Context: an optimization exercise on an open-source flow, tuned for small area, a short achievable clock period and few clock cycles. The choices shown serve that exercise and are no tape-out recipe.
Where RTL was checked, it was by simulation tests only, not by an equivalence proof against the original.
Some runs may be left out. An edit can pass the tests and still lose a function that they never use.
Function not checked in run 2: the RTL went through the layout flow alone.
No activity file was given, so power comes from the tool's default toggle rates.

==> design.v <==
module apb_master #( 
    parameter ADDR_WIDTH = 32, 
    parameter DATA_WIDTH = 32 
)( 
    input  wire                    pclk, 
    input  wire                    presetn, 
    input  wire                    transfer_req, 
    input  wire [ADDR_WIDTH-1:0]   transfer_addr, 
    input  wire [DATA_WIDTH-1:0]   transfer_wdata, 
    input  wire                    transfer_write, 
    output reg                     transfer_ready, 
    output reg  [DATA_WIDTH-1:0]   transfer_rdata, 
    output reg                     transfer_error, 
    output reg  [ADDR_WIDTH-1:0]   paddr, 
    output reg  [DATA_WIDTH-1:0]   pwdata, 
    input  wire [DATA_WIDTH-1:0]   prdata, 
    output reg                     pwrite, 
    output reg                     psel, 
    output reg                     penable, 
    input  wire                    pready, 
    input  wire                    pslverr, 
    output reg  [2:0]              pprot, 
    output reg  [3:0]              pstrb 
); 
    typedef enum logic [1:0] { 
        IDLE   = 2'b00, 
        SETUP  = 2'b01, 
        ACCESS = 2'b10 
    } apb_state_t; 
    apb_state_t current_state, next_state; 
    always_ff @(posedge pclk or negedge presetn) begin 
        if (!presetn) 
            current_state <= IDLE; 
        else 
            current_state <= next_state; 
    end 
    always_comb begin 
        case (current_state) 
            IDLE: begin 
                if (transfer_req) 
                    next_state = SETUP; 
                else 
                    next_state = IDLE; 
            end 
            SETUP: begin 
                next_state = ACCESS; 
            end 
            ACCESS: begin 
                if (pready) 
                    next_state = IDLE; 
                else 
                    next_state = ACCESS; 
            end 
            default: next_state = IDLE; 
        endcase 
    end 
    always_ff @(posedge pclk or negedge presetn) begin 
        if (!presetn) begin 
            paddr         <= '0; 
            pwdata        <= '0; 
            pwrite        <= 1'b0; 
            psel          <= 1'b0; 
            penable       <= 1'b0; 
            pprot         <= 3'b000; 
            pstrb         <= 4'b0000; 
            transfer_ready <= 1'b1; 
            transfer_rdata <= '0; 
            transfer_error <= 1'b0; 
        end else begin 
            case (current_state) 
                IDLE: begin 
                    psel          <= 1'b0; 
                    penable       <= 1'b0; 
                    transfer_ready <= 1'b1; 
                    if (transfer_req) begin 
                        paddr         <= transfer_addr; 
                        pwdata        <= transfer_wdata; 
                        pwrite        <= transfer_write; 
                        pprot         <= 3'b000;  
                        pstrb         <= 4'b1111;  
                        transfer_ready <= 1'b0; 
                    end 
                end 
                SETUP: begin 
                    psel    <= 1'b1; 
                    penable <= 1'b0; 
                end 
                ACCESS: begin 
                    psel    <= 1'b1; 
                    penable <= 1'b1; 
                    if (pready) begin 
                        if (!pwrite) begin 
                            transfer_rdata <= prdata; 
                        end 
                        transfer_error <= pslverr; 
                    end 
                end 
            endcase 
        end 
    end 
endmodule 
module apb_decoder #( 
    parameter ADDR_WIDTH = 32, 
    parameter NUM_SLAVES = 3     	
)( 
    input  wire [ADDR_WIDTH-1:0]   paddr, 
    input  wire                    psel_master, 
    output reg  [NUM_SLAVES-1:0]   psel_slaves, 
    output reg                     decode_error 
); 
    localparam SLAVE_ADDR_BITS = 16;  
    always_comb begin 
        psel_slaves = '0; 
        decode_error = 1'b0; 
        if (psel_master) begin 
            case (paddr[19:16])  
                4'h0: psel_slaves[0] = 1'b1;  
                4'h1: psel_slaves[1] = 1'b1;  
                4'h2: psel_slaves[2] = 1'b1;  
                default: begin 
                    psel_slaves = '0; 
                    decode_error = 1'b1; 
                end 
            endcase 
        end 
    end 
endmodule 
module apb_slave #( 
    parameter ADDR_WIDTH = 32, 
    parameter DATA_WIDTH = 32, 
    parameter SLAVE_ID = 0, 
    parameter WAIT_CYCLES = 0 
)( 
    input  wire                    pclk, 
    input  wire                    presetn, 
    input  wire [ADDR_WIDTH-1:0]   paddr, 
    input  wire [DATA_WIDTH-1:0]   pwdata, 
    output reg  [DATA_WIDTH-1:0]   prdata, 
    input  wire                    pwrite, 
    input  wire                    psel, 
    input  wire                    penable, 
    output reg                     pready, 
    output reg                     pslverr, 
    input  wire [2:0]              pprot, 
    input  wire [3:0]              pstrb 
); 
    reg [DATA_WIDTH-1:0] memory [0:63]; 
    localparam WAIT_W = (WAIT_CYCLES > 0) ? $clog2(WAIT_CYCLES+1) : 1; 
    reg [WAIT_W-1:0] wait_count; 
    typedef enum logic [1:0] { 
        IDLE   = 2'b00, 
        ACCESS = 2'b01, 
        ERROR  = 2'b10 
    } slave_state_t; 
    slave_state_t current_state, next_state; 
    wire [5:0] mem_addr = paddr[7:2];  
    wire valid_address = (paddr[31:20] == 12'h0) && (paddr[15:8] == 8'h0);  
    always_ff @(posedge pclk or negedge presetn) begin 
        if (!presetn) 
            current_state <= IDLE; 
        else 
            current_state <= next_state; 
    end 
    always_comb begin 
        case (current_state) 
            IDLE: begin 
                if (psel && !penable) 
                    next_state = ACCESS; 
                else 
                    next_state = IDLE; 
            end 
            ACCESS: begin 
                if (!valid_address) 
                    next_state = ERROR; 
                else if (wait_count == WAIT_CYCLES) 
                    next_state = IDLE; 
                else 
                    next_state = ACCESS; 
            end 
            ERROR: begin 
                next_state = IDLE; 
            end 
            default: next_state = IDLE; 
        endcase 
    end 
    always_ff @(posedge pclk or negedge presetn) begin 
        if (!presetn) begin 
            wait_count <= '0; 
        end else begin 
            if (current_state == ACCESS && next_state == ACCESS) 
                wait_count <= wait_count + 1; 
            else 
                wait_count <= '0; 
        end 
    end 
    always_ff @(posedge pclk or negedge presetn) begin 
        if (!presetn) begin 
            prdata  <= '0; 
            pready  <= 1'b0; 
            pslverr <= 1'b0; 
            for (int i = 0; i < 64; i++) begin 
                memory[i] <= {SLAVE_ID[7:0], 24'h000000} + i; 
            end 
        end else begin 
            case (current_state) 
                IDLE: begin 
                    pready  <= 1'b0; 
                    pslverr <= 1'b0; 
                    prdata  <= '0; 
                end 
                ACCESS: begin 
                    if (valid_address && wait_count == WAIT_CYCLES) begin 
                        pready <= 1'b1; 
                        pslverr <= 1'b0; 
                        if (pwrite) begin 
                            if (pstrb[0]) memory[mem_addr][ 7: 0] <= pwdata[ 7: 0]; 
                            if (pstrb[1]) memory[mem_addr][15: 8] <= pwdata[15: 8]; 
                            if (pstrb[2]) memory[mem_addr][23:16] <= pwdata[23:16]; 
                            if (pstrb[3]) memory[mem_addr][31:24] <= pwdata[31:24]; 
                        end else begin 
                            prdata <= memory[mem_addr]; 
                        end 
                    end else if (!valid_address) begin 
                        pready  <= 1'b0; 
                        pslverr <= 1'b0; 
                    end else begin 
                        pready  <= 1'b0; 
                        pslverr <= 1'b0; 
                    end 
                end 
                ERROR: begin 
                    pready  <= 1'b1; 
                    pslverr <= 1'b1; 
                    prdata  <= 32'hDEADBEEF;  
                end 
            endcase 
        end 
    end 
endmodule
module apb_system_top #( 
    parameter ADDR_WIDTH = 32, 
    parameter DATA_WIDTH = 32, 
    parameter NUM_SLAVES = 3 
)( 
    input  wire                    pclk, 
    input  wire                    presetn, 
    input  wire                    transfer_req, 
    input  wire [ADDR_WIDTH-1:0]   transfer_addr, 
    input  wire [DATA_WIDTH-1:0]   transfer_wdata, 
    input  wire                    transfer_write, 
    output wire                    transfer_ready, 
    output wire [DATA_WIDTH-1:0]   transfer_rdata, 
    output wire                    transfer_error 
); 
    wire [ADDR_WIDTH-1:0]   paddr; 
    wire [DATA_WIDTH-1:0]   pwdata; 
    reg  [DATA_WIDTH-1:0]   prdata; 
    wire                    pwrite; 
    wire                    psel_master; 
    wire                    penable; 
    reg                     pready; 
    reg                     pslverr; 
    wire [2:0]              pprot; 
    wire [3:0]              pstrb; 
    wire [NUM_SLAVES-1:0]   psel_slaves; 
    wire                    decode_error; 
    wire [DATA_WIDTH-1:0]   prdata_slaves [NUM_SLAVES-1:0]; 
    wire [NUM_SLAVES-1:0]   pready_slaves; 
    wire [NUM_SLAVES-1:0]   pslverr_slaves; 
    apb_master #( 
        .ADDR_WIDTH(ADDR_WIDTH), 
        .DATA_WIDTH(DATA_WIDTH) 
    ) u_apb_master ( 
        .pclk           (pclk), 
        .presetn        (presetn), 
        .transfer_req   (transfer_req), 
        .transfer_addr  (transfer_addr), 
        .transfer_wdata (transfer_wdata), 
        .transfer_write (transfer_write), 
        .transfer_ready (transfer_ready), 
        .transfer_rdata (transfer_rdata), 
        .transfer_error (transfer_error), 
        .paddr          (paddr), 
        .pwdata         (pwdata), 
        .prdata         (prdata), 
        .pwrite         (pwrite), 
        .psel           (psel_master), 
        .penable        (penable), 
        .pready         (pready), 
        .pslverr        (pslverr), 
        .pprot          (pprot), 
        .pstrb          (pstrb) 
    ); 
    apb_decoder #( 
        .ADDR_WIDTH(ADDR_WIDTH), 
        .NUM_SLAVES(NUM_SLAVES) 
    ) u_apb_decoder ( 
        .paddr        (paddr), 
        .psel_master  (psel_master), 
        .psel_slaves  (psel_slaves), 
        .decode_error (decode_error) 
    ); 
    genvar i; 
    generate 
        for (i = 0; i < NUM_SLAVES; i++) begin : gen_slaves 
            apb_slave #( 
                .ADDR_WIDTH(ADDR_WIDTH), 
                .DATA_WIDTH(DATA_WIDTH), 
                .SLAVE_ID(i), 
                .WAIT_CYCLES(i)  
            ) u_apb_slave ( 
                .pclk    (pclk), 
                .presetn (presetn), 
                .paddr   (paddr), 
                .pwdata  (pwdata), 
                .prdata  (prdata_slaves[i]), 
                .pwrite  (pwrite), 
                .psel    (psel_slaves[i]), 
                .penable (penable), 
                .pready  (pready_slaves[i]), 
                .pslverr (pslverr_slaves[i]), 
                .pprot   (pprot), 
                .pstrb   (pstrb) 
            ); 
        end 
    endgenerate 
    always_comb begin 
        prdata = '0; 
        pready = decode_error;  
        pslverr = decode_error;  
        for (int j = 0; j < NUM_SLAVES; j++) begin 
            if (psel_slaves[j]) begin 
                prdata = prdata_slaves[j]; 
                pready = pready_slaves[j]; 
                pslverr = pslverr_slaves[j] | decode_error; 
            end 
        end 
    end 
endmodule 
==> run.sh <==
#!/bin/bash
# synth_recipe.tcl (not shown) runs the flow's synth.tcl, then flattens the netlist and writes it again
# the make line also repeats each setting of config.mk as NAME=value (left out here)
make -C /OpenROAD-flow-scripts/flow DESIGN_CONFIG=/design/flow/config.mk WORK_HOME=/design/flow/orfs CLKGATE_MAP_FILE= SYNTH_SCRIPT=/design/flow/synth_recipe.tcl finish
==> config.mk <==
export PLATFORM = sky130hd
export DESIGN_NAME = apb_system_top
export DESIGN_NICKNAME = apb_system_top
export VERILOG_FILES = /design/flow/design.v
export SDC_FILE = /design/flow/constraint.sdc
export NUM_CORES = 8
export LEC_CHECK = 0
export CAP_MARGIN = 30
export CORE_MARGIN = 2
export CORE_UTILIZATION = 40
export SLEW_MARGIN = 50
==> constraint.sdc <==
create_clock -name core_clock -period 6.0 [get_ports {pclk}]
set_input_delay 1.2000 -clock core_clock [delete_from_list [all_inputs] [get_ports {pclk}]]
set_output_delay 1.2000 -clock core_clock [all_outputs]
set_load 0.01 [all_outputs]
Run 1, hierarchy map of the flops:
Drawn at 1 px/µm.
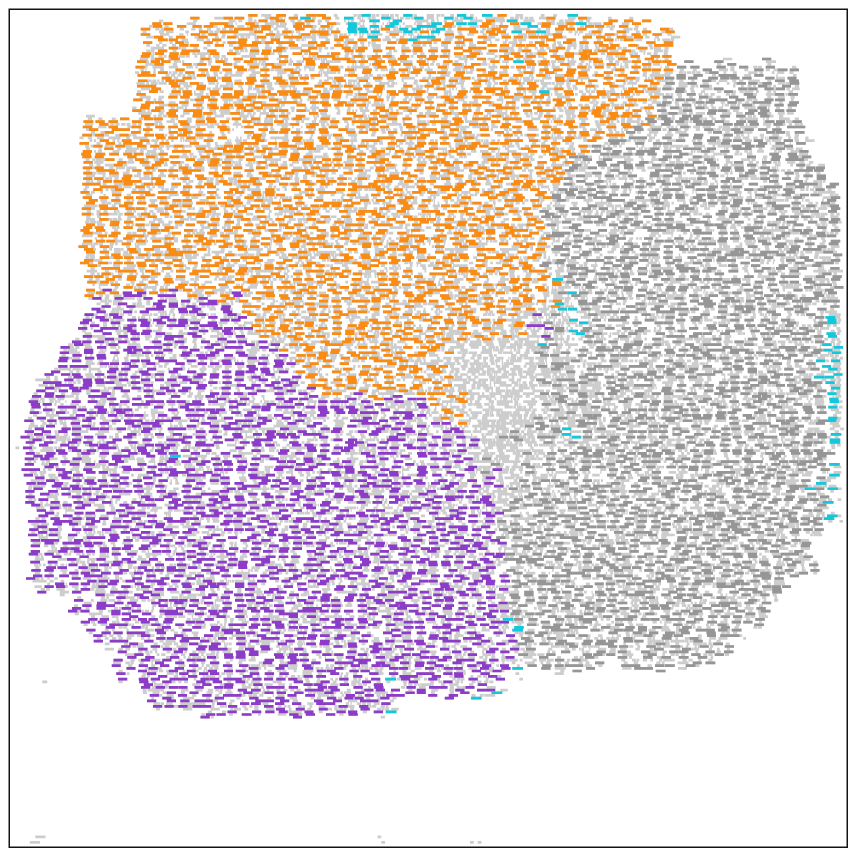
Key: cyan = `u_apb_master` [placed flops 102]; purple = `gen_slaves[1]` [placed flops 2085]; orange = `gen_slaves[2]` [placed flops 2086]
die area: 0.700 mm²
Final Util: 46.4%
Layout Cells excl Fill: 30020

Run 1, metal layers overlaid:
Drawn at 1 px/µm. Two of the layers only.
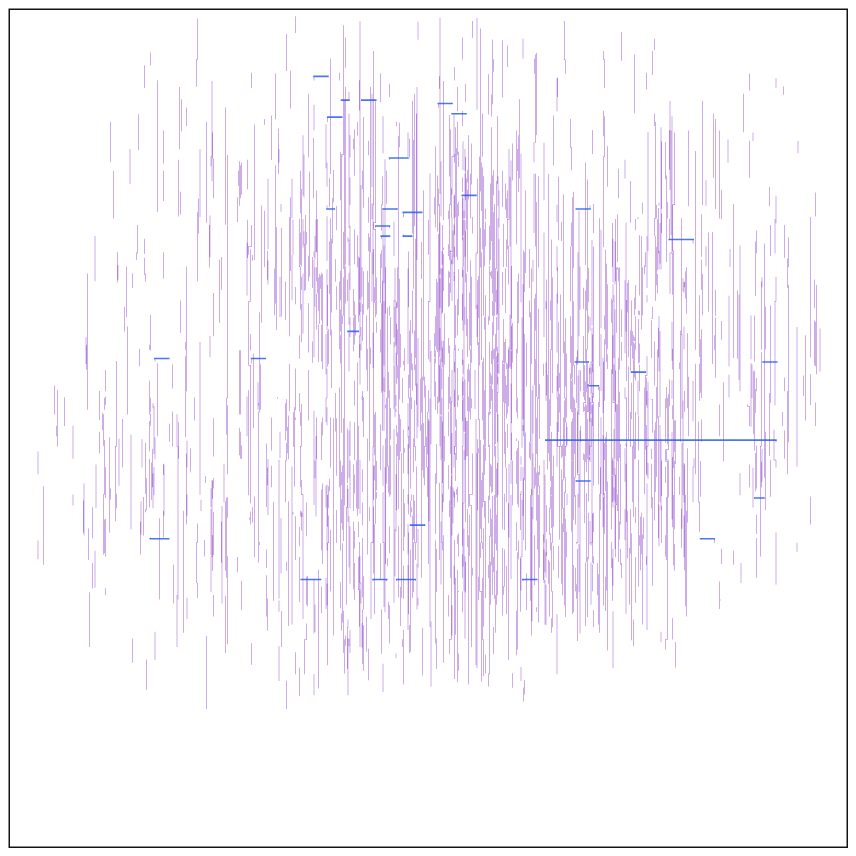
Key: blue = met5 [wire length 668 µm]; purple = met4 [wire length 82.2 mm]
All-Layer GR Usage: 32.5%
routed wire length: 1170000 µm

==> run_results.csv, run 1 <==
group,metric,value,unit
cells_and_area,multi_input_cells,11895,
routing,drtIter0Drc,27460,
logic_synthesis,ys_ff_latch,6358,
pwr,seqPwrFrac,42.1,%
global_route,grt_max_degree,171,
pwr,comb_power_share,18.5,%
cts,cts_sinks,6358,
cts,cts_buffers,657,
cells_and_area,seq_share,50.1,%
cts,cts_tree,"done",
global_route,grtUsageMet3,10.5,%
pwr,power.total,107000,µW
logic_synthesis,yosys.area_share.xor_xnor,0,%
logic_synthesis,synth_flop_cell,"dfrtp_1",
routing,first_pass_iters,7,
placement,dpl_cell_area,0.297,mm²
pwr,pwr.group.clock,42200,µW
global_route,grt_pass1_vias,190570,
logic_synthesis,synthAdderAreaFrac,0.0722,%
sta,max_slew_margin,41.4,%
cells_and_area,final_area,0.320,mm²
sta,setup_viol,0,
global_route,busiest_layer,"met2",
pwr,power_density,335,mW/mm²
cts,clk_pin_slew,0.06,ns
sta,fmax,212,MHz
setup_path,cp_top_family,"simple AND/OR/NAND/NOR gates",
cells_and_area,top_regs,"gen_slaves.u_apb_slave.memory (6144), gen_slaves.u_apb_slave.prdata (96)",
routing,m1WireLength,453000,µm
logic_synthesis,synth_top_area_share,51.0,%
pwr,clkPwrFrac,39.5,%
run_status,outcome,"timing/DRC/antenna clean",
logic_synthesis,syn-cell-area,0.277,mm²
setup_path,cpMostUsedCell,"buf_4",
cells_and_area,diodes,63,
pwr,intPower,71000,µW
setup_path,crit_chain,"buf_4, nand4bb_2, nor2_4, buf_4, buf_4, a22oi_1, nand2_1, a2111oi_2, buf_2, buf_4, nand4_1, a221o_1",
floorplan,die_y,836,µm
sta,hold_ws,0.0787,ns
logic_synthesis,synth_most_common_cell,"mux2_2",
placement,numPortBuffers,99,
cts,cts_buffer_depth,4,
floorplan,num_io_pins,102,
global_route,antenna_found_initial,121,
logic_synthesis,ys.warnings.count,9,
pwr,maxPowerGroup,"registers",
floorplan,taps,9210,
routing,top_layer,"met5",
placement,place_inst,28703,
routing,wl_per_cell,39.0,µm
global_route,met2_usage,46.5,%
cts,clockRootBuffer,"clkbuf_16",
logic_synthesis,syn_area_per_cell,13.6,µm²
cells_and_area,clkbuf_count,1074,
sta,fin_crit_sh,78.7,%
routing,met3_wirelength,146000,µm
cts,cts_resized,0,
logic_synthesis,netlist-cell-type-count,78,
pwr,netSwitchingFraction,33.6,%
pwr,comb_cell_power,19800,µW
cells_and_area,top_register,"gen_slaves.u_apb_slave.memory",
logic_synthesis,async_reset_ff_share,100,%
setup_path,crit_path_top_delay_cell,"nor2_4",
cells_and_area,nNetsFinal,20274,
worst_hold_path,hold_class,"input pin to async pin",
logic_synthesis,synth_mux_area_share,26.1,%
logic_synthesis,synth_cells,20322,
cells_and_area,seq_area,0.160,mm²
logic_synthesis,synth_commonest_cells,"6122 x mux2_2, 5653 x dfrtp_1, 2521 x a22oi_1",
sta,tns,0,ns
routing,drc,0,
placement,place_ws,1.59,ns
setup_path,critPathKind,"flip-flop to flip-flop",
setup_path,crit_required,7.05,ns
sta,hold_violations,0,
cells_and_area,fill_cells,61141,
routing,viasPerCell,6.57,
cells_and_area,buffer_area_share,4.90,%
sta,fin_crit,4.72,ns
pwr,seq-power,45000,µW
floorplan,rows,305,
placement,dp_hpwl,714000,µm
routing,met2_length,490000,µm
setup_path,crit-reg2reg-launch,"u_apb_master.paddr[5]",
sta,setup_ws,1.28,ns
setup_path,cp-start-kind,"flip-flop",
setup_path,path_buf_inv,5,
routing,vias,197123,
setup_path,end_kind,"flip-flop",
logic_synthesis,synth-simple-area-share,3.44,%
logic_synthesis,synth_edf_count,0,
floorplan,die_x,836,µm
sta,worstMarginPinSlew,0.870,ns
logic_synthesis,synth-compound-area-share,9.26,%
setup_path,cp_max_fo,24,
cts,clk-insertion-delay-late,1.21,ns
setup_path,path_depth,12,
sta,drv_slew,0,
routing,ant_nets,0,
logic_synthesis,synth.yosys.seq_area_share,57.7,%
cells_and_area,mostFrequentLayoutCell,"mux2_2",
setup_path,arrival,5.77,ns
cells_and_area,largest_reg_flops,6144,
sta,grt_setup_unrepaired,"no",
logic_synthesis,yosysTopAreaCell,"dfrtp_1",
Testbench counts for the RTL of run 1, summed over its fixed seeds: cycles 32,072.
Run 1, local utilization:
Drawn at 0.5 px/µm. The die is cut into 21 by 21 equal tiles; black is low, pale yellow is high, 0 to 100% covered.
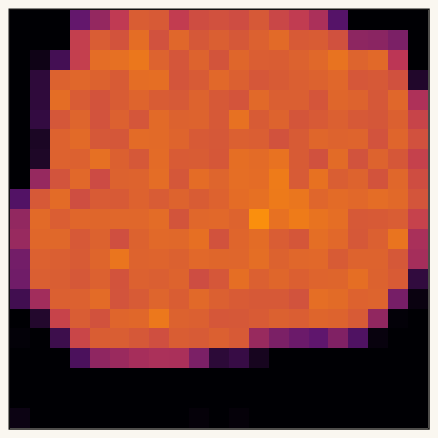
The fullest tile reaches 76%. 22% of the tiles are nearly empty. 0.20% of the tiles are over 75% full. The mean over all tiles is 44%.
Initial Util: 40.2%
core box area: 0.690 mm²

## Run 2: what changed since run 1
==> design.v (replaced) <==
module apb_system_top #(
    parameter ADDR_WIDTH = 32,
    parameter DATA_WIDTH = 32,
    parameter NUM_SLAVES = 3
)(
    input  wire                    pclk,
    input  wire                    presetn,
    input  wire                    transfer_req,
    input  wire [ADDR_WIDTH-1:0]   transfer_addr,
    input  wire [DATA_WIDTH-1:0]   transfer_wdata,
    input  wire                    transfer_write,
    output wire                    transfer_ready,
    output wire [DATA_WIDTH-1:0]   transfer_rdata,
    output wire                    transfer_error
);
    wire [3:0] slave  = transfer_addr[19:16];
    wire [5:0] word   = transfer_addr[7:2];
    wire       mapped = (slave[3:2] == 2'b00) && (slave[1:0] != 2'b11);
    wire       inwin  = (transfer_addr[31:20] == 12'h0) && (transfer_addr[15:8] == 8'h0);
    wire       hit    = mapped && inwin;
    reg        ready_q;
    reg  [5:0] init_cnt;
    always @(posedge pclk or negedge presetn) begin
        if (!presetn) begin
            ready_q  <= 1'b0;
            init_cnt <= 6'd0;
        end else if (!ready_q) begin
            init_cnt <= init_cnt + 6'd1;
            if (init_cnt == 6'd63) ready_q <= 1'b1;
        end
    end
    wire wr = transfer_req && transfer_write && hit && ready_q;
    wire [192*32-1:0] rd_terms;
    genvar s, w;
    generate
        for (s = 0; s < 3; s = s + 1) begin : g_s
            wire [31:0] wd = ready_q ? transfer_wdata
                                     : {6'd0, s == 2 ? 1'b1 : 1'b0, s == 1 ? 1'b1 : 1'b0, 18'd0, init_cnt};
            for (w = 0; w < 64; w = w + 1) begin : g_w
                wire we = ready_q ? (wr && slave[1:0] == s && word == w) : (init_cnt == w);
                reg [31:0] q;
                always @(posedge pclk)
                    if (we) q <= wd;
                wire rs = hit && slave[1:0] == s && word == w;
                assign rd_terms[(s*64+w)*32 +: 32] = {32{rs}} & q;
            end
        end
    endgenerate
    reg [31:0] rd_or;
    integer i;
    always @* begin
        rd_or = 32'd0;
        for (i = 0; i < 192; i = i + 1) rd_or = rd_or | rd_terms[i*32 +: 32];
    end
    reg [31:0] rdata_q;
    reg        error_q;
    always @(posedge pclk) begin
        rdata_q <= rd_or | ((mapped && !inwin) ? 32'hDEADBEEF : 32'd0);
        error_q <= !hit;
    end
    assign transfer_ready = ready_q;
    assign transfer_rdata = rdata_q;
    assign transfer_error = error_q;
endmodule
Run 2, local utilization:
Drawn at 0.5 px/µm. The die is cut into 38 by 38 equal tiles; black is low, pale yellow is high, 0 to 100% covered.
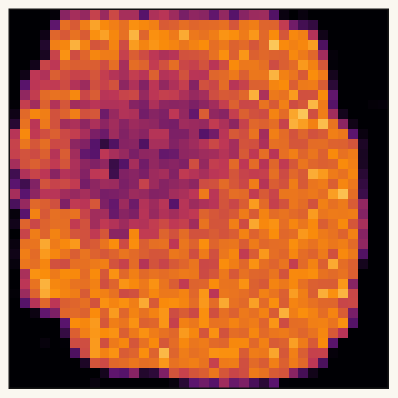
16% of the tiles are nearly empty. The emptiest ninth of the die: top right. The densest ninth of the die: bottom middle. The fullest tile reaches 88%. 7.1% of the tiles are over 75% full. The mean over all tiles is 48%.
Initial Util: 40.2%
Final Util: 50.0%
core box area: 0.562 mm²

Run 2, clock wires, drivers and flops:
Drawn at 1 px/µm.
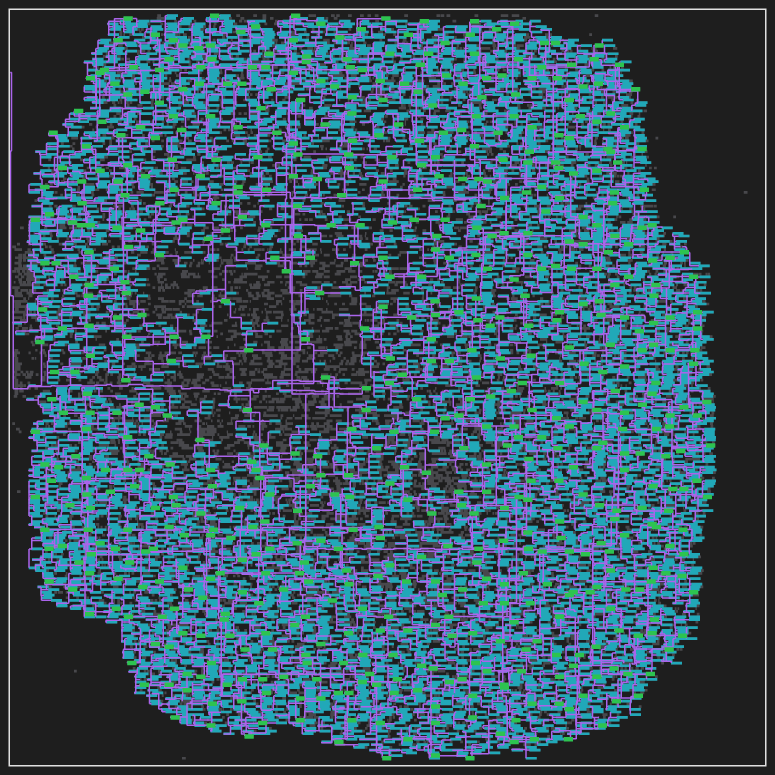
Key: green = cells driving clock nets [count 633]; purple = clock wires [length 71.6 mm]; cyan = flip-flops [count 6184]
Position of the flops: spread over the die. There are 634 routed clock nets.
Clock power frac: 44.9%
Clk. pwr: 39800 µW
final setup skew: 0.113 ns
clock latency (worst-skew pair): 1.25 ns

Run 2, routing congestion:
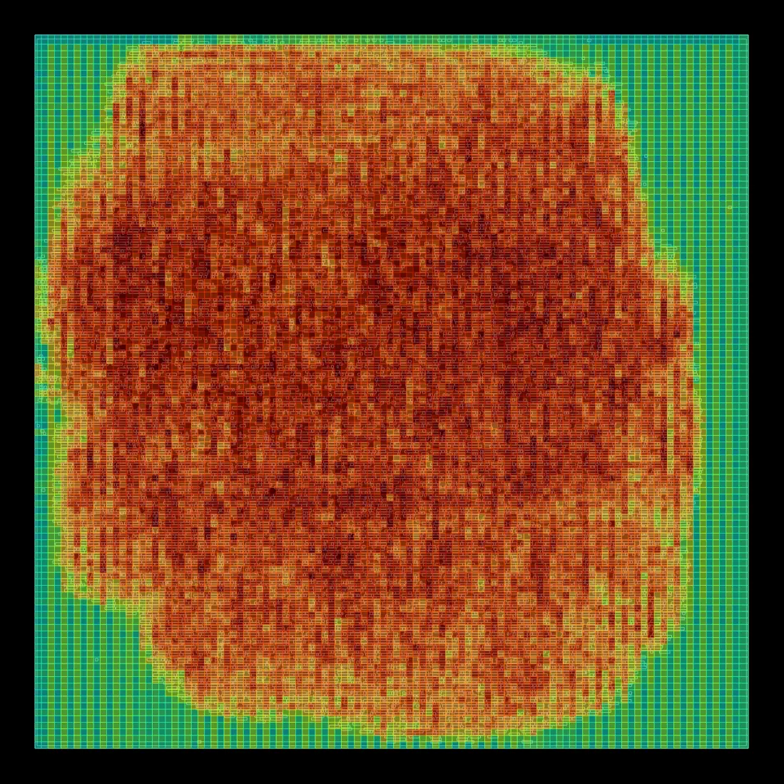
met1 Usage GRT: 55.4%
GRT busiest layer: met2

==> run 2 against run 1 <==
- count of clock-buffer cells in the layout fell by 275
- combinational power shrank about 90%
- total power is 17% lower
- still clean
- synthesized cell count shrank 39%
==> run_results.csv, run 2 <==
group,metric,value,unit
sta,setup_viol,0,
cells_and_area,layout_common_cells,"6144 x edfxtp_1, 2005 x a22oi_1, 1167 x buf_4",
cells_and_area,n_all_inverters,24,
setup_path,cp_top_family,"buffers and inverters",
logic_synthesis,synth_most_common_cell,"edfxtp_1",
logic_synthesis,synth-compound-area-share,11.7,%
routing,routed_wl,1350000,µm
placement,place_ws,0.0223,ns
logic_synthesis,ys.warnings.count,1,
routing,drtIter0Drc,45528,
setup_path,crit_start,"transfer_addr[7]",
flow_run,cap_violations,0,
floorplan,num_io_pins,102,
logic_synthesis,yosys.area_share.xor_xnor,0.0194,%
logic_synthesis,synth_fp_nets,12420,
floorplan,die_x,755,µm
cells_and_area,fill_cells,45796,
pwr,maxPowerGroup,"registers",
logic_synthesis,synth_commonest_cells,"6144 x edfxtp_1, 2007 x a22oi_1, 493 x nand2_1",
logic_synthesis,synth_top_family_by_area,"compound AO/OA/AOI/OAI gates",
setup_path,cp_max_fo,28,
pwr,comb_cell_power,2010,µW
setup_path,crit_path_end,"rdata_q[6]",
cts,htree_levels,6,
cells_and_area,clkbuf_count,799,
setup_path,crit-reg2reg-launch,"g_s[1].g_w[1].q[6]",
setup_path,path_depth,16,
setup_path,cp-start-kind,"input pin",
setup_path,path_buf_inv,8,
pwr,p_leak,0.0794,µW
logic_synthesis,synthAdderAreaFrac,0.0222,%
setup_path,arrival,6.20,ns
pwr,power_density,315,mW/mm²
setup_path,r2r-end,"rdata_q[6]",
pwr,ir_worst_vdd,0.304,mV
cts,cts_tree,"done",
global_route,met2_usage,60.3,%
cts,cts_buffer_depth,4,
pwr,seqPwrFrac,52.8,%
cells_and_area,mostFrequentLayoutCell,"edfxtp_1",
routing,met3_wirelength,252000,µm
worst_hold_path,hold_class,"input pin to async pin",
placement,gp_congestion,1.08,
logic_synthesis,ys_ff_latch,6184,
cts,cts_resized,0,
global_route,grt_pass1_vias,145022,
logic_synthesis,synth_mux_area_share,0.405,%
placement,dp_hpwl,866000,µm
logic_synthesis,synth.yosys.seq_area_share,82.1,%
setup_path,crit_required,7.07,ns
cells_and_area,top_regs,"g_s.g_w.q (6144), rdata_q (32), init_cnt (6)",
logic_synthesis,synth_top_area_share,81.8,%
placement,numPortBuffers,99,
floorplan,die_area,0.570,mm²
run_status,outcome,"timing/DRC/antenna clean",
sta,hold_violations,0,
floorplan,taps,7479,
setup_path,cpPeakStageDelay,0.66,ns
routing,m1WireLength,428000,µm
logic_synthesis,syn_area_per_cell,18.3,µm²
pwr,netSwitchingFraction,22.0,%
cells_and_area,multiInputGateArea,0.0409,mm²
floorplan,die_y,755,µm
cells_and_area,diodes,287,
cells_and_area,clkCellAreaFrac,7.22,%
cts,hold_buffers,0,
global_route,antenna_found_initial,231,
cts,clockRootBuffer,"clkbuf_16",
cells_and_area,final_area,0.281,mm²
sta,max_slew_margin,25.6,%
routing,top_layer,"met5",
routing,viasPerCell,7.67,
pwr,seq-power,46800,µW
logic_synthesis,synth_flop_cell,"edfxtp_1",
sta,setup_ws,0.875,ns
logic_synthesis,yosysTopAreaCell,"edfxtp_1",
sta,drv_slew,0,
sta,fin_crit_sh,85.4,%
placement,dpl_cell_area,0.259,mm²
cells_and_area,buffers,2010,
logic_synthesis,syn-cell-area,0.226,mm²
cells_and_area,seq_area,0.185,mm²
routing,drc,0,
cells_and_area,seq_cells,6184,
logic_synthesis,async_reset_ff_share,0.113,%
pwr,switchingPower,19500,µW
global_route,grt_max_degree,162,
global_route,track_usage,46.0,%
cells_and_area,multi_input_area_share,14.6,%
cts,post_cts_buffers,0,
pwr,comb_power_share,2.3,%
placement,place_inst,21051,
cells_and_area,buffer_area_share,8.66,%
setup_path,end_kind,"flip-flop",
setup_path,r2r_cells,13,
floorplan,rows,275,
setup_path,r2r_setup_slack,1.97,ns
setup_path,crit_chain,"buf_4, buf_4, buf_4, or4b_2, nor2_4, buf_8, buf_12, buf_4, a22oi_1, nand4_1, o21ai_0, o21ai_1, nor3_2, buf_4, nand4_1, buf_4",
routing,met2_length,525000,µm
logic_synthesis,synthTopCellsByArea,"edfxtp_1 82%, a22oi_1 6.7%, nand2_1 0.82%, a222oi_1 0.74%, a221oi_1 0.73%",
sta,tns,0,ns
global_route,overflow,0,
sta,grt_setup_unrepaired,"no",
cts,cts_buffers,633,
sta,hold_ws,0.259,ns
cts,clk_pin_slew,0.06,ns
cells_and_area,top_register,"g_s.g_w.q",
setup_path,cpMostUsedCell,"buf_4",
routing,wl_per_cell,59.9,µm
sta,worstMarginPinSlew,1.12,ns
pwr,intPower,69100,µW
cells_and_area,largest_class,"sequential cells",
cells_and_area,multi_input_cells,5386,
cells_and_area,seq_share,65.9,%
global_route,grt_pass1_wl,1660000,µm
logic_synthesis,netlist-cell-type-count,90,
cells_and_area,drive_gt1_share,22.6,%
global_route,grtUsageMet3,23.6,%
cells_and_area,area_growth,24.6,%
sta,fmax,195,MHz
routing,first_pass_iters,9,
routing,ant_nets,0,
pwr,power.total,88600,µW
logic_synthesis,synth_cells,12348,
routing,vias,172596,
logic_synthesis,synth-simple-area-share,4.17,%
logic_synthesis,synth_edf_count,6144,
cells_and_area,fin_cells,22513,
setup_path,crit_path_top_delay_cell,"nor3_2",
cells_and_area,nNetsFinal,14311,
cts,cts_sinks,6184,
cells_and_area,largest_reg_flops,6144,
setup_path,critPathKind,"input pin to flip-flop",
sta,fin_crit,5.12,ns
## Run 3: what changed since run 2
==> design.v (replaced) <==
module apb_rd_aoi3 (
    input  wire        s0, s1, s2,
    input  wire [31:0] d0, d1, d2,
    output wire [31:0] y
);
    assign y = ~(({32{s0}} & d0) | ({32{s1}} & d1) | ({32{s2}} & d2));
endmodule
module apb_rd_nand4 (
    input  wire [31:0] a, b, c, d,
    output wire [31:0] y
);
    assign y = ~(a & b & c & d);
endmodule
module apb_rd_nor4 (
    input  wire [31:0] a, b, c, d,
    output wire [31:0] y
);
    assign y = ~(a | b | c | d);
endmodule
module apb_rd_nor2 (
    input  wire [31:0] a, b,
    output wire [31:0] y
);
    assign y = ~(a | b);
endmodule
module apb_system_top #(
    parameter ADDR_WIDTH = 32,
    parameter DATA_WIDTH = 32,
    parameter NUM_SLAVES = 3
)(
    input  wire                    pclk,
    input  wire                    presetn,
    input  wire                    transfer_req,
    input  wire [ADDR_WIDTH-1:0]   transfer_addr,
    input  wire [DATA_WIDTH-1:0]   transfer_wdata,
    input  wire                    transfer_write,
    output wire                    transfer_ready,
    output wire [DATA_WIDTH-1:0]   transfer_rdata,
    output wire                    transfer_error
);
    wire [3:0] slave  = transfer_addr[19:16];
    wire [5:0] word   = transfer_addr[7:2];
    wire       mapped = (slave[3:2] == 2'b00) && (slave[1:0] != 2'b11);
    wire       inwin  = (transfer_addr[31:20] == 12'h0) && (transfer_addr[15:8] == 8'h0);
    wire       hit    = mapped && inwin;
    wire       wr     = transfer_req && transfer_write && hit;
    wire [31:0] wd0 = transfer_wdata & {32{presetn}};
    wire [31:0] wd1 = transfer_wdata | {32{!presetn}};
    wire [3:0] p0 = 4'b0001 << word[1:0];
    wire [3:0] p1 = 4'b0001 << word[3:2];
    wire [3:0] p2 = 4'b0001 << word[5:4];
    wire [3:0] sd = 4'b0001 << slave[1:0];
    wire [64*32-1:0] ya;
    genvar s, w, b;
    generate
        for (w = 0; w < 64; w = w + 1) begin : g_w
            wire        wl = p2[w/16] & p1[(w/4)%4] & p0[w%4];
            wire [2:0]  sel;
            wire [31:0] q [0:2];
            for (s = 0; s < 3; s = s + 1) begin : g_s
                localparam [31:0] INIT = (s << 24) + w;
                wire [31:0] wd;
                for (b = 0; b < 32; b = b + 1) begin : g_b
                    assign wd[b] = INIT[b] ? wd1[b] : wd0[b];
                end
                wire we = (wr && sd[s] && wl) || !presetn;
                reg [31:0] m;
                always @(posedge pclk)
                    if (we) m <= wd;
                assign q[s]   = m;
                assign sel[s] = sd[s] & wl;
            end
            apb_rd_aoi3 u_a (.s0(sel[0]), .s1(sel[1]), .s2(sel[2]),
                             .d0(q[0]), .d1(q[1]), .d2(q[2]), .y(ya[w*32 +: 32]));
        end
    endgenerate
    wire [16*32-1:0] yb;
    wire [8*32-1:0]  yc;
    wire [2*32-1:0]  yd;
    genvar k;
    generate
        for (k = 0; k < 16; k = k + 1) begin : g_b4
            apb_rd_nand4 u_b (.a(ya[(4*k)*32 +: 32]), .b(ya[(4*k+1)*32 +: 32]),
                              .c(ya[(4*k+2)*32 +: 32]), .d(ya[(4*k+3)*32 +: 32]),
                              .y(yb[k*32 +: 32]));
        end
        for (k = 0; k < 8; k = k + 1) begin : g_c2
            apb_rd_nor2 u_c (.a(yb[(2*k)*32 +: 32]), .b(yb[(2*k+1)*32 +: 32]),
                             .y(yc[k*32 +: 32]));
        end
        for (k = 0; k < 2; k = k + 1) begin : g_d4
            apb_rd_nand4 u_d (.a(yc[(4*k)*32 +: 32]), .b(yc[(4*k+1)*32 +: 32]),
                              .c(yc[(4*k+2)*32 +: 32]), .d(yc[(4*k+3)*32 +: 32]),
                              .y(yd[k*32 +: 32]));
        end
    endgenerate
    wire [31:0] rd = yd[0 +: 32] | yd[32 +: 32];
    reg [31:0] rdata_q;
    reg        error_q;
    always @(posedge pclk) begin
        rdata_q <= (hit ? rd : 32'd0) | ((mapped && !inwin) ? 32'hDEADBEEF : 32'd0);
        error_q <= !hit;
    end
    reg ready_q;
    always @(posedge pclk or negedge presetn)
        if (!presetn) ready_q <= 1'b0;
        else          ready_q <= 1'b1;
    assign transfer_ready = ready_q;
    assign transfer_rdata = rdata_q;
    assign transfer_error = error_q;
endmodule
--- a/config.mk
+++ b/config.mk
@@ -8,4 +8,10 @@
 export CAP_MARGIN = 30
 export CORE_MARGIN = 2
-export CORE_UTILIZATION = 40
+export CORE_UTILIZATION = 60
+export CTS_BUF_LIST = sky130_fd_sc_hd__clkbuf_16
+export CTS_CLUSTER_DIAMETER = 80
+export CTS_CLUSTER_SIZE = 20
+export SETUP_SLACK_MARGIN = 3.0
 export SLEW_MARGIN = 50
+export SYNTH_HIERARCHICAL = 1
+export SYNTH_MINIMUM_KEEP_SIZE = 0
Run 3, sequential cells grouped by signal name:
Drawn at 1 px/µm.
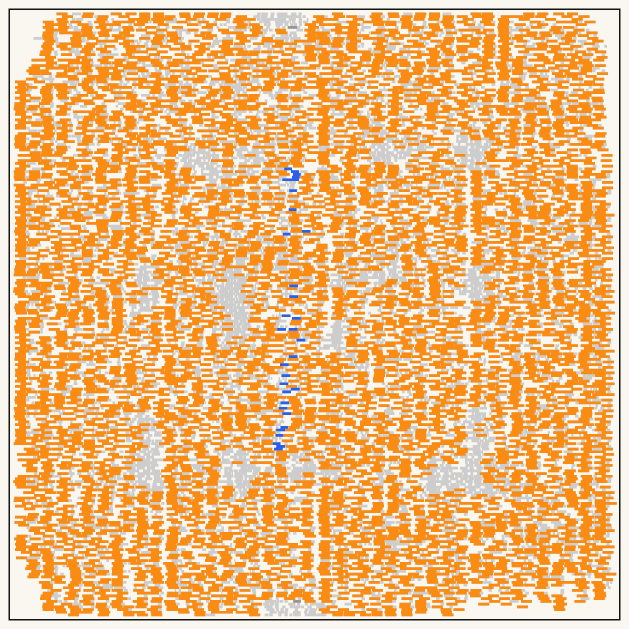
Key: blue = `rdata_q` [placed flops 32]; orange = `g_w.g_s.m` [placed flops 6144, where spread over the die]
Another 2 sequential cells are not colored.
Final Util: 68.9%
Power Sequential: 52100 µW
sequential share of cell area: 73.6%
Reg area: 0.185 mm²

Run 3, routing congestion:
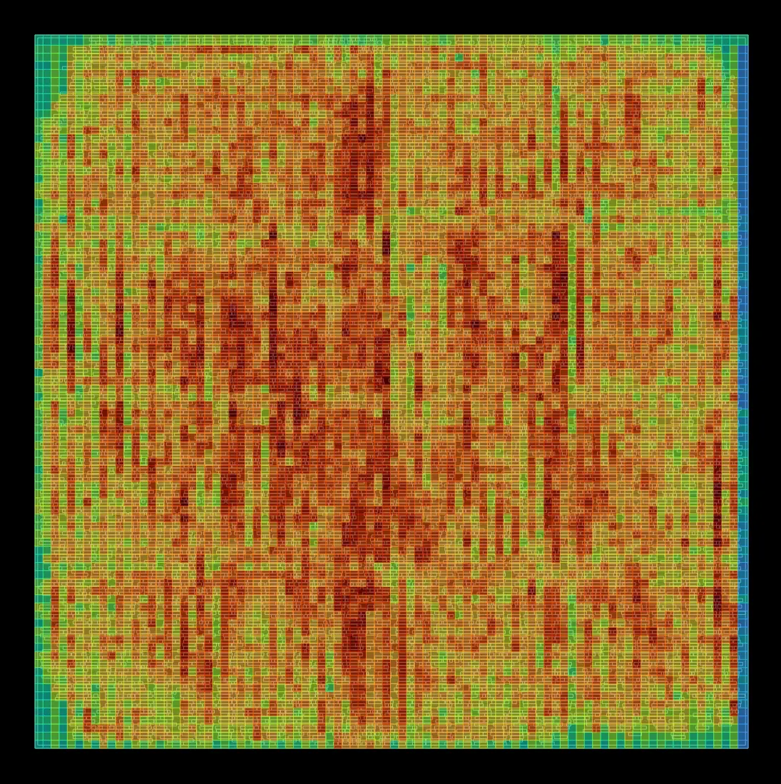
met3 usage in global routing: 6.15%
routed len/inst: 41.7 µm
met1 Usage GRT: 48.4%
met2 usage: 55.9%
All-Layer GR Usage: 35.7%

Run 3, local utilization:
Drawn at 0.5 px/µm. The die is cut into 30 by 30 equal tiles; black is low, pale yellow is high, 0 to 100% covered.
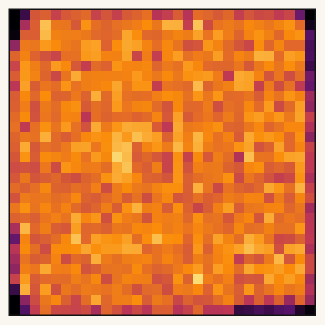
The fullest tile reaches 92%. 22% of the tiles are over 75% full. 0.70% of the tiles are nearly empty. The mean over all tiles is 66%.
core box area: 0.365 mm²
Initial Util: 60.2%

==> run 3 against run 2 <==
- still clean
- flip-flop and latch count down 6
- cell count down 28%
- total power down 10%
- combinational power up 89%
- fmax up 41%
- sequential power up 11%
- global-route usage down 10 points
- non-clock buffer count down 672
- synthesized cell count down 16%
- utilization up 19 points
- wire length down 50%
- critical path type unchanged
- critical endpoint is now rdata_q[29]
- largest cell class unchanged
==> run_results.csv, run 3 <==
group,metric,value,unit
setup_path,cpPeakStageDelay,0.45,ns
cts,hold_buffers,0,
cells_and_area,clkbuf_count,361,
cts,cts_tree,"done",
setup_path,r2r_setup_slack,3.28,ns
routing,vias,122609,
logic_synthesis,netlist-cell-type-count,34,
worst_hold_path,hold_class,"input pin to async pin",
routing,top_layer,"met5",
pwr,comb_cell_power,3800,µW
placement,numPortBuffers,99,
cells_and_area,fill_cells,22699,
routing,met3_wirelength,80200,µm
sta,grt_setup_unrepaired,"yes",
sta,hold_violations,0,
sta,setup_viol,0,
logic_synthesis,synthTopCellsByArea,"edfxtp_1 84%, a222oi_1 9.3%, buf_6 2.1%, nand4_1 1.6%, nor2_1 0.82%",
cells_and_area,seq_cells,6178,
routing,ant_nets,0,
run_status,outcome,"timing/DRC/antenna clean",
cts,clockRootBuffer,"clkbuf_16",
sta,setup_ws,2.36,ns
logic_synthesis,synth_top_area_share,84.0,%
sta,hold_ws,0.307,ns
cells_and_area,layout_common_cells,"6144 x edfxtp_1, 2048 x a222oi_1, 576 x nand4_1, 576 x buf_4, 369 x clkbuf_16",
logic_synthesis,synth-compound-area-share,10.1,%
logic_synthesis,ys_ff_latch,6178,
logic_synthesis,synth_fp_nets,10403,
pwr,netSwitchingFraction,21.2,%
logic_synthesis,async_reset_ff_share,0.0162,%
logic_synthesis,synth_flop_cell,"edfxtp_1",
global_route,grt_pass1_wl,914000,µm
sta,drv_slew,0,
cts,htree_levels,5,
pwr,maxPowerGroup,"registers",
global_route,grt_pass1_vias,114851,
cells_and_area,drive_gt1_share,20.7,%
placement,place_inst,15341,
logic_synthesis,yosys.area_share.xor_xnor,0,%
routing,drtIter0Drc,25386,
logic_synthesis,synthAdderAreaFrac,0,%
cells_and_area,final_area,0.252,mm²
pwr,ir_worst_vdd,0.270,mV
sta,fin_crit,3.64,ns
cells_and_area,n_all_inverters,0,
cells_and_area,buffers,1338,
setup_path,critPathKind,"input pin to flip-flop",
placement,dpl_cell_area,0.233,mm²
cells_and_area,diodes,37,
placement,gp_congestion,0.852,
cells_and_area,multiInputGateArea,0.0341,mm²
logic_synthesis,ys.warnings.count,7,
setup_path,crit_required,6.86,ns
pwr,pwr.group.clock,23800,µW
sta,fmax,275,MHz
setup_path,crit_start,"transfer_addr[4]",
routing,first_pass_iters,13,
cells_and_area,buffer_area_share,6.66,%
cells_and_area,fin_cells,16271,
cts,cts_buffer_depth,4,
logic_synthesis,syn_area_per_cell,21.3,µm²
floorplan,rows,222,
cells_and_area,multi_input_area_share,13.6,%
floorplan,taps,4816,
pwr,power_density,316,mW/mm²
floorplan,die_x,609,µm
setup_path,path_buf_inv,7,
setup_path,cp_max_fo,7,
logic_synthesis,synth_most_common_cell,"edfxtp_1",
setup_path,cpMostUsedCell,"buf_12",
logic_synthesis,synth-simple-area-share,2.90,%
cts,cts_buffers,347,
sta,max_slew_margin,45.2,%
logic_synthesis,synth_edf_count,6144,
setup_path,cp_top_family,"simple AND/OR/NAND/NOR gates",
pwr,clkPwrFrac,29.8,%
cells_and_area,nNetsFinal,11416,
pwr,p_leak,0.0818,µW
setup_path,r2r-end,"rdata_q[5]",
cells_and_area,largest_class,"sequential cells",
logic_synthesis,synth_mux_area_share,0,%
routing,drc,0,
setup_path,crit_path_top_delay_cell,"nand4_1",
Testbench counts for the RTL of run 3, summed over its fixed seeds: cycles 4,800.
## Run 4: what changed since run 3
--- a/config.mk
+++ b/config.mk
@@ -16,2 +16,3 @@
 export SYNTH_HIERARCHICAL = 1
 export SYNTH_MINIMUM_KEEP_SIZE = 0
+export TNS_END_PERCENT = 10
Run 4, metal layers overlaid:
Drawn at 1 px/µm. Two of the layers only.
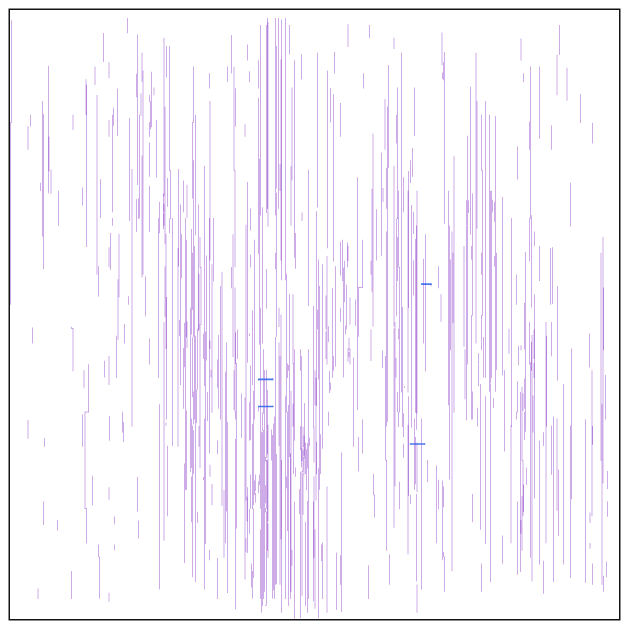
Key: blue = met5 [wire length 50.6 µm]; purple = met4 [wire length 44.4 mm]
All-Layer GR Usage: 35.5%
routed len/inst: 41.4 µm
routed wire length: 675000 µm
vias after detailed routing: 122914

Run 4, sequential cells grouped by signal name:
Drawn at 1 px/µm.
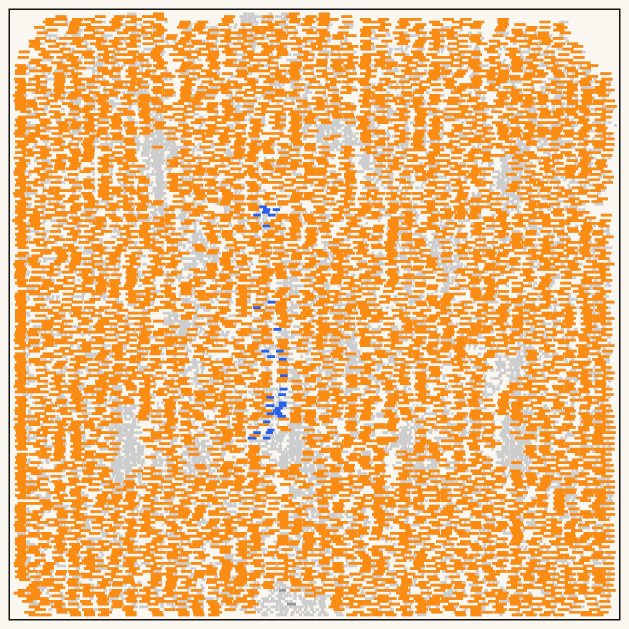
Key: blue = `rdata_q` [placed flops 32]; orange = `g_w.g_s.m` [placed flops 6144, where spread over the die]
Another 2 sequential cells are not colored.
sequential share of cell area: 74.0%
Final Util: 68.6%
Reg area: 0.185 mm²

Run 4, routing congestion:
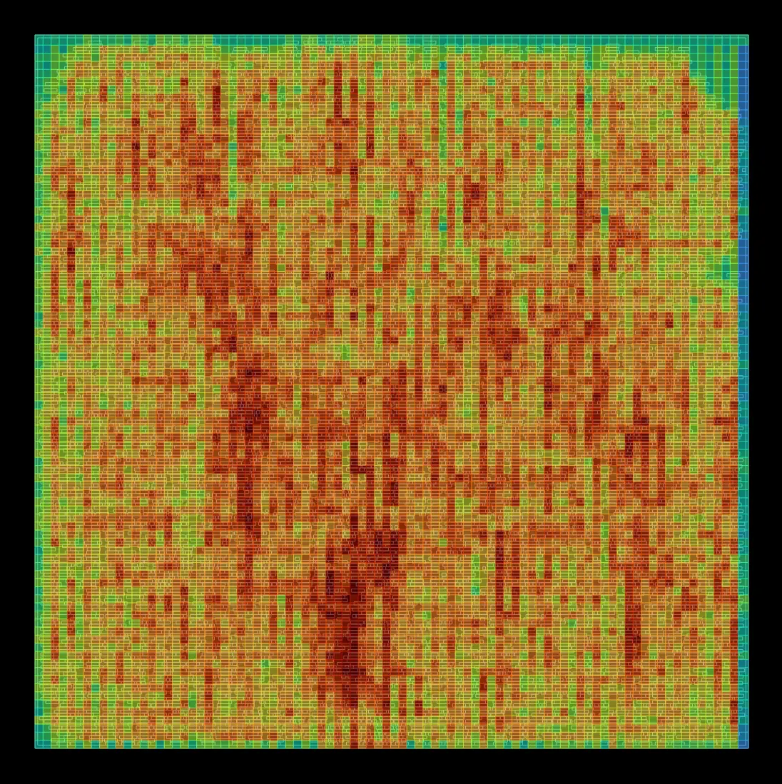
met2 usage: 55.0%
met1 Usage GRT: 48.9%
met3 usage in global routing: 6.06%

==> run 4 against run 3 <==
- register-to-register slack worse by 0.07 ns
- clock power barely moved
- still clean on timing, DRC and antenna
- wire length shrank 0.55%
- die area is the same
- critical path type unchanged
- sequential share of layout area grew 0.36 points
- flip-flop and latch count unchanged
- cell count rose by 0.21%
- count of clock-buffer cells in the layout down 1
- non-clock buffer count increased by 55
==> run_results.csv, run 4 <==
group,metric,value,unit
run_status,outcome,"timing/DRC/antenna clean",
routing,drc,0,
pwr,seqPwrFrac,65.4,%
worst_hold_path,hold_class,"input pin to async pin",
floorplan,coreArea,0.365,mm²
routing,first_pass_iters,13,
routing,ant_nets,0,
global_route,antenna_found_initial,33,
logic_synthesis,synth-compound-area-share,10.1,%
logic_synthesis,synth_fp_nets,10403,
setup_path,end_kind,"flip-flop",
sta,fin_crit_sh,59.7,%
setup_path,r2r_setup_slack,3.21,ns
logic_synthesis,synth_top_area_share,84.0,%
placement,place_inst,15405,
cts,htree_levels,5,
floorplan,die_area,0.371,mm²
placement,place_ws,0.237,ns
logic_synthesis,synth_flop_cell,"edfxtp_1",
pwr,intPower,62700,µW
cts,hold_buffers,0,
global_route,grt_pass1_vias,115770,
pwr,clkPwrFrac,29.9,%
logic_synthesis,ys.warnings.count,7,
routing,met2_length,313000,µm
global_route,grt_max_degree,133,
sta,grt_setup_unrepaired,"yes",
setup_path,crit-reg2reg-launch,"g_w[49].g_s[0].m[6]",
global_route,overflow,0,
setup_path,r2r-end,"rdata_q[6]",
floorplan,rows,222,
logic_synthesis,synth_cells,10335,
setup_path,crit_start,"transfer_addr[5]",
logic_synthesis,syn-cell-area,0.220,mm²
pwr,ir_worst_vdd,0.297,mV
cts,cts_buffer_depth,4,
cells_and_area,largest_class,"sequential cells",
pwr,maxPowerGroup,"registers",
floorplan,die_y,609,µm
cells_and_area,buffers,1393,
cts,cts_resized,665,
cells_and_area,n_all_inverters,0,
logic_synthesis,synth_edf_count,6144,
logic_synthesis,synth_commonest_cells,"6144 x edfxtp_1, 2048 x a222oi_1, 576 x nand4_1",
setup_path,cp-start-kind,"input pin",
cells_and_area,final_area,0.250,mm²
cts,clk_pin_slew,0.08,ns
routing,m1WireLength,238000,µm
logic_synthesis,yosysTopAreaCell,"edfxtp_1",
cts,cts_tree,"done",
cells_and_area,drive_gt1_share,20.3,%
logic_synthesis,synth_most_common_cell,"edfxtp_1",
sta,drv_slew,0,
cells_and_area,fin_cells,16305,
flow_run,cap_violations,0,
logic_synthesis,synth_mux_area_share,0,%
setup_path,crit_path_top_delay_cell,"nand4_1",
pwr,power_density,318,mW/mm²
routing,met3_wirelength,78500,µm
pwr,switchingPower,16900,µW
logic_synthesis,syn_area_per_cell,21.3,µm²
routing,viasPerCell,7.54,
floorplan,start_util,60.2,%
sta,hold_ws,0.200,ns
floorplan,taps,4816,
placement,numPortBuffers,99,
logic_synthesis,ys_ff_latch,6178,
routing,top_layer,"met5",
cts,post_cts_buffers,339,
## Run 5: what changed since run 4
--- a/design.v
+++ b/design.v
@@ -95,9 +95,9 @@
         end
     endgenerate
-    wire [31:0] rd = yd[0 +: 32] | yd[32 +: 32];
-    reg [31:0] rdata_q;
+    reg [31:0] rd0_n, rd1_n;
     reg        error_q;
     always @(posedge pclk) begin
-        rdata_q <= (hit ? rd : 32'd0) | ((mapped && !inwin) ? 32'hDEADBEEF : 32'd0);
+        rd0_n   <= ~(({32{hit}} & yd[0 +: 32]) | ((mapped && !inwin) ? 32'hDEADBEEF : 32'd0));
+        rd1_n   <= ~({32{hit}} & yd[32 +: 32]);
         error_q <= !hit;
     end
@@ -107,5 +107,5 @@
         else          ready_q <= 1'b1;
     assign transfer_ready = ready_q;
-    assign transfer_rdata = rdata_q;
+    assign transfer_rdata = ~(rd0_n & rd1_n);
     assign transfer_error = error_q;
 endmodule
Run 5, metal layers overlaid:
Drawn at 1 px/µm. Two of the layers only.
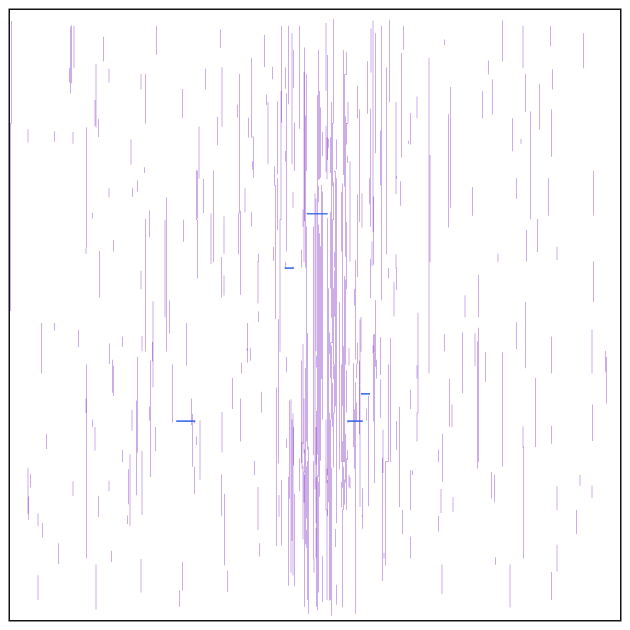
Key: purple = met4 [wire length 25.0 mm]; blue = met5 [wire length 65.3 µm]
All-Layer GR Usage: 34.7%
routed wire length: 665000 µm

Run 5, routing congestion:
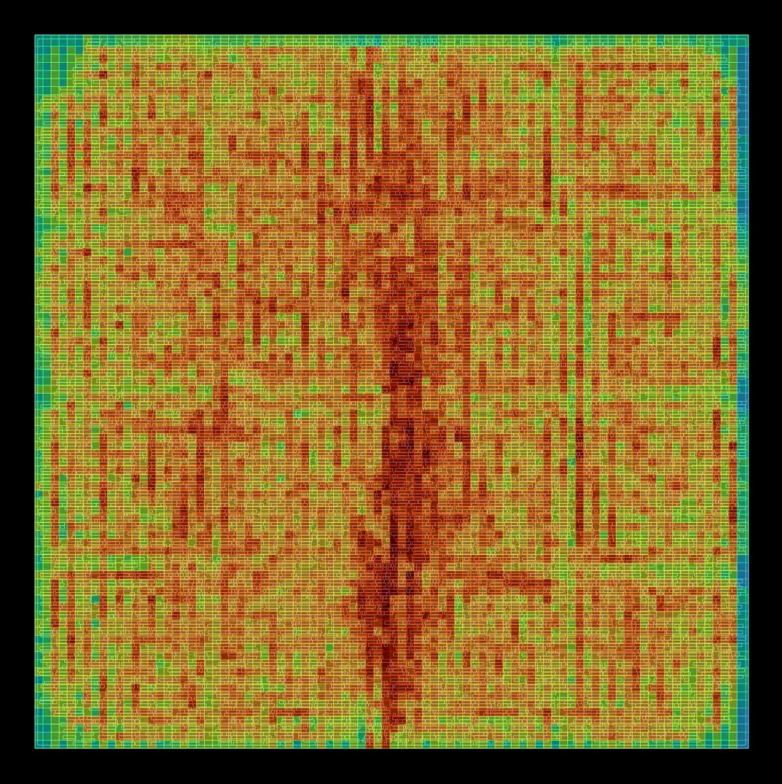
routed len/inst: 41.2 µm
met2 usage: 52.5%

Run 5, sequential cells grouped by signal name:
Drawn at 1 px/µm.
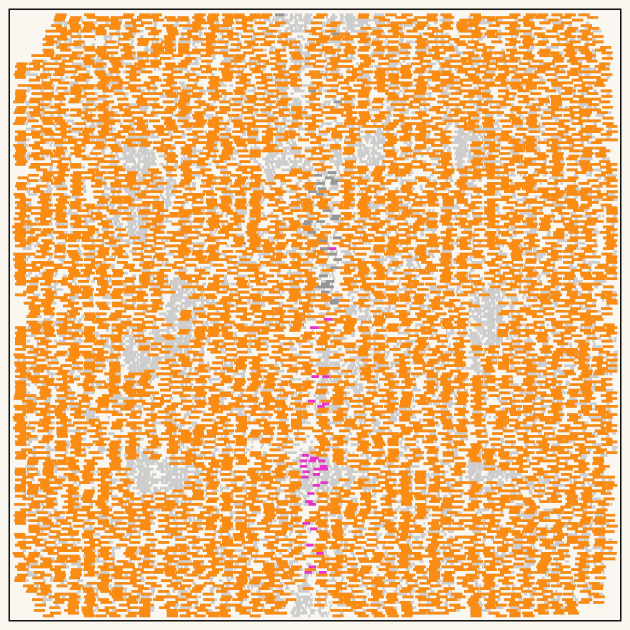
Key: orange = `g_w.g_s.m` [placed flops 6144, where spread over the die]; magenta = `rd0_n` [placed flops 32, where bottom middle]
Another 34 sequential cells are not colored.
Reg area: 0.186 mm²
Power Sequential: 52300 µW
Final Util: 68.0%

==> run 5 against run 4 <==
- sequential share of layout area rose by 0.80 points
- area after synthesis rose by 0.31%
- still clean
- synthesized cell count rose by 0.67%
- utilization fell by 0.57 points
- setup slack improved by 0.27 ns
- combinational power fell by 6.1%
- register-to-register slack improved by 0.41 ns
- total power rose by 0.40%
- hold slack got worse by 0.078 ns
- largest cell class unchanged
- flip-flop and latch count rose by 32
- fmax rose by 8.2%
- non-clock buffer count fell by 298
- largest power group unchanged
==> run_results.csv, run 5 <==
group,metric,value,unit
logic_synthesis,yosys.area_share.xor_xnor,0,%
routing,viasPerCell,7.59,
pwr,seqPwrFrac,65.4,%
logic_synthesis,synth_edf_count,6144,
logic_synthesis,async_reset_ff_share,0.0161,%
sta,fmax,302,MHz
routing,first_pass_iters,14,
routing,ant_nets,0,
setup_path,crit_path_top_delay_cell,"nand4_1",
logic_synthesis,synth.yosys.seq_area_share,84.3,%
setup_path,end_kind,"flip-flop",
cells_and_area,mostFrequentLayoutCell,"edfxtp_1",
cells_and_area,multi_input_area_share,13.8,%
logic_synthesis,ys_ff_latch,6210,
setup_path,cp-start-kind,"input pin",
logic_synthesis,synth_top_area_share,83.7,%
floorplan,coreArea,0.366,mm²
pwr,switchingPower,16900,µW
setup_path,crit_path_end,"rd0_n[18]",
floorplan,die_y,610,µm
pwr,pwr.group.clock,24200,µW
flow_run,cap_violations,0,
placement,place_ws,0.674,ns
logic_synthesis,synth_most_common_cell,"edfxtp_1",
logic_synthesis,synth_commonest_cells,"6144 x edfxtp_1, 2048 x a222oi_1, 576 x nand4_1",
cts,clk_pin_slew,0.08,ns
routing,vias,122430,
cells_and_area,buffer_area_share,5.11,%
global_route,use_met1,50.3,%
cells_and_area,clkbuf_count,366,
cells_and_area,multiInputGateArea,0.0342,mm²
logic_synthesis,synthAdderAreaFrac,0,%
logic_synthesis,syn_area_per_cell,21.2,µm²
floorplan,die_x,610,µm
cts,cts_tree,"done",
sta,worstMarginPinSlew,0.857,ns
global_route,antenna_found_initial,35,
setup_path,cp_top_family,"simple AND/OR/NAND/NOR gates",
routing,m1WireLength,245000,µm
logic_synthesis,synth_cells,10404,
setup_path,path_buf_inv,4,
cells_and_area,layout_common_cells,"6144 x edfxtp_1, 2048 x a222oi_1, 576 x nand4_1",
logic_synthesis,synth-compound-area-share,10.1,%
cells_and_area,largest_reg_flops,6144,
cells_and_area,nNetsFinal,11232,
logic_synthesis,synth_fp_nets,10472,
setup_path,crit-reg2reg-launch,"g_w[25].g_s[0].m[18]",
sta,grt_setup_unrepaired,"yes",
setup_path,crit_start,"transfer_addr[7]",
sta,hold_violations,0,
sta,clock_skew,0.0293,ns
sta,tns,0,ns
run_status,outcome,"timing/DRC/antenna clean",
cells_and_area,final_area,0.249,mm²
cells_and_area,diodes,22,
floorplan,num_io_pins,102,
routing,met2_length,304000,µm
floorplan,taps,4816,
sta,max_slew_margin,42.9,%
logic_synthesis,netlist-cell-type-count,29,
setup_path,arrival,4.21,ns
cells_and_area,clkCellAreaFrac,3.90,%
setup_path,cpPeakStageDelay,0.58,ns
pwr,maxPowerGroup,"registers",
pwr,clkPwrFrac,30.2,%
sta,fin_crit,3.31,ns
cells_and_area,top_register,"g_w.g_s.m",
cells_and_area,buffers,1095,
setup_path,crit_required,6.90,ns
worst_hold_path,hold_class,"input pin to async pin",
placement,dp_hpwl,370000,µm
routing,top_layer,"met5",
sta,setup_viol,0,
placement,gp_congestion,0.848,
routing,drc,0,
global_route,overflow,0,
pwr,power.total,80000,µW
setup_path,critPathKind,"input pin to flip-flop",
placement,dpl_cell_area,0.232,mm²
pwr,netSwitchingFraction,21.2,%
sta,setup_ws,2.69,ns
cells_and_area,top_regs,"g_w.g_s.m (6144), rd0_n (32), rd1_n (32)",
pwr,comb_power_share,4.4,%
sta,drv_slew,0,
pwr,ir_worst_vdd,0.266,mV
placement,numPortBuffers,99,
setup_path,r2r-end,"rd0_n[18]",
cts,clockRootBuffer,"clkbuf_16",
sta,fin_crit_sh,55.2,%
cells_and_area,fill_cells,23050,
cells_and_area,area_growth,12.9,%
floorplan,rows,222,
logic_synthesis,yosysTopAreaCell,"edfxtp_1",
setup_path,r2r_cells,5,
cts,cts_buffers,349,
setup_path,path_depth,12,
global_route,grtUsageMet3,8.15,%
global_route,grt_max_degree,145,
setup_path,r2r_setup_slack,3.62,ns
cts,cts_resized,741,
logic_synthesis,synth-simple-area-share,2.94,%
floorplan,start_util,60.3,%
cts,post_cts_buffers,147,
logic_synthesis,synth_top_family_by_area,"compound AO/OA/AOI/OAI gates",
floorplan,die_area,0.372,mm²
cells_and_area,seq_cells,6210,
logic_synthesis,synthTopCellsByArea,"edfxtp_1 84%, a222oi_1 9.3%, buf_6 2.0%, nand4_1 1.6%, nor2_1 0.76%",
routing,met3_wirelength,91100,µm
cts,cts_buffer_depth,4,
logic_synthesis,synth_mux_area_share,0,%
global_route,grt_pass1_vias,114343,
cts,hold_buffers,0,
cells_and_area,multi_input_cells,3508,
global_route,grt_pass1_wl,896000,µm
pwr,comb_cell_power,3530,µW
cts,cts_sinks,6210,
routing,drtIter0Drc,25185,
pwr,power_density,322,mW/mm²
cells_and_area,n_all_inverters,0,
Testbench counts for the RTL of run 5, summed over its fixed seeds: cycles 4,800.
## Run 6: what changed since run 5
--- a/config.mk
+++ b/config.mk
@@ -12,5 +12,5 @@
 export CTS_CLUSTER_DIAMETER = 80
 export CTS_CLUSTER_SIZE = 20
-export SETUP_SLACK_MARGIN = 3.0
+export SETUP_SLACK_MARGIN = 3.6
 export SLEW_MARGIN = 50
 export SYNTH_HIERARCHICAL = 1
Run 6, sequential cells grouped by signal name:
Drawn at 1 px/µm.
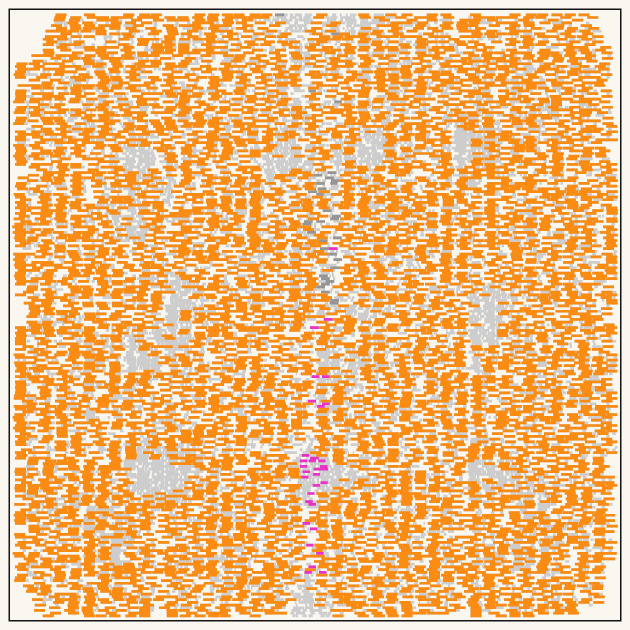
Key: magenta = `rd0_n` [placed flops 32, where bottom middle]; orange = `g_w.g_s.m` [placed flops 6144, where spread over the die]
Another 34 sequential cells are not colored.
sequential share of cell area: 72.9%
Reg area: 0.186 mm²
Final Util: 69.8%

Run 6, clock wires, drivers and flops:
Drawn at 1 px/µm.
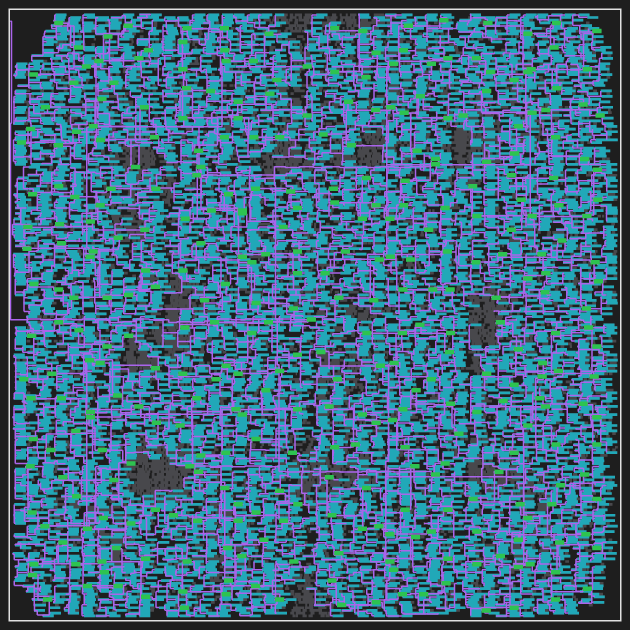
Key: cyan = flip-flops [count 6210]; green = cells driving clock nets [count 349]; purple = clock wires [length 59.1 mm]
Position of the flops: spread over the die.
Clock power frac: 30.1%
clock latency (worst-skew pair): 0.99 ns
Clk. pwr: 24200 µW
final setup skew: 0.0263 ns

Run 6, metal layers overlaid:
Drawn at 1 px/µm. Two of the layers only.
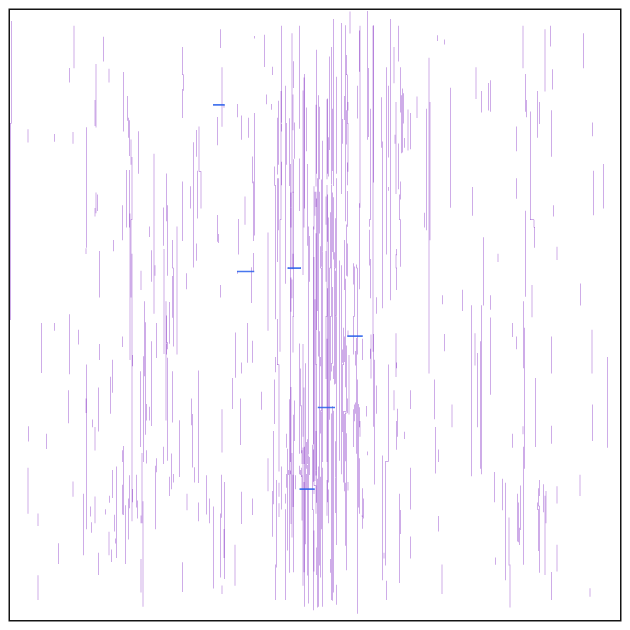
Key: blue = met5 [wire length 81.2 µm]; purple = met4 [wire length 30.9 mm]
routed wire length: 696000 µm
All-Layer GR Usage: 35.9%
routed len/inst: 42.4 µm

==> run 6 against run 5 <==
- clock power about the same
- register-to-register slack better by 0.08 ns
- critical path depth up 1
- cell count rose by 1.8%
- first-iteration DRC count rose by 5.0%
- non-clock buffer count is 293 higher
- area after synthesis unchanged
- largest cell class unchanged
- highest routed layer unchanged
==> run_results.csv, run 6 <==
group,metric,value,unit
run_status,outcome,"timing/DRC/antenna clean",
pwr,comb_power_share,4.9,%
logic_synthesis,ys_ff_latch,6210,
setup_path,path_buf_inv,5,
routing,met2_length,316000,µm
sta,tns,0,ns
sta,hold_ws,0.0824,ns
floorplan,die_area,0.372,mm²
logic_synthesis,yosysTopAreaCell,"edfxtp_1",
cells_and_area,multi_input_cells,3509,
logic_synthesis,synth_cells,10404,
routing,vias,125561,
cts,clockRootBuffer,"clkbuf_16",
cts,cts_buffers,349,
placement,numPortBuffers,99,
routing,drc,0,
routing,first_pass_iters,13,
logic_synthesis,synth.yosys.seq_area_share,84.3,%
global_route,grt_pass1_wl,924000,µm
cts,clk_pin_slew,0.08,ns
global_route,grt_max_degree,145,
cts,hold_buffers,0,
logic_synthesis,synth_flop_cell,"edfxtp_1",
global_route,grt_pass1_vias,115915,
floorplan,num_io_pins,102,
pwr,maxPowerGroup,"registers",
setup_path,path_depth,13,
sta,fin_crit_sh,55.2,%
cells_and_area,nNetsFinal,11526,
logic_synthesis,yosys.area_share.xor_xnor,0,%
pwr,seqPwrFrac,65.0,%
floorplan,die_y,610,µm
logic_synthesis,netlist-cell-type-count,29,
pwr,p_leak,0.0837,µW
cells_and_area,largest_class,"sequential cells",
global_route,met2_usage,54.1,%
pwr,ir_worst_vdd,0.265,mV
floorplan,die_x,610,µm
sta,hold_violations,0,
cells_and_area,top_register,"g_w.g_s.m",
global_route,grtUsageMet3,9.02,%
global_route,antenna_found_initial,33,
sta,grt_setup_unrepaired,"yes",
flow_run,cap_violations,0,
setup_path,critPathKind,"input pin to flip-flop",
setup_path,crit_chain,"buf_12, buf_12, buf_16, and4bb_4, nand2_8, nor2_4, buf_12, buf_4, a222oi_1, nand4_1, nor2_1, nand4_1, o31ai_2",
setup_path,cp_top_family,"simple AND/OR/NAND/NOR gates",
placement,gp_congestion,0.848,
setup_path,r2r_setup_slack,3.70,ns
pwr,power.total,80400,µW
cells_and_area,largest_reg_flops,6144,
cts,cts_tree,"done",
logic_synthesis,synthAdderAreaFrac,0,%
logic_synthesis,async_reset_ff_share,0.0161,%
sta,setup_ws,2.69,ns
logic_synthesis,ys.warnings.count,7,
cells_and_area,seq_cells,6210,
logic_synthesis,synthTopCellsByArea,"edfxtp_1 84%, a222oi_1 9.3%, buf_6 2.0%, nand4_1 1.6%, nor2_1 0.76%",
cells_and_area,top_regs,"g_w.g_s.m (6144), rd0_n (32), rd1_n (32)",
setup_path,cpMostUsedCell,"buf_12",
cells_and_area,multi_input_area_share,13.6,%
cells_and_area,mostFrequentLayoutCell,"edfxtp_1",
cts,post_cts_buffers,356,
cts,cts_resized,1311,
global_route,busiest_layer,"met2",
cts,cts_buffer_depth,4,
logic_synthesis,syn_area_per_cell,21.2,µm²
placement,dpl_cell_area,0.232,mm²
setup_path,crit_path_end,"rd0_n[28]",
cells_and_area,buffers,1388,
sta,max_slew_margin,47.1,%
routing,m1WireLength,250000,µm
pwr,power_density,315,mW/mm²
logic_synthesis,synth_fp_nets,10472,
logic_synthesis,synth-simple-area-share,2.94,%
sta,fin_crit,3.31,ns
logic_synthesis,synth_mux_area_share,0,%
sta,setup_viol,0,
cells_and_area,clkbuf_count,366,
cells_and_area,final_area,0.255,mm²
## Run 7: what changed since run 6
--- a/config.mk
+++ b/config.mk
@@ -12,5 +12,5 @@
 export CTS_CLUSTER_DIAMETER = 80
 export CTS_CLUSTER_SIZE = 20
-export SETUP_SLACK_MARGIN = 3.6
+export SETUP_SLACK_MARGIN = 2.7
 export SLEW_MARGIN = 50
 export SYNTH_HIERARCHICAL = 1
Run 7, clock wires, drivers and flops:
Drawn at 1 px/µm.
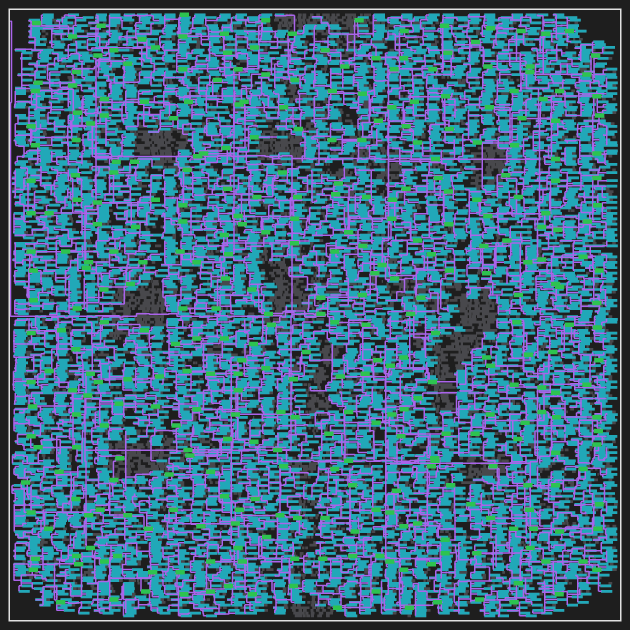
Key: green = cells driving clock nets [count 349]; purple = clock wires [length 58.4 mm]; cyan = flip-flops [count 6210]
Position of the flops: spread over the die. There are 350 routed clock nets.
Clk. pwr: 23900 µW
Clock power frac: 29.9%
final setup skew: 0.0347 ns

Run 7, routing congestion:
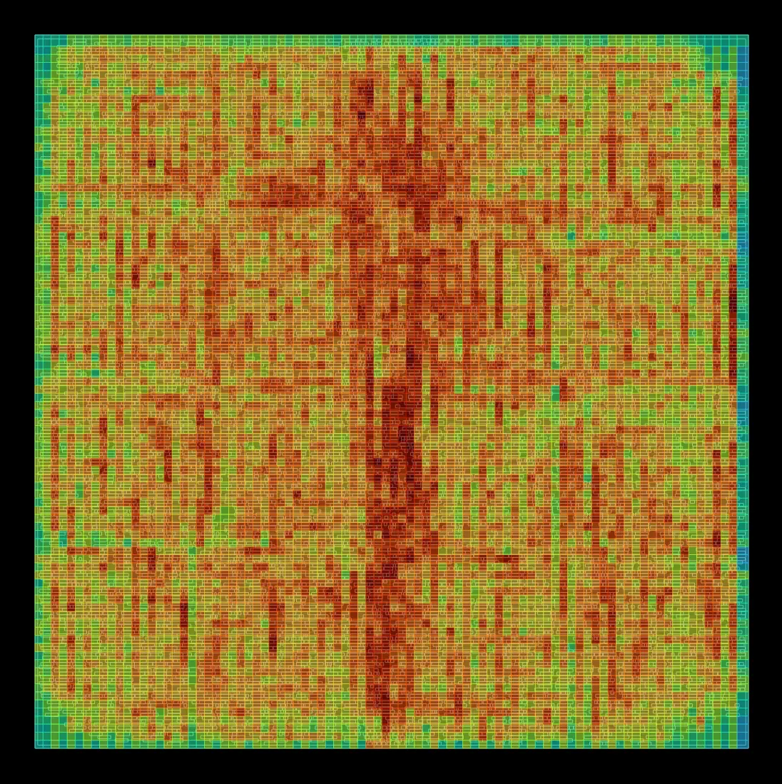
Final Util: 67.3%
met2 usage: 53.1%
met1 Usage GRT: 48.0%
met3 usage in global routing: 8.12%

Run 7, metal layers overlaid:
Drawn at 1 px/µm. Two of the layers only.
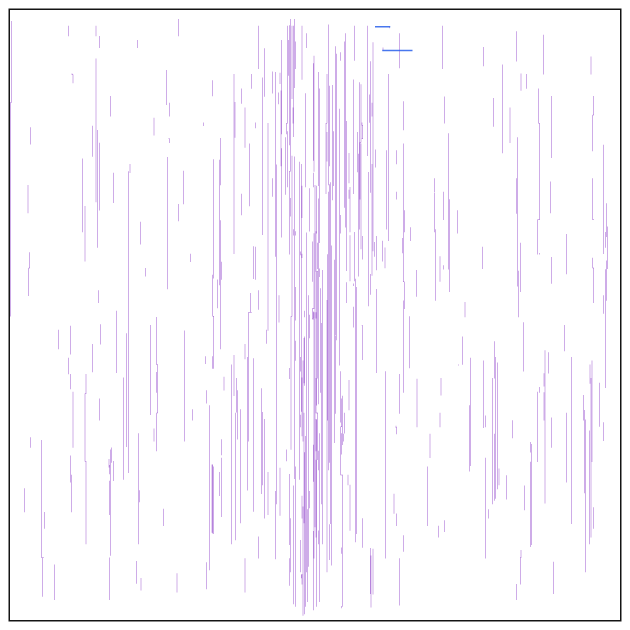
Key: purple = met4 [wire length 28.1 mm]; blue = met5 [wire length 42.3 µm]
All-Layer GR Usage: 34.3%
routed wire length: 652000 µm
routed len/inst: 40.9 µm
vias after detailed routing: 119928

==> run 7 against run 6 <==
- total power shrank 0.98%
- cell area shrank 3.6%
- first-iteration DRC count shrank 7.3%
- global-route usage shrank 1.6 points
- non-clock buffer count shrank 492
- register-to-register slack lost 0.04 ns
- sequential power is essentially flat
- die area is the same
- cell count shrank 3.0%
- via count shrank 4.5%
- hold slack gained 0.043 ns
- critical path type unchanged
- largest power group unchanged
- highest routed layer unchanged
==> run_results.csv, run 7 <==
group,metric,value,unit
run_status,outcome,"timing/DRC/antenna clean",
setup_path,cp-start-kind,"input pin",
logic_synthesis,yosysTopAreaCell,"edfxtp_1",
setup_path,path_depth,11,
routing,drc,0,
routing,met2_length,304000,µm
cells_and_area,nNetsFinal,11030,
sta,max_slew_margin,48.2,%
floorplan,taps,4816,
logic_synthesis,synth_cells,10404,
pwr,netSwitchingFraction,21.0,%
routing,first_pass_iters,13,
setup_path,crit-reg2reg-launch,"g_w[27].g_s[0].m[16]",
pwr,ir_worst_vdd,0.246,mV
cells_and_area,seq_area,0.186,mm²
pwr,power.total,79700,µW
cts,cts_buffer_depth,4,
sta,tns,0,ns
cts,post_cts_buffers,48,
sta,hold_violations,0,
cts,clk_pin_slew,0.08,ns
logic_synthesis,synth_fp_nets,10472,
cts,clk-insertion-delay-late,0.99,ns
sta,fin_crit_sh,57.7,%
cells_and_area,largest_class,"sequential cells",
global_route,overflow,0,
setup_path,path_buf_inv,3,
cells_and_area,largest_reg_flops,6144,
routing,ant_nets,0,
cts,cts_buffers,349,
logic_synthesis,synthTopCellsByArea,"edfxtp_1 84%, a222oi_1 9.3%, buf_6 2.0%, nand4_1 1.6%, nor2_1 0.76%",
logic_synthesis,synth-simple-area-share,2.94,%
cells_and_area,multi_input_cells,3505,
cts,htree_levels,5,
cells_and_area,mostFrequentLayoutCell,"edfxtp_1",
logic_synthesis,ys.warnings.count,7,
cts,cts_resized,305,
logic_synthesis,synth_edf_count,6144,
setup_path,r2r_setup_slack,3.66,ns
global_route,antenna_found_initial,37,
setup_path,crit_path_top_delay_cell,"a222oi_1",
pwr,switchingPower,16800,µW
placement,place_inst,15340,
routing,viasPerCell,7.52,
setup_path,cp_top_family,"simple AND/OR/NAND/NOR gates",
logic_synthesis,syn-cell-area,0.220,mm²
floorplan,rows,222,
cells_and_area,fin_cells,15943,
cells_and_area,diodes,24,
sta,grt_setup_unrepaired,"yes",
cells_and_area,seq_cells,6210,
cts,cts_tree,"done",
cells_and_area,layout_common_cells,"6144 x edfxtp_1, 2048 x a222oi_1, 576 x nand4_1",
global_route,grt_max_degree,142,
sta,drv_slew,0,
cells_and_area,clkCellAreaFrac,3.87,%
logic_synthesis,syn_area_per_cell,21.2,µm²
setup_path,arrival,4.37,ns
cells_and_area,top_regs,"g_w.g_s.m (6144), rd0_n (32), rd1_n (32)",
logic_synthesis,async_reset_ff_share,0.0161,%
pwr,seq-power,52300,µW
logic_synthesis,synth_top_family_by_area,"compound AO/OA/AOI/OAI gates",
floorplan,coreArea,0.366,mm²
routing,top_layer,"met5",
cells_and_area,clkbuf_count,357,
flow_run,cap_violations,0,
cells_and_area,buffer_area_share,4.65,%
floorplan,die_x,610,µm
routing,met3_wirelength,82500,µm
pwr,p_leak,0.0794,µW
setup_path,end_kind,"flip-flop",
sta,fmax,289,MHz
cells_and_area,area_growth,11.7,%
cts,hold_buffers,0,
routing,drtIter0Drc,24525,
logic_synthesis,yosys.area_share.xor_xnor,0,%
placement,place_ws,0.569,ns
pwr,power_density,324,mW/mm²
setup_path,crit_required,6.91,ns
routing,m1WireLength,237000,µm
cells_and_area,drive_gt1_share,16.7,%
setup_path,crit_chain,"buf_4, buf_12, and4b_1, nand2_2, nor2_2, buf_6, a222oi_1, nand4_1, nor2_4, nand4_1, nand3_1",
placement,dpl_cell_area,0.234,mm²
cells_and_area,buffers,896,
setup_path,r2r-end,"rd0_n[16]",
setup_path,r2r_cells,6,
placement,numPortBuffers,99,
sta,fin_crit,3.46,ns
global_route,busiest_layer,"met2",
pwr,intPower,62900,µW
global_route,grt_pass1_vias,113302,
pwr,comb_power_share,4.4,%
setup_path,crit_start,"transfer_addr[6]",
placement,gp_congestion,0.886,
setup_path,cp_max_fo,32,
cells_and_area,multi_input_area_share,13.5,%
sta,worstMarginPinSlew,0.777,ns
cells_and_area,fill_cells,23277,
logic_synthesis,synthAdderAreaFrac,0,%
floorplan,die_area,0.372,mm²
cts,cts_sinks,6210,
sta,setup_ws,2.54,ns
logic_synthesis,synth_flop_cell,"edfxtp_1",
pwr,maxPowerGroup,"registers",
global_route,grt_pass1_wl,887000,µm
setup_path,critPathKind,"input pin to flip-flop",
cells_and_area,final_area,0.246,mm²
cells_and_area,multiInputGateArea,0.0332,mm²
placement,dp_hpwl,373000,µm
logic_synthesis,synth_commonest_cells,"6144 x edfxtp_1, 2048 x a222oi_1, 576 x nand4_1",
logic_synthesis,ys_ff_latch,6210,
cts,clockRootBuffer,"clkbuf_16",
setup_path,cpPeakStageDelay,0.60,ns
logic_synthesis,synth.yosys.seq_area_share,84.3,%
logic_synthesis,synth_top_area_share,83.7,%
setup_path,cpMostUsedCell,"nand4_1",
logic_synthesis,synth_most_common_cell,"edfxtp_1",
setup_path,crit_path_end,"rd1_n[7]",
floorplan,num_io_pins,102,
cells_and_area,seq_share,75.5,%
floorplan,die_y,610,µm
logic_synthesis,synth-compound-area-share,10.1,%
pwr,seqPwrFrac,65.6,%
worst_hold_path,hold_class,"input pin to async pin",
floorplan,start_util,60.3,%
logic_synthesis,synth_mux_area_share,0,%
pwr,comb_cell_power,3530,µW
cells_and_area,n_all_inverters,0,
sta,hold_ws,0.126,ns
logic_synthesis,netlist-cell-type-count,29,
cells_and_area,top_register,"g_w.g_s.m",
sta,setup_viol,0,
## Run 8: what changed since run 7
--- a/config.mk
+++ b/config.mk
@@ -12,5 +12,6 @@
 export CTS_CLUSTER_DIAMETER = 80
 export CTS_CLUSTER_SIZE = 20
-export SETUP_SLACK_MARGIN = 2.7
+export GPL_ROUTABILITY_DRIVEN = 0
+export SETUP_SLACK_MARGIN = 3.0
 export SLEW_MARGIN = 50
 export SYNTH_HIERARCHICAL = 1
Run 8, clock wires, drivers and flops:
Drawn at 1 px/µm.
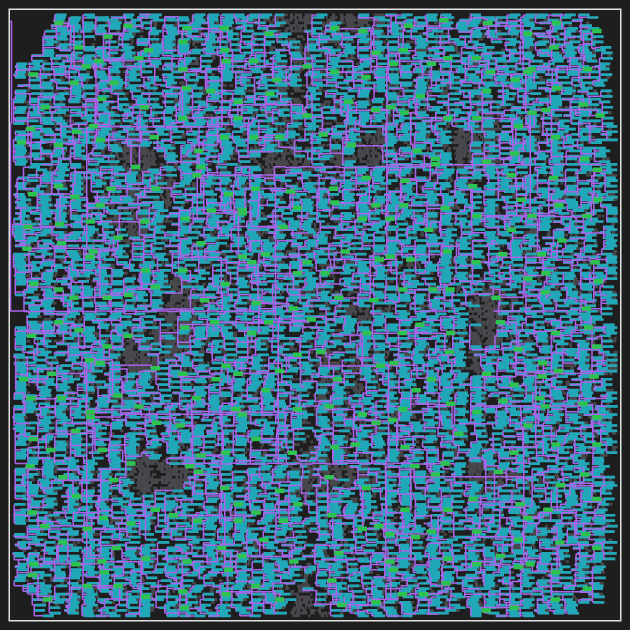
Key: purple = clock wires [length 59.1 mm]; cyan = flip-flops [count 6210]; green = cells driving clock nets [count 349]
Position of the flops: spread over the die.
clock latency (worst-skew pair): 1.00 ns
final setup skew: 0.0293 ns
Clk. pwr: 24200 µW

Run 8, local utilization:
Drawn at 0.5 px/µm. The die is cut into 30 by 30 equal tiles; black is low, pale yellow is high, 0 to 100% covered.
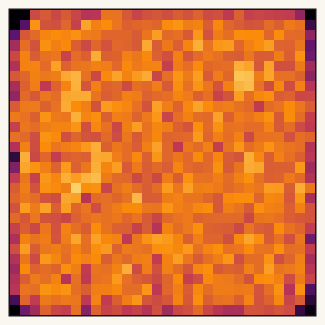
0.60% of the tiles are nearly empty. The mean over all tiles is 65%. The fullest tile reaches 90%. 16% of the tiles are over 75% full.
Final Util: 68.0%
core box area: 0.366 mm²
Initial Util: 60.3%

==> run 8 against run 7 <==
- critical path depth increased by 1
- still clean on timing, DRC and antenna
- first-iteration DRC count increased by 2.7%
- via count increased by 2.1%
- synthesized cell count unchanged
- setup slack improved by 0.15 ns
- cell count increased by 1.2%
==> run_results.csv, run 8 <==
group,metric,value,unit
routing,viasPerCell,7.59,
global_route,grtUsageMet3,8.15,%
pwr,maxPowerGroup,"registers",
floorplan,num_io_pins,102,
run_status,outcome,"timing/DRC/antenna clean",
sta,fin_crit_sh,55.2,%
cts,post_cts_buffers,147,
setup_path,crit_chain,"buf_12, buf_16, and4bb_4, nand2_4, buf_6, nor2_4, buf_6, a222oi_1, nand4_1, nor2_4, nand4_1, o31ai_1",
pwr,switchingPower,16900,µW
cells_and_area,buffers,1095,
cells_and_area,fin_cells,16140,
cells_and_area,fill_cells,23050,
pwr,comb_cell_power,3530,µW
cells_and_area,layout_common_cells,"6144 x edfxtp_1, 2048 x a222oi_1, 576 x nand4_1",
global_route,grt_pass1_vias,114343,
pwr,power.total,80000,µW
routing,ant_nets,0,
setup_path,crit_start,"transfer_addr[7]",
setup_path,cpPeakStageDelay,0.58,ns
logic_synthesis,synth_fp_nets,10472,
global_route,overflow,0,
setup_path,arrival,4.21,ns
global_route,track_usage,34.7,%
logic_synthesis,synth_edf_count,6144,
setup_path,r2r_cells,5,
worst_hold_path,hold_class,"input pin to async pin",
sta,worstMarginPinSlew,0.857,ns
setup_path,cp-start-kind,"input pin",
floorplan,die_y,610,µm
logic_synthesis,synthAdderAreaFrac,0,%
routing,drc,0,
logic_synthesis,synth_top_family_by_area,"compound AO/OA/AOI/OAI gates",
cts,clk_pin_slew,0.08,ns
cells_and_area,multi_input_cells,3508,
cells_and_area,top_register,"g_w.g_s.m",
placement,dp_hpwl,370000,µm
floorplan,taps,4816,
setup_path,cp_top_family,"simple AND/OR/NAND/NOR gates",
cells_and_area,n_all_inverters,0,
cells_and_area,diodes,22,
sta,tns,0,ns
logic_synthesis,synth_commonest_cells,"6144 x edfxtp_1, 2048 x a222oi_1, 576 x nand4_1",
cells_and_area,drive_gt1_share,19.2,%
logic_synthesis,yosysTopAreaCell,"edfxtp_1",
setup_path,crit_required,6.90,ns
cells_and_area,top_regs,"g_w.g_s.m (6144), rd0_n (32), rd1_n (32)",
global_route,met2_usage,52.5,%
cells_and_area,seq_share,74.8,%
sta,drv_slew,0,
sta,setup_ws,2.69,ns
routing,vias,122430,
logic_synthesis,synth-compound-area-share,10.1,%
setup_path,crit_path_end,"rd0_n[18]",
cts,hold_buffers,0,
logic_synthesis,synth-simple-area-share,2.94,%
sta,grt_setup_unrepaired,"yes",
routing,drtIter0Drc,25185,
routing,met2_length,304000,µm
pwr,seq-power,52300,µW
logic_synthesis,yosys.area_share.xor_xnor,0,%
logic_synthesis,synth.yosys.seq_area_share,84.3,%
cells_and_area,clkCellAreaFrac,3.90,%
routing,top_layer,"met5",
floorplan,die_x,610,µm
cts,cts_resized,741,
cells_and_area,multiInputGateArea,0.0342,mm²
cells_and_area,seq_cells,6210,
setup_path,path_buf_inv,4,
setup_path,cp_max_fo,8,
placement,numPortBuffers,99,
logic_synthesis,synth_top_area_share,83.7,%
logic_synthesis,ys_ff_latch,6210,
cts,cts_tree,"done",
sta,hold_ws,0.122,ns
logic_synthesis,synth_cells,10404,
sta,fin_crit,3.31,ns
sta,max_slew_margin,42.9,%
cells_and_area,nNetsFinal,11232,
placement,place_inst,15310,
cts,clockRootBuffer,"clkbuf_16",
pwr,netSwitchingFraction,21.2,%
cells_and_area,final_area,0.249,mm²
logic_synthesis,synth_flop_cell,"edfxtp_1",
setup_path,r2r_setup_slack,3.62,ns
cts,htree_levels,5,
global_route,busiest_layer,"met2",
placement,dpl_cell_area,0.232,mm²
cts,cts_buffers,349,
global_route,use_met1,50.3,%
routing,m1WireLength,245000,µm
floorplan,die_area,0.372,mm²
cells_and_area,seq_area,0.186,mm²
routing,routed_wl,665000,µm
cells_and_area,area_growth,12.9,%
logic_synthesis,netlist-cell-type-count,29,
cells_and_area,multi_input_area_share,13.8,%
routing,wl_per_cell,41.2,µm
placement,place_ws,0.674,ns
pwr,intPower,63100,µW
cells_and_area,clkbuf_count,366,
setup_path,end_kind,"flip-flop",
setup_path,path_depth,12,
setup_path,r2r-end,"rd0_n[18]",
cells_and_area,largest_class,"sequential cells",
pwr,clkPwrFrac,30.2,%
logic_synthesis,syn_area_per_cell,21.2,µm²
cells_and_area,buffer_area_share,5.11,%
pwr,power_density,322,mW/mm²
logic_synthesis,async_reset_ff_share,0.0161,%
logic_synthesis,synth_mux_area_share,0,%
setup_path,crit-reg2reg-launch,"g_w[25].g_s[0].m[18]",
logic_synthesis,synth_most_common_cell,"edfxtp_1",
cts,cts_buffer_depth,4,
sta,hold_violations,0,
global_route,antenna_found_initial,35,
cells_and_area,largest_reg_flops,6144,
setup_path,critPathKind,"input pin to flip-flop",
sta,setup_viol,0,
logic_synthesis,syn-cell-area,0.220,mm²
## Run 9: what changed since run 8
--- a/config.mk
+++ b/config.mk
@@ -8,9 +8,9 @@
 export CAP_MARGIN = 30
 export CORE_MARGIN = 2
-export CORE_UTILIZATION = 60
+export CORE_UTILIZATION = 70
 export CTS_BUF_LIST = sky130_fd_sc_hd__clkbuf_16
 export CTS_CLUSTER_DIAMETER = 80
 export CTS_CLUSTER_SIZE = 20
-export GPL_ROUTABILITY_DRIVEN = 0
+export PLACE_DENSITY = 0.75
 export SETUP_SLACK_MARGIN = 3.0
 export SLEW_MARGIN = 50
Run 9, routing congestion:
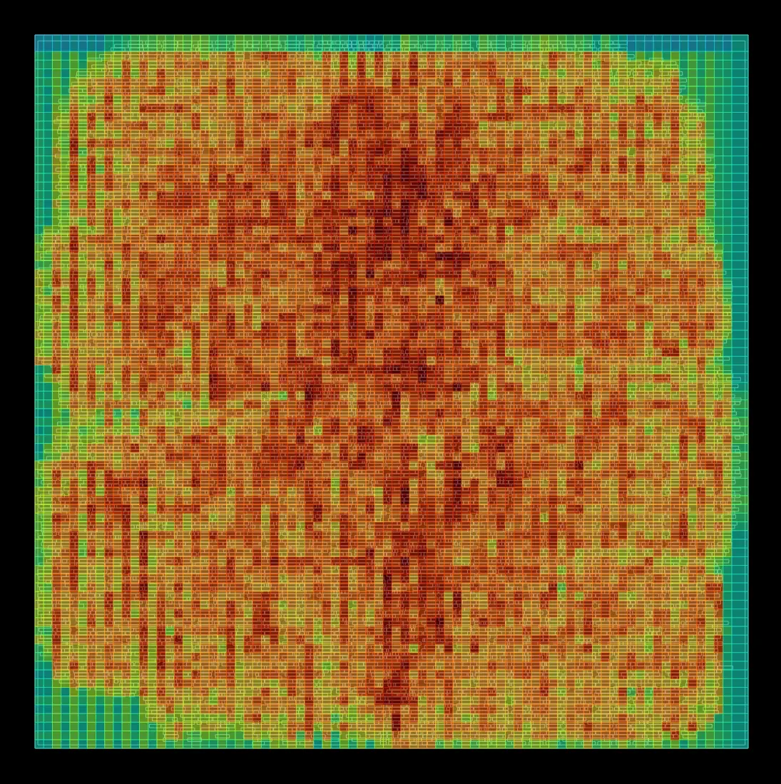
met1 Usage GRT: 53.1%
met2 usage: 59.7%

Run 9, metal layers overlaid:
Drawn at 1 px/µm. Two of the layers only.
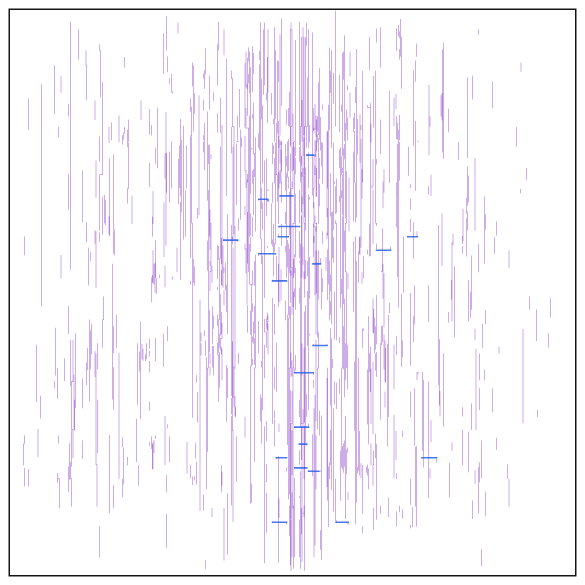
Key: purple = met4 [wire length 37.0 mm]; blue = met5 [wire length 262 µm]
All-Layer GR Usage: 39.8%
routed len/inst: 41.8 µm
routed wire length: 646000 µm
vias after detailed routing: 126299

Run 9, sequential cells grouped by signal name:
Drawn at 1 px/µm.
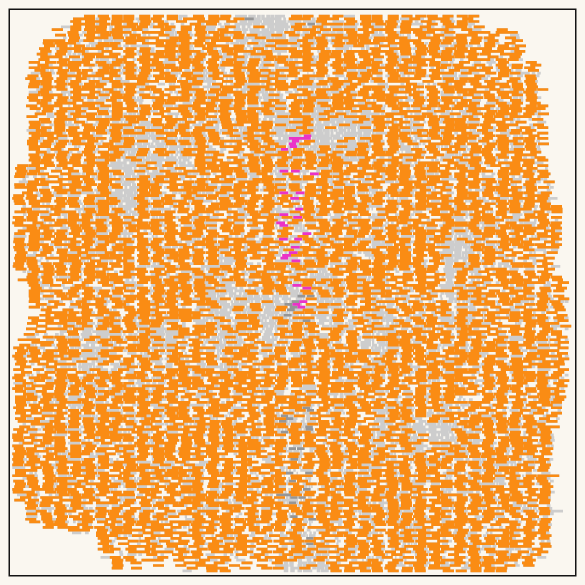
Key: magenta = `rd0_n` [placed flops 32]; orange = `g_w.g_s.m` [placed flops 6144, where spread over the die]
Another 34 sequential cells are not colored.
Final Util: 79.1%
Power Sequential: 52500 µW

==> run 9 against run 8 <==
- still clean
- count of clock-buffer cells in the layout decreased by 8
- combinational power decreased by 2%
- fmax decreased by 1.0%
- via count increased by 3.2%
- cell area decreased by 0.61%
- area after synthesis unchanged
- die area decreased by 14%
- flip-flop and latch count unchanged
- critical path type unchanged
- largest cell class unchanged
- largest power group unchanged
==> run_results.csv, run 9 <==
group,metric,value,unit
setup_path,cp_top_family,"simple AND/OR/NAND/NOR gates",
logic_synthesis,syn_area_per_cell,21.2,µm²
cells_and_area,area_growth,12.2,%
cells_and_area,largest_reg_flops,6144,
pwr,ir_worst_vdd,0.325,mV
placement,dp_hpwl,356000,µm
floorplan,rows,205,
sta,grt_setup_unrepaired,"yes",
cts,hold_buffers,0,
pwr,intPower,62900,µW
setup_path,cp-start-kind,"input pin",
global_route,antenna_found_initial,57,
worst_hold_path,hold_class,"input pin to async pin",
pwr,netSwitchingFraction,21.2,%
logic_synthesis,synth-simple-area-share,2.94,%
logic_synthesis,netlist-cell-type-count,29,
cts,post_cts_buffers,184,
cts,clk_pin_slew,0.08,ns
floorplan,num_io_pins,102,
sta,worstMarginPinSlew,0.780,ns
sta,drv_slew,0,
floorplan,taps,4140,
cells_and_area,final_area,0.247,mm²
global_route,grt_max_degree,145,
cts,cts_sinks,6210,
logic_synthesis,synth_edf_count,6144,
setup_path,cpPeakStageDelay,0.63,ns
logic_synthesis,synth_top_area_share,83.7,%
cells_and_area,multi_input_area_share,13.7,%
pwr,maxPowerGroup,"registers",
cells_and_area,seq_area,0.186,mm²
logic_synthesis,synth_commonest_cells,"6144 x edfxtp_1, 2048 x a222oi_1, 576 x nand4_1",
setup_path,crit-reg2reg-launch,"g_w[7].g_s[0].m[28]",
logic_synthesis,async_reset_ff_share,0.0161,%
logic_synthesis,synth_flop_cell,"edfxtp_1",
logic_synthesis,yosysTopAreaCell,"edfxtp_1",
pwr,comb_cell_power,3470,µW
setup_path,crit_required,6.86,ns
sta,fin_crit_sh,55.7,%
sta,tns,0,ns
setup_path,critPathKind,"input pin to flip-flop",
cells_and_area,fill_cells,14820,
sta,fmax,299,MHz
setup_path,crit_chain,"buf_12, buf_16, buf_4, and4bb_2, nand2_2, nor2_4, buf_8, a222oi_1, nand4_1, nor2_2, nand4_1, o31ai_1",
setup_path,r2r_setup_slack,3.60,ns
cells_and_area,buffers,1050,
cells_and_area,largest_class,"sequential cells",
global_route,overflow,0,
logic_synthesis,syn-cell-area,0.220,mm²
pwr,comb_power_share,4.4,%
placement,place_inst,14637,
cells_and_area,fin_cells,15452,
cells_and_area,buffer_area_share,5.01,%
placement,place_ws,0.451,ns
setup_path,path_buf_inv,4,
floorplan,coreArea,0.312,mm²
logic_synthesis,synth_most_common_cell,"edfxtp_1",
routing,drtIter0Drc,31179,
placement,dpl_cell_area,0.231,mm²
cells_and_area,clkbuf_count,358,
routing,first_pass_iters,15,
routing,drc,0,
routing,met2_length,295000,µm
setup_path,crit_start,"transfer_addr[4]",
logic_synthesis,synthAdderAreaFrac,0,%
sta,hold_ws,0.114,ns
cells_and_area,nNetsFinal,11191,
pwr,p_leak,0.0807,µW
logic_synthesis,synthTopCellsByArea,"edfxtp_1 84%, a222oi_1 9.3%, buf_6 2.0%, nand4_1 1.6%, nor2_1 0.76%",
cells_and_area,multiInputGateArea,0.0339,mm²
pwr,clkPwrFrac,29.9,%
cts,cts_buffer_depth,4,
setup_path,r2r-end,"rd0_n[28]",
logic_synthesis,synth_fp_nets,10472,
routing,met3_wirelength,115000,µm
logic_synthesis,synth_top_family_by_area,"compound AO/OA/AOI/OAI gates",
sta,hold_violations,0,
global_route,busiest_layer,"met2",
pwr,pwr.group.clock,23800,µW
cts,cts_resized,624,
pwr,power.total,79800,µW
setup_path,crit_path_end,"rd0_n[26]",
placement,numPortBuffers,99,
routing,top_layer,"met5",
logic_synthesis,synth-compound-area-share,10.1,%
sta,max_slew_margin,48.0,%
logic_synthesis,yosys.area_share.xor_xnor,0,%
pwr,power_density,323,mW/mm²
cells_and_area,multi_input_cells,3512,
cts,htree_levels,5,
global_route,grtUsageMet3,13.4,%
floorplan,die_area,0.319,mm²
setup_path,end_kind,"flip-flop",
routing,ant_nets,0,
setup_path,path_depth,12,
cells_and_area,seq_share,75.2,%
global_route,grt_pass1_wl,885000,µm
logic_synthesis,synth.yosys.seq_area_share,84.3,%
cells_and_area,seq_cells,6210,
cells_and_area,layout_common_cells,"6144 x edfxtp_1, 2048 x a222oi_1, 591 x buf_4",
setup_path,r2r_cells,5,
cts,cts_tree,"done",
cells_and_area,diodes,44,
global_route,grt_pass1_vias,118981,
cts,clockRootBuffer,"clkbuf_16",
sta,fin_crit,3.34,ns
floorplan,die_x,565,µm
run_status,outcome,"timing/DRC/antenna clean",
flow_run,cap_violations,0,
pwr,seqPwrFrac,65.8,%
cells_and_area,top_register,"g_w.g_s.m",
logic_synthesis,ys_ff_latch,6210,
cells_and_area,n_all_inverters,0,
sta,clock_skew,0.0634,ns
logic_synthesis,synth_cells,10404,
cts,clk-insertion-delay-late,1.00,ns
logic_synthesis,synth_mux_area_share,0,%
floorplan,start_util,70.5,%
placement,gp_congestion,0.938,
routing,viasPerCell,8.17,
setup_path,cp_max_fo,16,
logic_synthesis,ys.warnings.count,7,
routing,m1WireLength,198000,µm
sta,setup_ws,2.66,ns
## Run 10: what changed since run 9
--- a/config.mk
+++ b/config.mk
@@ -8,9 +8,8 @@
 export CAP_MARGIN = 30
 export CORE_MARGIN = 2
-export CORE_UTILIZATION = 70
+export CORE_UTILIZATION = 60
 export CTS_BUF_LIST = sky130_fd_sc_hd__clkbuf_16
-export CTS_CLUSTER_DIAMETER = 80
-export CTS_CLUSTER_SIZE = 20
-export PLACE_DENSITY = 0.75
+export CTS_CLUSTER_DIAMETER = 100
+export CTS_CLUSTER_SIZE = 25
 export SETUP_SLACK_MARGIN = 3.0
 export SLEW_MARGIN = 50
Run 10, local utilization:
Drawn at 0.5 px/µm. The die is cut into 30 by 30 equal tiles; black is low, pale yellow is high, 0 to 100% covered.
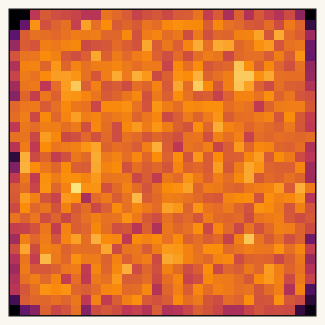
The fullest tile reaches 94%. 13% of the tiles are over 75% full. 0.60% of the tiles are nearly empty. The mean over all tiles is 65%.
Final Util: 67.4%

Run 10, routing congestion:
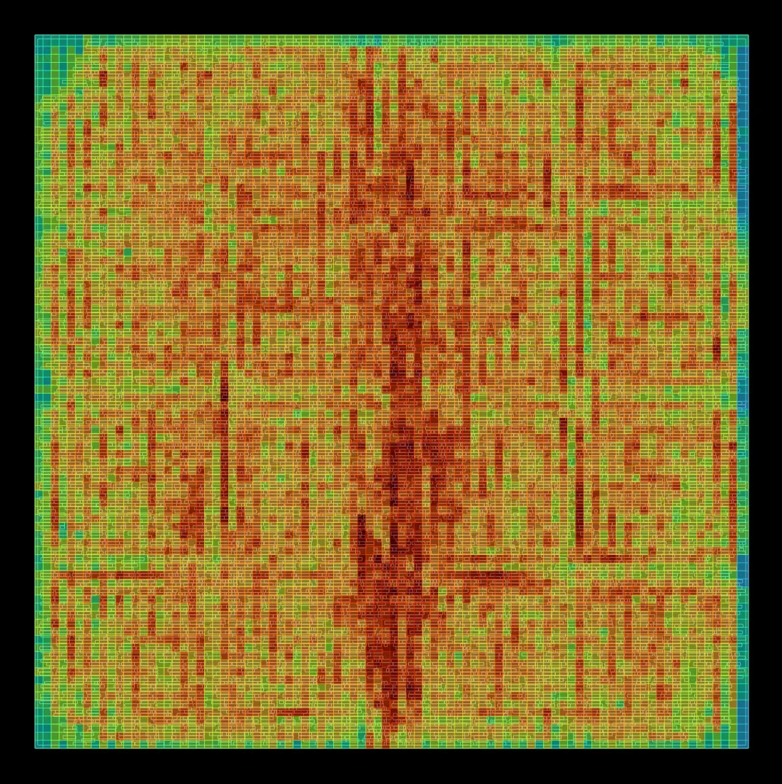
All-Layer GR Usage: 34.7%
met2 usage: 52.2%

Run 10, metal layers overlaid:
Drawn at 1 px/µm. Two of the layers only.
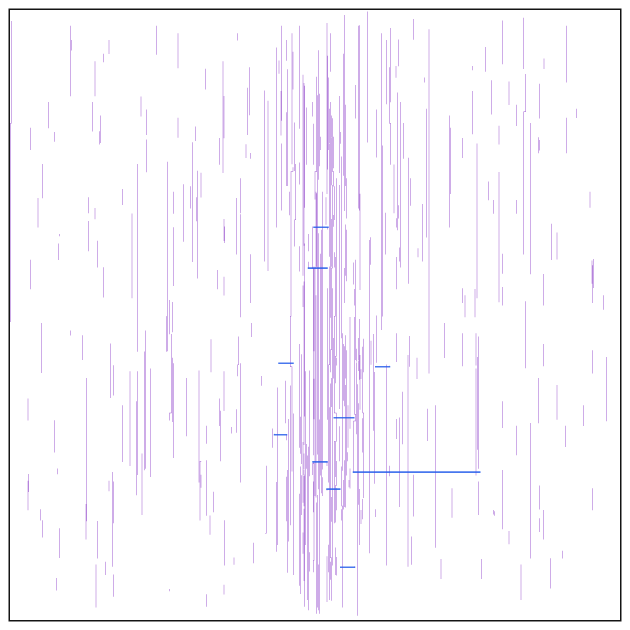
Key: blue = met5 [wire length 258 µm]; purple = met4 [wire length 27.0 mm]
routed len/inst: 41.4 µm
routed wire length: 662000 µm
vias after detailed routing: 120968

==> run 10 against run 9 <==
- area after synthesis unchanged
- via count decreased by 4.2%
- cell count increased by 3.6%
- critical path type unchanged
- highest routed layer unchanged
==> run_results.csv, run 10 <==
group,metric,value,unit
setup_path,cp-start-kind,"input pin",
setup_path,cpMostUsedCell,"buf_12",
global_route,overflow,0,
setup_path,cpPeakStageDelay,0.64,ns
cts,cts_resized,798,
cells_and_area,mostFrequentLayoutCell,"edfxtp_1",
logic_synthesis,ys.warnings.count,7,
routing,m1WireLength,245000,µm
logic_synthesis,synth-compound-area-share,10.1,%
routing,first_pass_iters,13,
cells_and_area,diodes,20,
setup_path,r2r_setup_slack,3.66,ns
setup_path,path_buf_inv,6,
worst_hold_path,hold_class,"input pin to async pin",
cells_and_area,top_regs,"g_w.g_s.m (6144), rd0_n (32), rd1_n (32)",
floorplan,coreArea,0.366,mm²
floorplan,taps,4816,
pwr,comb_cell_power,3530,µW
global_route,busiest_layer,"met2",
sta,drv_slew,0,
placement,numPortBuffers,99,
logic_synthesis,synth_commonest_cells,"6144 x edfxtp_1, 2048 x a222oi_1, 576 x nand4_1",
setup_path,crit-reg2reg-launch,"g_w[25].g_s[0].m[18]",
flow_run,cap_violations,0,
cells_and_area,multiInputGateArea,0.0341,mm²
setup_path,crit_start,"transfer_addr[6]",
pwr,power.total,77400,µW
sta,tns,0,ns
setup_path,r2r_cells,5,
logic_synthesis,synth_fp_nets,10472,
logic_synthesis,synth_top_family_by_area,"compound AO/OA/AOI/OAI gates",
cells_and_area,multi_input_area_share,13.8,%
cells_and_area,clkCellAreaFrac,3.16,%
cells_and_area,area_growth,11.9,%
cells_and_area,n_all_inverters,0,
routing,ant_nets,0,
sta,worstMarginPinSlew,0.815,ns
setup_path,crit_path_end,"rd1_n[4]",
global_route,grtUsageMet3,7.92,%
cells_and_area,drive_gt1_share,18.2,%
cts,htree_levels,5,
logic_synthesis,synth-simple-area-share,2.94,%
placement,dp_hpwl,370000,µm
cts,clockRootBuffer,"clkbuf_16",
pwr,ir_worst_vdd,0.271,mV
setup_path,cp_max_fo,12,
placement,place_ws,0.674,ns
setup_path,crit_path_top_delay_cell,"nand4_1",
cells_and_area,clkbuf_count,295,
cells_and_area,buffer_area_share,5.10,%
logic_synthesis,netlist-cell-type-count,29,
cts,hold_buffers,0,
sta,fmax,301,MHz
cells_and_area,seq_cells,6210,
logic_synthesis,syn-cell-area,0.220,mm²
sta,hold_violations,0,
cells_and_area,nNetsFinal,11128,
sta,hold_ws,0.117,ns
setup_path,cp_top_family,"simple AND/OR/NAND/NOR gates",
cells_and_area,fin_cells,16002,
sta,fin_crit_sh,55.3,%
routing,viasPerCell,7.56,
logic_synthesis,yosysTopAreaCell,"edfxtp_1",
setup_path,crit_chain,"buf_16, buf_16, buf_12, and4b_4, nand2_2, buf_6, nor2_4, buf_12, buf_12, a222oi_1, nand4_1, nor2_4, nand4_1, nand3_1",
global_route,grt_pass1_wl,894000,µm
floorplan,die_area,0.372,mm²
logic_synthesis,synth_flop_cell,"edfxtp_1",
sta,fin_crit,3.32,ns
cells_and_area,fill_cells,23216,
logic_synthesis,yosys.area_share.xor_xnor,0,%
placement,place_inst,15310,
logic_synthesis,synth.yosys.seq_area_share,84.3,%
logic_synthesis,synthTopCellsByArea,"edfxtp_1 84%, a222oi_1 9.3%, buf_6 2.0%, nand4_1 1.6%, nor2_1 0.76%",
cts,cts_sinks,6210,
placement,gp_congestion,0.848,
pwr,power_density,314,mW/mm²
floorplan,rows,222,
logic_synthesis,synth_top_area_share,83.7,%
global_route,grt_pass1_vias,113356,
cts,cts_buffer_depth,4,
logic_synthesis,async_reset_ff_share,0.0161,%
routing,drtIter0Drc,24803,
floorplan,die_y,610,µm
routing,top_layer,"met5",
sta,setup_ws,2.68,ns
floorplan,die_x,610,µm
pwr,pwr.group.clock,21600,µW
routing,drc,0,
global_route,use_met1,50.5,%
logic_synthesis,ys_ff_latch,6210,
logic_synthesis,synth_cells,10404,
cts,clk_pin_slew,0.10,ns
setup_path,path_depth,14,
logic_synthesis,synth_most_common_cell,"edfxtp_1",
pwr,clkPwrFrac,27.9,%
pwr,switchingPower,16400,µW
routing,met3_wirelength,90400,µm
pwr,seq-power,52300,µW
sta,grt_setup_unrepaired,"yes",
pwr,maxPowerGroup,"registers",
global_route,grt_max_degree,145,
pwr,seqPwrFrac,67.5,%
cells_and_area,seq_share,75.4,%
cts,cts_tree,"done",
cells_and_area,seq_area,0.186,mm²
pwr,comb_power_share,4.6,%
setup_path,crit_required,6.90,ns
setup_path,critPathKind,"input pin to flip-flop",
setup_path,r2r-end,"rd0_n[18]",
placement,dpl_cell_area,0.232,mm²
cells_and_area,buffers,1056,
setup_path,arrival,4.21,ns
cells_and_area,final_area,0.246,mm²
cts,clk-insertion-delay-late,0.99,ns
cells_and_area,largest_reg_flops,6144,
logic_synthesis,synth_edf_count,6144,
routing,met2_length,300000,µm
pwr,intPower,61000,µW
sta,clock_skew,0.0578,ns
cells_and_area,layout_common_cells,"6144 x edfxtp_1, 2048 x a222oi_1, 576 x nand4_1",
logic_synthesis,synth_mux_area_share,0,%
global_route,antenna_found_initial,32,
floorplan,num_io_pins,102,
sta,max_slew_margin,45.5,%
cells_and_area,largest_class,"sequential cells",
logic_synthesis,synthAdderAreaFrac,0,%
run_status,outcome,"timing/DRC/antenna clean",
floorplan,start_util,60.3,%
sta,setup_viol,0,
cells_and_area,multi_input_cells,3506,
cells_and_area,top_register,"g_w.g_s.m",
pwr,p_leak,0.0793,µW
cts,cts_buffers,286,
logic_synthesis,syn_area_per_cell,21.2,µm²
cts,post_cts_buffers,154,
setup_path,end_kind,"flip-flop",
pwr,netSwitchingFraction,21.1,%
## Run 11: what changed since run 10
--- a/design.v
+++ b/design.v
@@ -45,15 +45,33 @@
     wire       hit    = mapped && inwin;
     wire       wr     = transfer_req && transfer_write && hit;
-    wire [31:0] wd0 = transfer_wdata & {32{presetn}};
-    wire [31:0] wd1 = transfer_wdata | {32{!presetn}};
+    reg        pw_valid;
+    reg  [5:0] pw_word;
+    reg  [1:0] pw_slave;
+    reg [31:0] pw_data;
+    always @(posedge pclk or negedge presetn)
+        if (!presetn) pw_valid <= 1'b0;
+        else          pw_valid <= wr;
+    always @(posedge pclk) begin
+        pw_word  <= word;
+        pw_slave <= slave[1:0];
+        pw_data  <= transfer_wdata;
+    end
+    wire byp = pw_valid && hit && word == pw_word && slave[1:0] == pw_slave;
+    wire [31:0] wd0 = pw_data & {32{presetn}};
+    wire [31:0] wd1 = pw_data | {32{!presetn}};
     wire [3:0] p0 = 4'b0001 << word[1:0];
     wire [3:0] p1 = 4'b0001 << word[3:2];
     wire [3:0] p2 = 4'b0001 << word[5:4];
     wire [3:0] sd = 4'b0001 << slave[1:0];
+    wire [3:0] q0 = 4'b0001 << pw_word[1:0];
+    wire [3:0] q1 = 4'b0001 << pw_word[3:2];
+    wire [3:0] q2 = 4'b0001 << pw_word[5:4];
+    wire [3:0] qs = {4{pw_valid}} & (4'b0001 << pw_slave);
     wire [64*32-1:0] ya;
     genvar s, w, b;
     generate
         for (w = 0; w < 64; w = w + 1) begin : g_w
-            wire        wl = p2[w/16] & p1[(w/4)%4] & p0[w%4];
+            wire        wl  = p2[w/16] & p1[(w/4)%4] & p0[w%4];
+            wire        wwl = q2[w/16] & q1[(w/4)%4] & q0[w%4];
             wire [2:0]  sel;
             wire [31:0] q [0:2];
@@ -64,5 +82,5 @@
                     assign wd[b] = INIT[b] ? wd1[b] : wd0[b];
                 end
-                wire we = (wr && sd[s] && wl) || !presetn;
+                wire we = (qs[s] && wwl) || !presetn;
                 reg [31:0] m;
                 always @(posedge pclk)
@@ -98,6 +116,7 @@
     reg        error_q;
     always @(posedge pclk) begin
-        rd0_n   <= ~(({32{hit}} & yd[0 +: 32]) | ((mapped && !inwin) ? 32'hDEADBEEF : 32'd0));
-        rd1_n   <= ~({32{hit}} & yd[32 +: 32]);
+        rd0_n   <= ~(({32{hit && !byp}} & yd[0 +: 32]) | ({32{byp}} & pw_data)
+                     | ((mapped && !inwin) ? 32'hDEADBEEF : 32'd0));
+        rd1_n   <= ~({32{hit && !byp}} & yd[32 +: 32]);
         error_q <= !hit;
     end
Run 11, clock wires, drivers and flops:
Drawn at 1 px/µm.
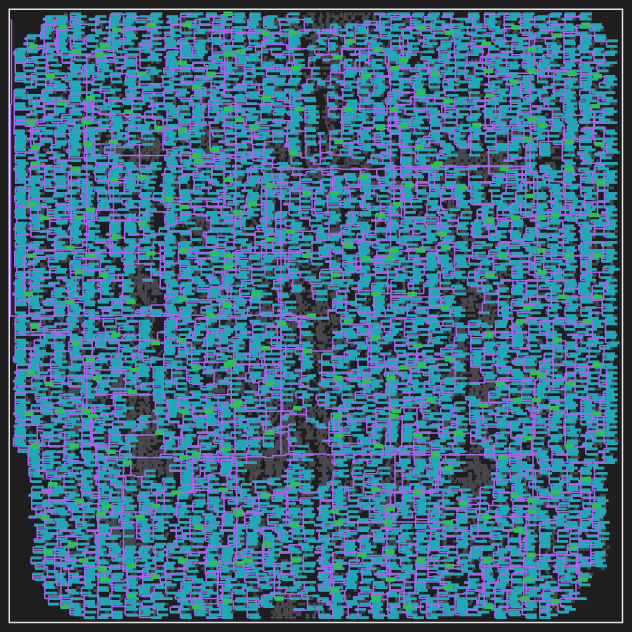
Key: purple = clock wires [length 57.4 mm]; green = cells driving clock nets [count 288]; cyan = flip-flops [count 6251]
There are 289 routed clock nets.
final setup skew: 0.0365 ns
Clk. pwr: 22000 µW

Run 11, local utilization:
Drawn at 0.5 px/µm. The die is cut into 31 by 31 equal tiles; black is low, pale yellow is high, 0 to 100% covered.
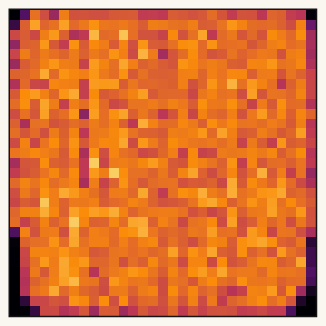
The mean over all tiles is 65%. The fullest tile reaches 89%. 14% of the tiles are over 75% full. 1.5% of the tiles are nearly empty.
Final Util: 67.1%
core box area: 0.368 mm²
Initial Util: 60.2%

Run 11, metal layers overlaid:
Drawn at 1 px/µm. Two of the layers only.
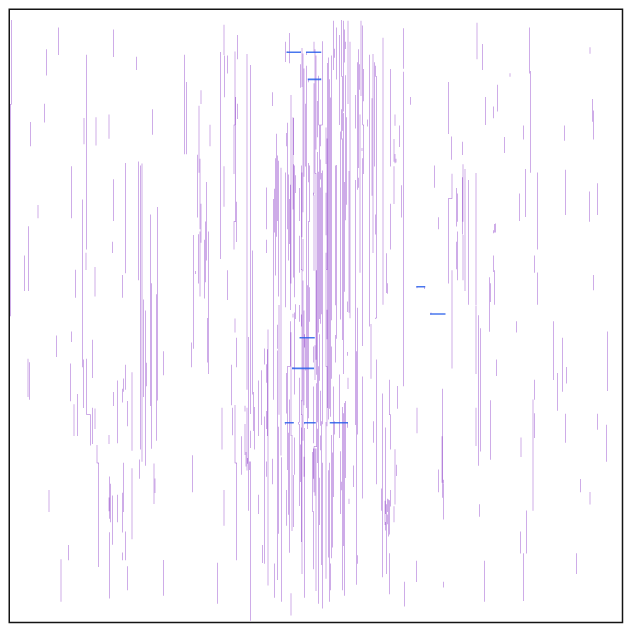
Key: purple = met4 [wire length 32.1 mm]; blue = met5 [wire length 128 µm]
All-Layer GR Usage: 35.0%
routed wire length: 667000 µm
vias after detailed routing: 121846
routed len/inst: 41.0 µm

==> run 11 against run 10 <==
- via count up 0.73%
- highest routed layer unchanged
- flip-flop and latch count up 41
- sequential power about the same
- fmax down 2.6%
- die area up 0.57%
- still clean on timing, DRC and antenna
- synthesized cell count up 2.2%
- wire length up 0.64%
- total power up 0.73%
- critical path type unchanged
==> run_results.csv, run 11 <==
group,metric,value,unit
run_status,outcome,"timing/DRC/antenna clean",
pwr,maxPowerGroup,"registers",
cts,clk-insertion-delay-late,0.98,ns
logic_synthesis,async_reset_ff_share,0.0320,%
pwr,comb_cell_power,3660,µW
sta,fin_crit,3.41,ns
routing,ant_nets,0,
floorplan,taps,4837,
cts,post_cts_buffers,142,
worst_hold_path,hold_class,"input pin to flip-flop",
routing,met2_length,301000,µm
sta,setup_ws,2.59,ns
placement,dp_hpwl,386000,µm
setup_path,path_depth,14,
cells_and_area,fill_cells,23376,
global_route,overflow,0,
cells_and_area,seq_cells,6251,
logic_synthesis,synth_fp_nets,10702,
pwr,p_leak,0.0788,µW
setup_path,critPathKind,"input pin to flip-flop",
sta,grt_setup_unrepaired,"yes",
setup_path,crit_chain,"buf_12, nor2b_4, clkbuf_16, buf_4, nand2_8, nor2_4, buf_12, buf_4, a222oi_1, nand4_1, nor2_1, nand4_1, o31a_1, o31ai_1",
setup_path,r2r-end,"g_w[38].g_s[0].m[12]",
global_route,busiest_layer,"met2",
logic_synthesis,synthTopCellsByArea,"edfxtp_1 83%, a222oi_1 9.3%, buf_6 2.0%, nand4_1 1.6%, dfxtp_1 0.95%",
global_route,use_met1,49.3,%
routing,drc,0,
sta,fin_crit_sh,56.8,%
cells_and_area,seq_share,75.5,%
setup_path,crit_start,"transfer_addr[2]",
floorplan,die_y,612,µm
setup_path,path_buf_inv,5,
routing,first_pass_iters,13,
global_route,grt_pass1_vias,114236,
pwr,intPower,61400,µW
logic_synthesis,yosysTopAreaCell,"edfxtp_1",
placement,place_inst,15645,
cells_and_area,final_area,0.247,mm²
logic_synthesis,synth_most_common_cell,"edfxtp_1",
sta,fmax,294,MHz
cells_and_area,drive_gt1_share,17.6,%
global_route,grtUsageMet3,9.07,%
cts,clk_pin_slew,0.10,ns
setup_path,crit_path_top_delay_cell,"nor2_1",
sta,setup_viol,0,
sta,worstMarginPinSlew,0.838,ns
setup_path,cp-start-kind,"input pin",
cells_and_area,largest_class,"sequential cells",
pwr,clkPwrFrac,28.2,%
setup_path,cp_top_family,"simple AND/OR/NAND/NOR gates",
sta,max_slew_margin,44.1,%
setup_path,cp_max_fo,13,
cells_and_area,multiInputGateArea,0.0338,mm²
logic_synthesis,synth_commonest_cells,"6144 x edfxtp_1, 2048 x a222oi_1, 583 x nand4_1",
cts,cts_buffer_depth,4,
global_route,grt_max_degree,121,
pwr,comb_power_share,4.7,%
cells_and_area,largest_reg_flops,6144,
setup_path,crit_path_end,"rd0_n[1]",
logic_synthesis,synth_mux_area_share,0,%
logic_synthesis,synth.yosys.seq_area_share,84.2,%
flow_run,cap_violations,0,
cells_and_area,buffers,1074,
logic_synthesis,synth_flop_cell,"edfxtp_1",
cells_and_area,multi_input_area_share,13.7,%
setup_path,crit-reg2reg-launch,"pw_word[5]",
global_route,grt_pass1_wl,902000,µm
floorplan,num_io_pins,102,
cts,cts_buffers,288,
pwr,netSwitchingFraction,21.2,%
cts,cts_tree,"done",
placement,dpl_cell_area,0.235,mm²
setup_path,end_kind,"flip-flop",
pwr,switchingPower,16600,µW
cts,cts_resized,524,
cells_and_area,seq_area,0.187,mm²
logic_synthesis,ys_ff_latch,6251,
logic_synthesis,synth_edf_count,6144,
routing,top_layer,"met5",
cells_and_area,fin_cells,16271,
logic_synthesis,synth-compound-area-share,9.96,%
placement,numPortBuffers,99,
floorplan,rows,223,
logic_synthesis,synth_top_family_by_area,"compound AO/OA/AOI/OAI gates",
cells_and_area,clkCellAreaFrac,3.25,%
cts,clockRootBuffer,"clkbuf_16",
setup_path,cpPeakStageDelay,0.57,ns
setup_path,crit_required,6.86,ns
routing,m1WireLength,241000,µm
pwr,ir_worst_vdd,0.274,mV
cts,hold_buffers,0,
global_route,met2_usage,52.9,%
Testbench counts for the RTL of run 11, summed over its fixed seeds: cycles 4,800.
## Run 12: what changed since run 11
--- a/config.mk
+++ b/config.mk
@@ -6,4 +6,5 @@
 export NUM_CORES = 8
 export LEC_CHECK = 0
+export ABC_CLOCK_PERIOD_IN_PS = 1500
 export CAP_MARGIN = 30
 export CORE_MARGIN = 2
Run 12, routing congestion:
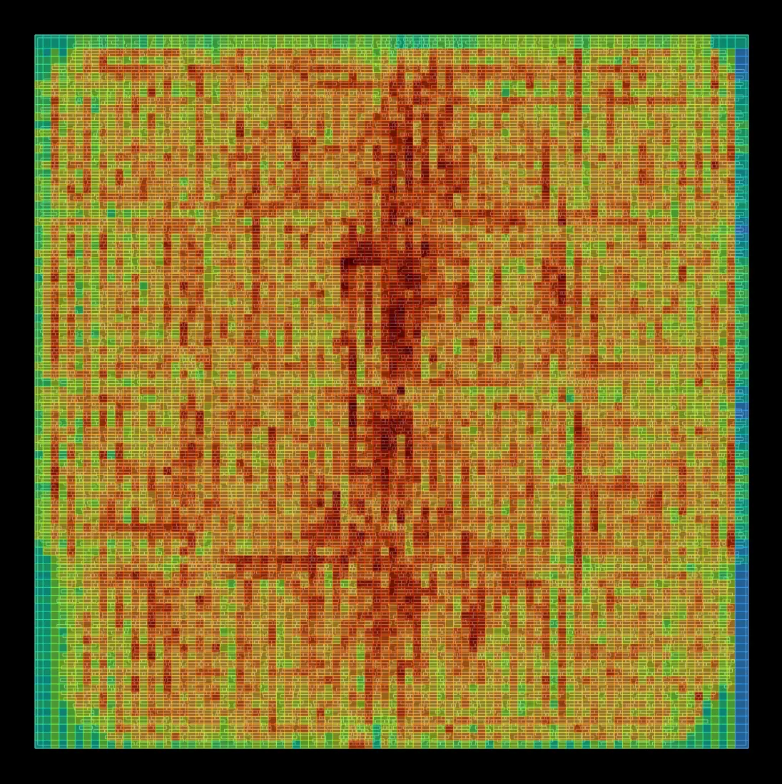
met3 usage in global routing: 9.07%
met1 Usage GRT: 49.3%
met2 usage: 52.9%

Run 12, sequential cells grouped by signal name:
Drawn at 1 px/µm.
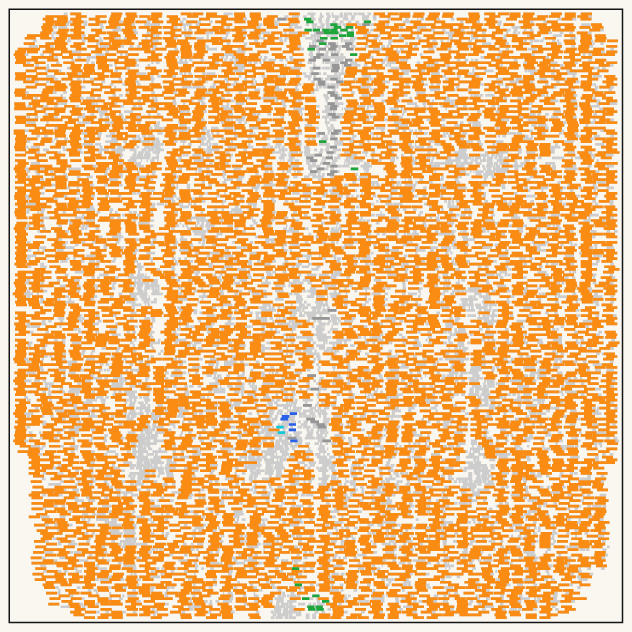
Key: cyan = `pw_slave` [placed flops 2]; green = `pw_data` [placed flops 32, where a vertical strip down the middle]; orange = `g_w.g_s.m` [placed flops 6144, where spread over the die]; blue = `pw_word` [placed flops 6]
Another 67 sequential cells are not colored.
Power Sequential: 52300 µW
sequential share of cell area: 75.5%
Reg area: 0.187 mm²

==> run 12 against run 11 <==
- register-to-register slack about the same
- still clean on timing, DRC and antenna
- largest power group unchanged
- sequential power is essentially flat
- critical path type unchanged
- wire length unchanged
- clock power about the same
- fmax is the same
- area after synthesis did not move
==> run_results.csv, run 12 <==
group,metric,value,unit
cells_and_area,multi_input_cells,3680,
logic_synthesis,synth_top_area_share,83.3,%
cells_and_area,buffer_area_share,5.09,%
cts,htree_levels,5,
cts,post_cts_buffers,142,
routing,drtIter0Drc,24457,
cts,hold_buffers,0,
routing,m1WireLength,241000,µm
setup_path,end_kind,"flip-flop",
setup_path,path_depth,14,
cells_and_area,area_growth,11.6,%
setup_path,crit_chain,"buf_12, nor2b_4, clkbuf_16, buf_4, nand2_8, nor2_4, buf_12, buf_4, a222oi_1, nand4_1, nor2_1, nand4_1, o31a_1, o31ai_1",
logic_synthesis,synth_most_common_cell,"edfxtp_1",
cells_and_area,multiInputGateArea,0.0338,mm²
logic_synthesis,yosysTopAreaCell,"edfxtp_1",
global_route,grt_max_degree,121,
cells_and_area,nNetsFinal,11373,
cells_and_area,clkCellAreaFrac,3.25,%
routing,drc,0,
pwr,ir_worst_vdd,0.274,mV
setup_path,crit-reg2reg-launch,"pw_word[5]",
logic_synthesis,synth-compound-area-share,9.96,%
setup_path,r2r-end,"g_w[38].g_s[0].m[12]",
setup_path,crit_required,6.86,ns
worst_hold_path,hold_class,"input pin to flip-flop",
cts,cts_buffers,288,
sta,clock_skew,0.0365,ns
pwr,maxPowerGroup,"registers",
setup_path,cp-start-kind,"input pin",
placement,dp_hpwl,386000,µm
cts,cts_tree,"done",
sta,max_slew_margin,44.1,%
cts,cts_buffer_depth,4,
logic_synthesis,syn-cell-area,0.222,mm²
placement,place_ws,0.366,ns
pwr,netSwitchingFraction,21.2,%
cells_and_area,fin_cells,16271,
sta,setup_viol,0,
cells_and_area,drive_gt1_share,17.6,%
global_route,antenna_found_initial,30,
routing,routed_wl,667000,µm
pwr,power_density,315,mW/mm²
placement,numPortBuffers,99,
floorplan,start_util,60.2,%
run_status,outcome,"timing/DRC/antenna clean",
setup_path,cpPeakStageDelay,0.57,ns
cells_and_area,multi_input_area_share,13.7,%
logic_synthesis,synth-simple-area-share,3.13,%
floorplan,die_y,612,µm
pwr,switchingPower,16600,µW
flow_run,cap_violations,0,
sta,grt_setup_unrepaired,"yes",
setup_path,arrival,4.26,ns
setup_path,r2r_cells,5,
pwr,intPower,61400,µW
logic_synthesis,synth_commonest_cells,"6144 x edfxtp_1, 2048 x a222oi_1, 583 x nand4_1",
setup_path,cp_top_family,"simple AND/OR/NAND/NOR gates",
pwr,pwr.group.clock,22000,µW
global_route,grt_pass1_vias,114236,
cells_and_area,fill_cells,23376,
cts,clk-insertion-delay-late,0.98,ns
logic_synthesis,syn_area_per_cell,20.8,µm²
cells_and_area,mostFrequentLayoutCell,"edfxtp_1",
logic_synthesis,synth_cells,10634,
logic_synthesis,synth_top_family_by_area,"compound AO/OA/AOI/OAI gates",
sta,setup_ws,2.59,ns
global_route,busiest_layer,"met2",
logic_synthesis,yosys.area_share.xor_xnor,0.0418,%
pwr,seqPwrFrac,67.1,%
setup_path,crit_path_top_delay_cell,"nor2_1",
cts,clockRootBuffer,"clkbuf_16",
routing,top_layer,"met5",
logic_synthesis,synth_flop_cell,"edfxtp_1",
floorplan,taps,4837,
routing,vias,121846,
setup_path,critPathKind,"input pin to flip-flop",
pwr,clkPwrFrac,28.2,%
cells_and_area,fin_util,67.1,%
setup_path,crit_path_end,"rd0_n[1]",
logic_synthesis,synthAdderAreaFrac,0,%
pwr,p_leak,0.0788,µW
setup_path,cp_max_fo,13,
cells_and_area,largest_reg_flops,6144,
routing,first_pass_iters,13,
setup_path,crit_start,"transfer_addr[2]",
logic_synthesis,ys_ff_latch,6251,
routing,met2_length,301000,µm
sta,fin_crit,3.41,ns
cells_and_area,clkbuf_count,305,
global_route,overflow,0,
sta,fmax,294,MHz
floorplan,num_io_pins,102,
routing,viasPerCell,7.49,
cells_and_area,seq_cells,6251,
pwr,comb_power_share,4.7,%
cells_and_area,buffers,1074,
pwr,comb_cell_power,3660,µW
sta,tns,0,ns
cells_and_area,layout_common_cells,"6144 x edfxtp_1, 2048 x a222oi_1, 616 x buf_4",
routing,ant_nets,0,
cells_and_area,n_all_inverters,10,
cells_and_area,final_area,0.247,mm²
routing,wl_per_cell,41.0,µm
setup_path,path_buf_inv,5,
routing,met3_wirelength,91300,µm
logic_synthesis,synth_fp_nets,10702,
cts,cts_sinks,6251,
floorplan,die_x,612,µm
logic_synthesis,synth_edf_count,6144,
placement,dpl_cell_area,0.235,mm²
logic_synthesis,netlist-cell-type-count,39,
global_route,grt_pass1_wl,902000,µm
global_route,track_usage,35.0,%
sta,fin_crit_sh,56.8,%
sta,hold_ws,0.398,ns
sta,hold_violations,0,
cts,clk_pin_slew,0.10,ns
logic_synthesis,async_reset_ff_share,0.0320,%
floorplan,die_area,0.374,mm²
cells_and_area,top_register,"g_w.g_s.m",
floorplan,coreArea,0.368,mm²
sta,drv_slew,0,
cells_and_area,diodes,25,
cts,cts_resized,524,
logic_synthesis,ys.warnings.count,7,
logic_synthesis,synth.yosys.seq_area_share,84.2,%
pwr,power.total,78000,µW
placement,gp_congestion,0.929,
setup_path,r2r_setup_slack,2.84,ns
placement,place_inst,15645,
cells_and_area,largest_class,"sequential cells",
logic_synthesis,synth_mux_area_share,0,%
logic_synthesis,synthTopCellsByArea,"edfxtp_1 83%, a222oi_1 9.3%, buf_6 2.0%, nand4_1 1.6%, dfxtp_1 0.95%",

[static timing again, ports no longer ideal]
In the flow no input, the clock included, has a driving cell. The finished layouts below were timed again as built, in two steps.
Step 1 assumes that a clkbuf_16 drives the clock port and a buf_2 every other input.
Step 2 times the ports against the registers' clock, not the clock port: input delays grow and output delays shrink by t, the midpoint of the rising clock arrivals with the driver on.
Slacks: ideal ports / drivers / drivers and shift; pairs: ideal ports / drivers.
| run | t (ns) | setup WS [ns] | clock arrival spread, ns | worst register clock-pin slew, ns | pins driven straight from the clock port |
|---|---|---|---|---|---|
| run 1 | 1.293 | 1.278 / 1.278 / 1.278 | 0.131 / 0.130 | 0.08 / 0.08 | 1 |
| run 2 | 1.327 | 0.875 / 0.777 / -0.550 | 0.116 / 0.116 | 0.07 / 0.07 | 1 |
| run 3 | 1.099 | 2.360 / 2.334 / 1.235 | 0.055 / 0.055 | 0.09 / 0.09 | 1 |
| run 4 | 1.081 | 2.420 / 2.455 / 1.374 | 0.040 / 0.040 | 0.09 / 0.09 | 1 |
| run 5 | 1.081 | 2.691 / 2.678 / 1.598 | 0.044 / 0.045 | 0.09 / 0.09 | 1 |
| run 6 | 1.090 | 2.686 / 2.688 / 1.598 | 0.043 / 0.043 | 0.09 / 0.09 | 1 |
| run 7 | 1.081 | 2.538 / 2.447 / 1.543 | 0.046 / 0.045 | 0.09 / 0.09 | 1 |
| run 8 | 1.081 | 2.691 / 2.678 / 1.598 | 0.044 / 0.045 | 0.09 / 0.09 | 1 |
| run 9 | 1.097 | 2.657 / 2.707 / 1.610 | 0.069 / 0.070 | 0.09 / 0.09 | 1 |
| run 10 | 1.073 | 2.683 / 2.711 / 1.639 | 0.061 / 0.061 | 0.10 / 0.10 | 1 |
| run 11 | 1.069 | 2.595 / 2.584 / 1.515 | 0.045 / 0.046 | 0.10 / 0.10 | 1 |
| run 12 | 1.069 | 2.595 / 2.584 / 1.515 | 0.045 / 0.046 | 0.10 / 0.10 | 1 |
With both steps, setup timing fails in run 2, where it was met with ideal ports. The setup slack of run 2, which loses most, moves by -0.098 ns with the drivers and by -1.425 ns with both steps.
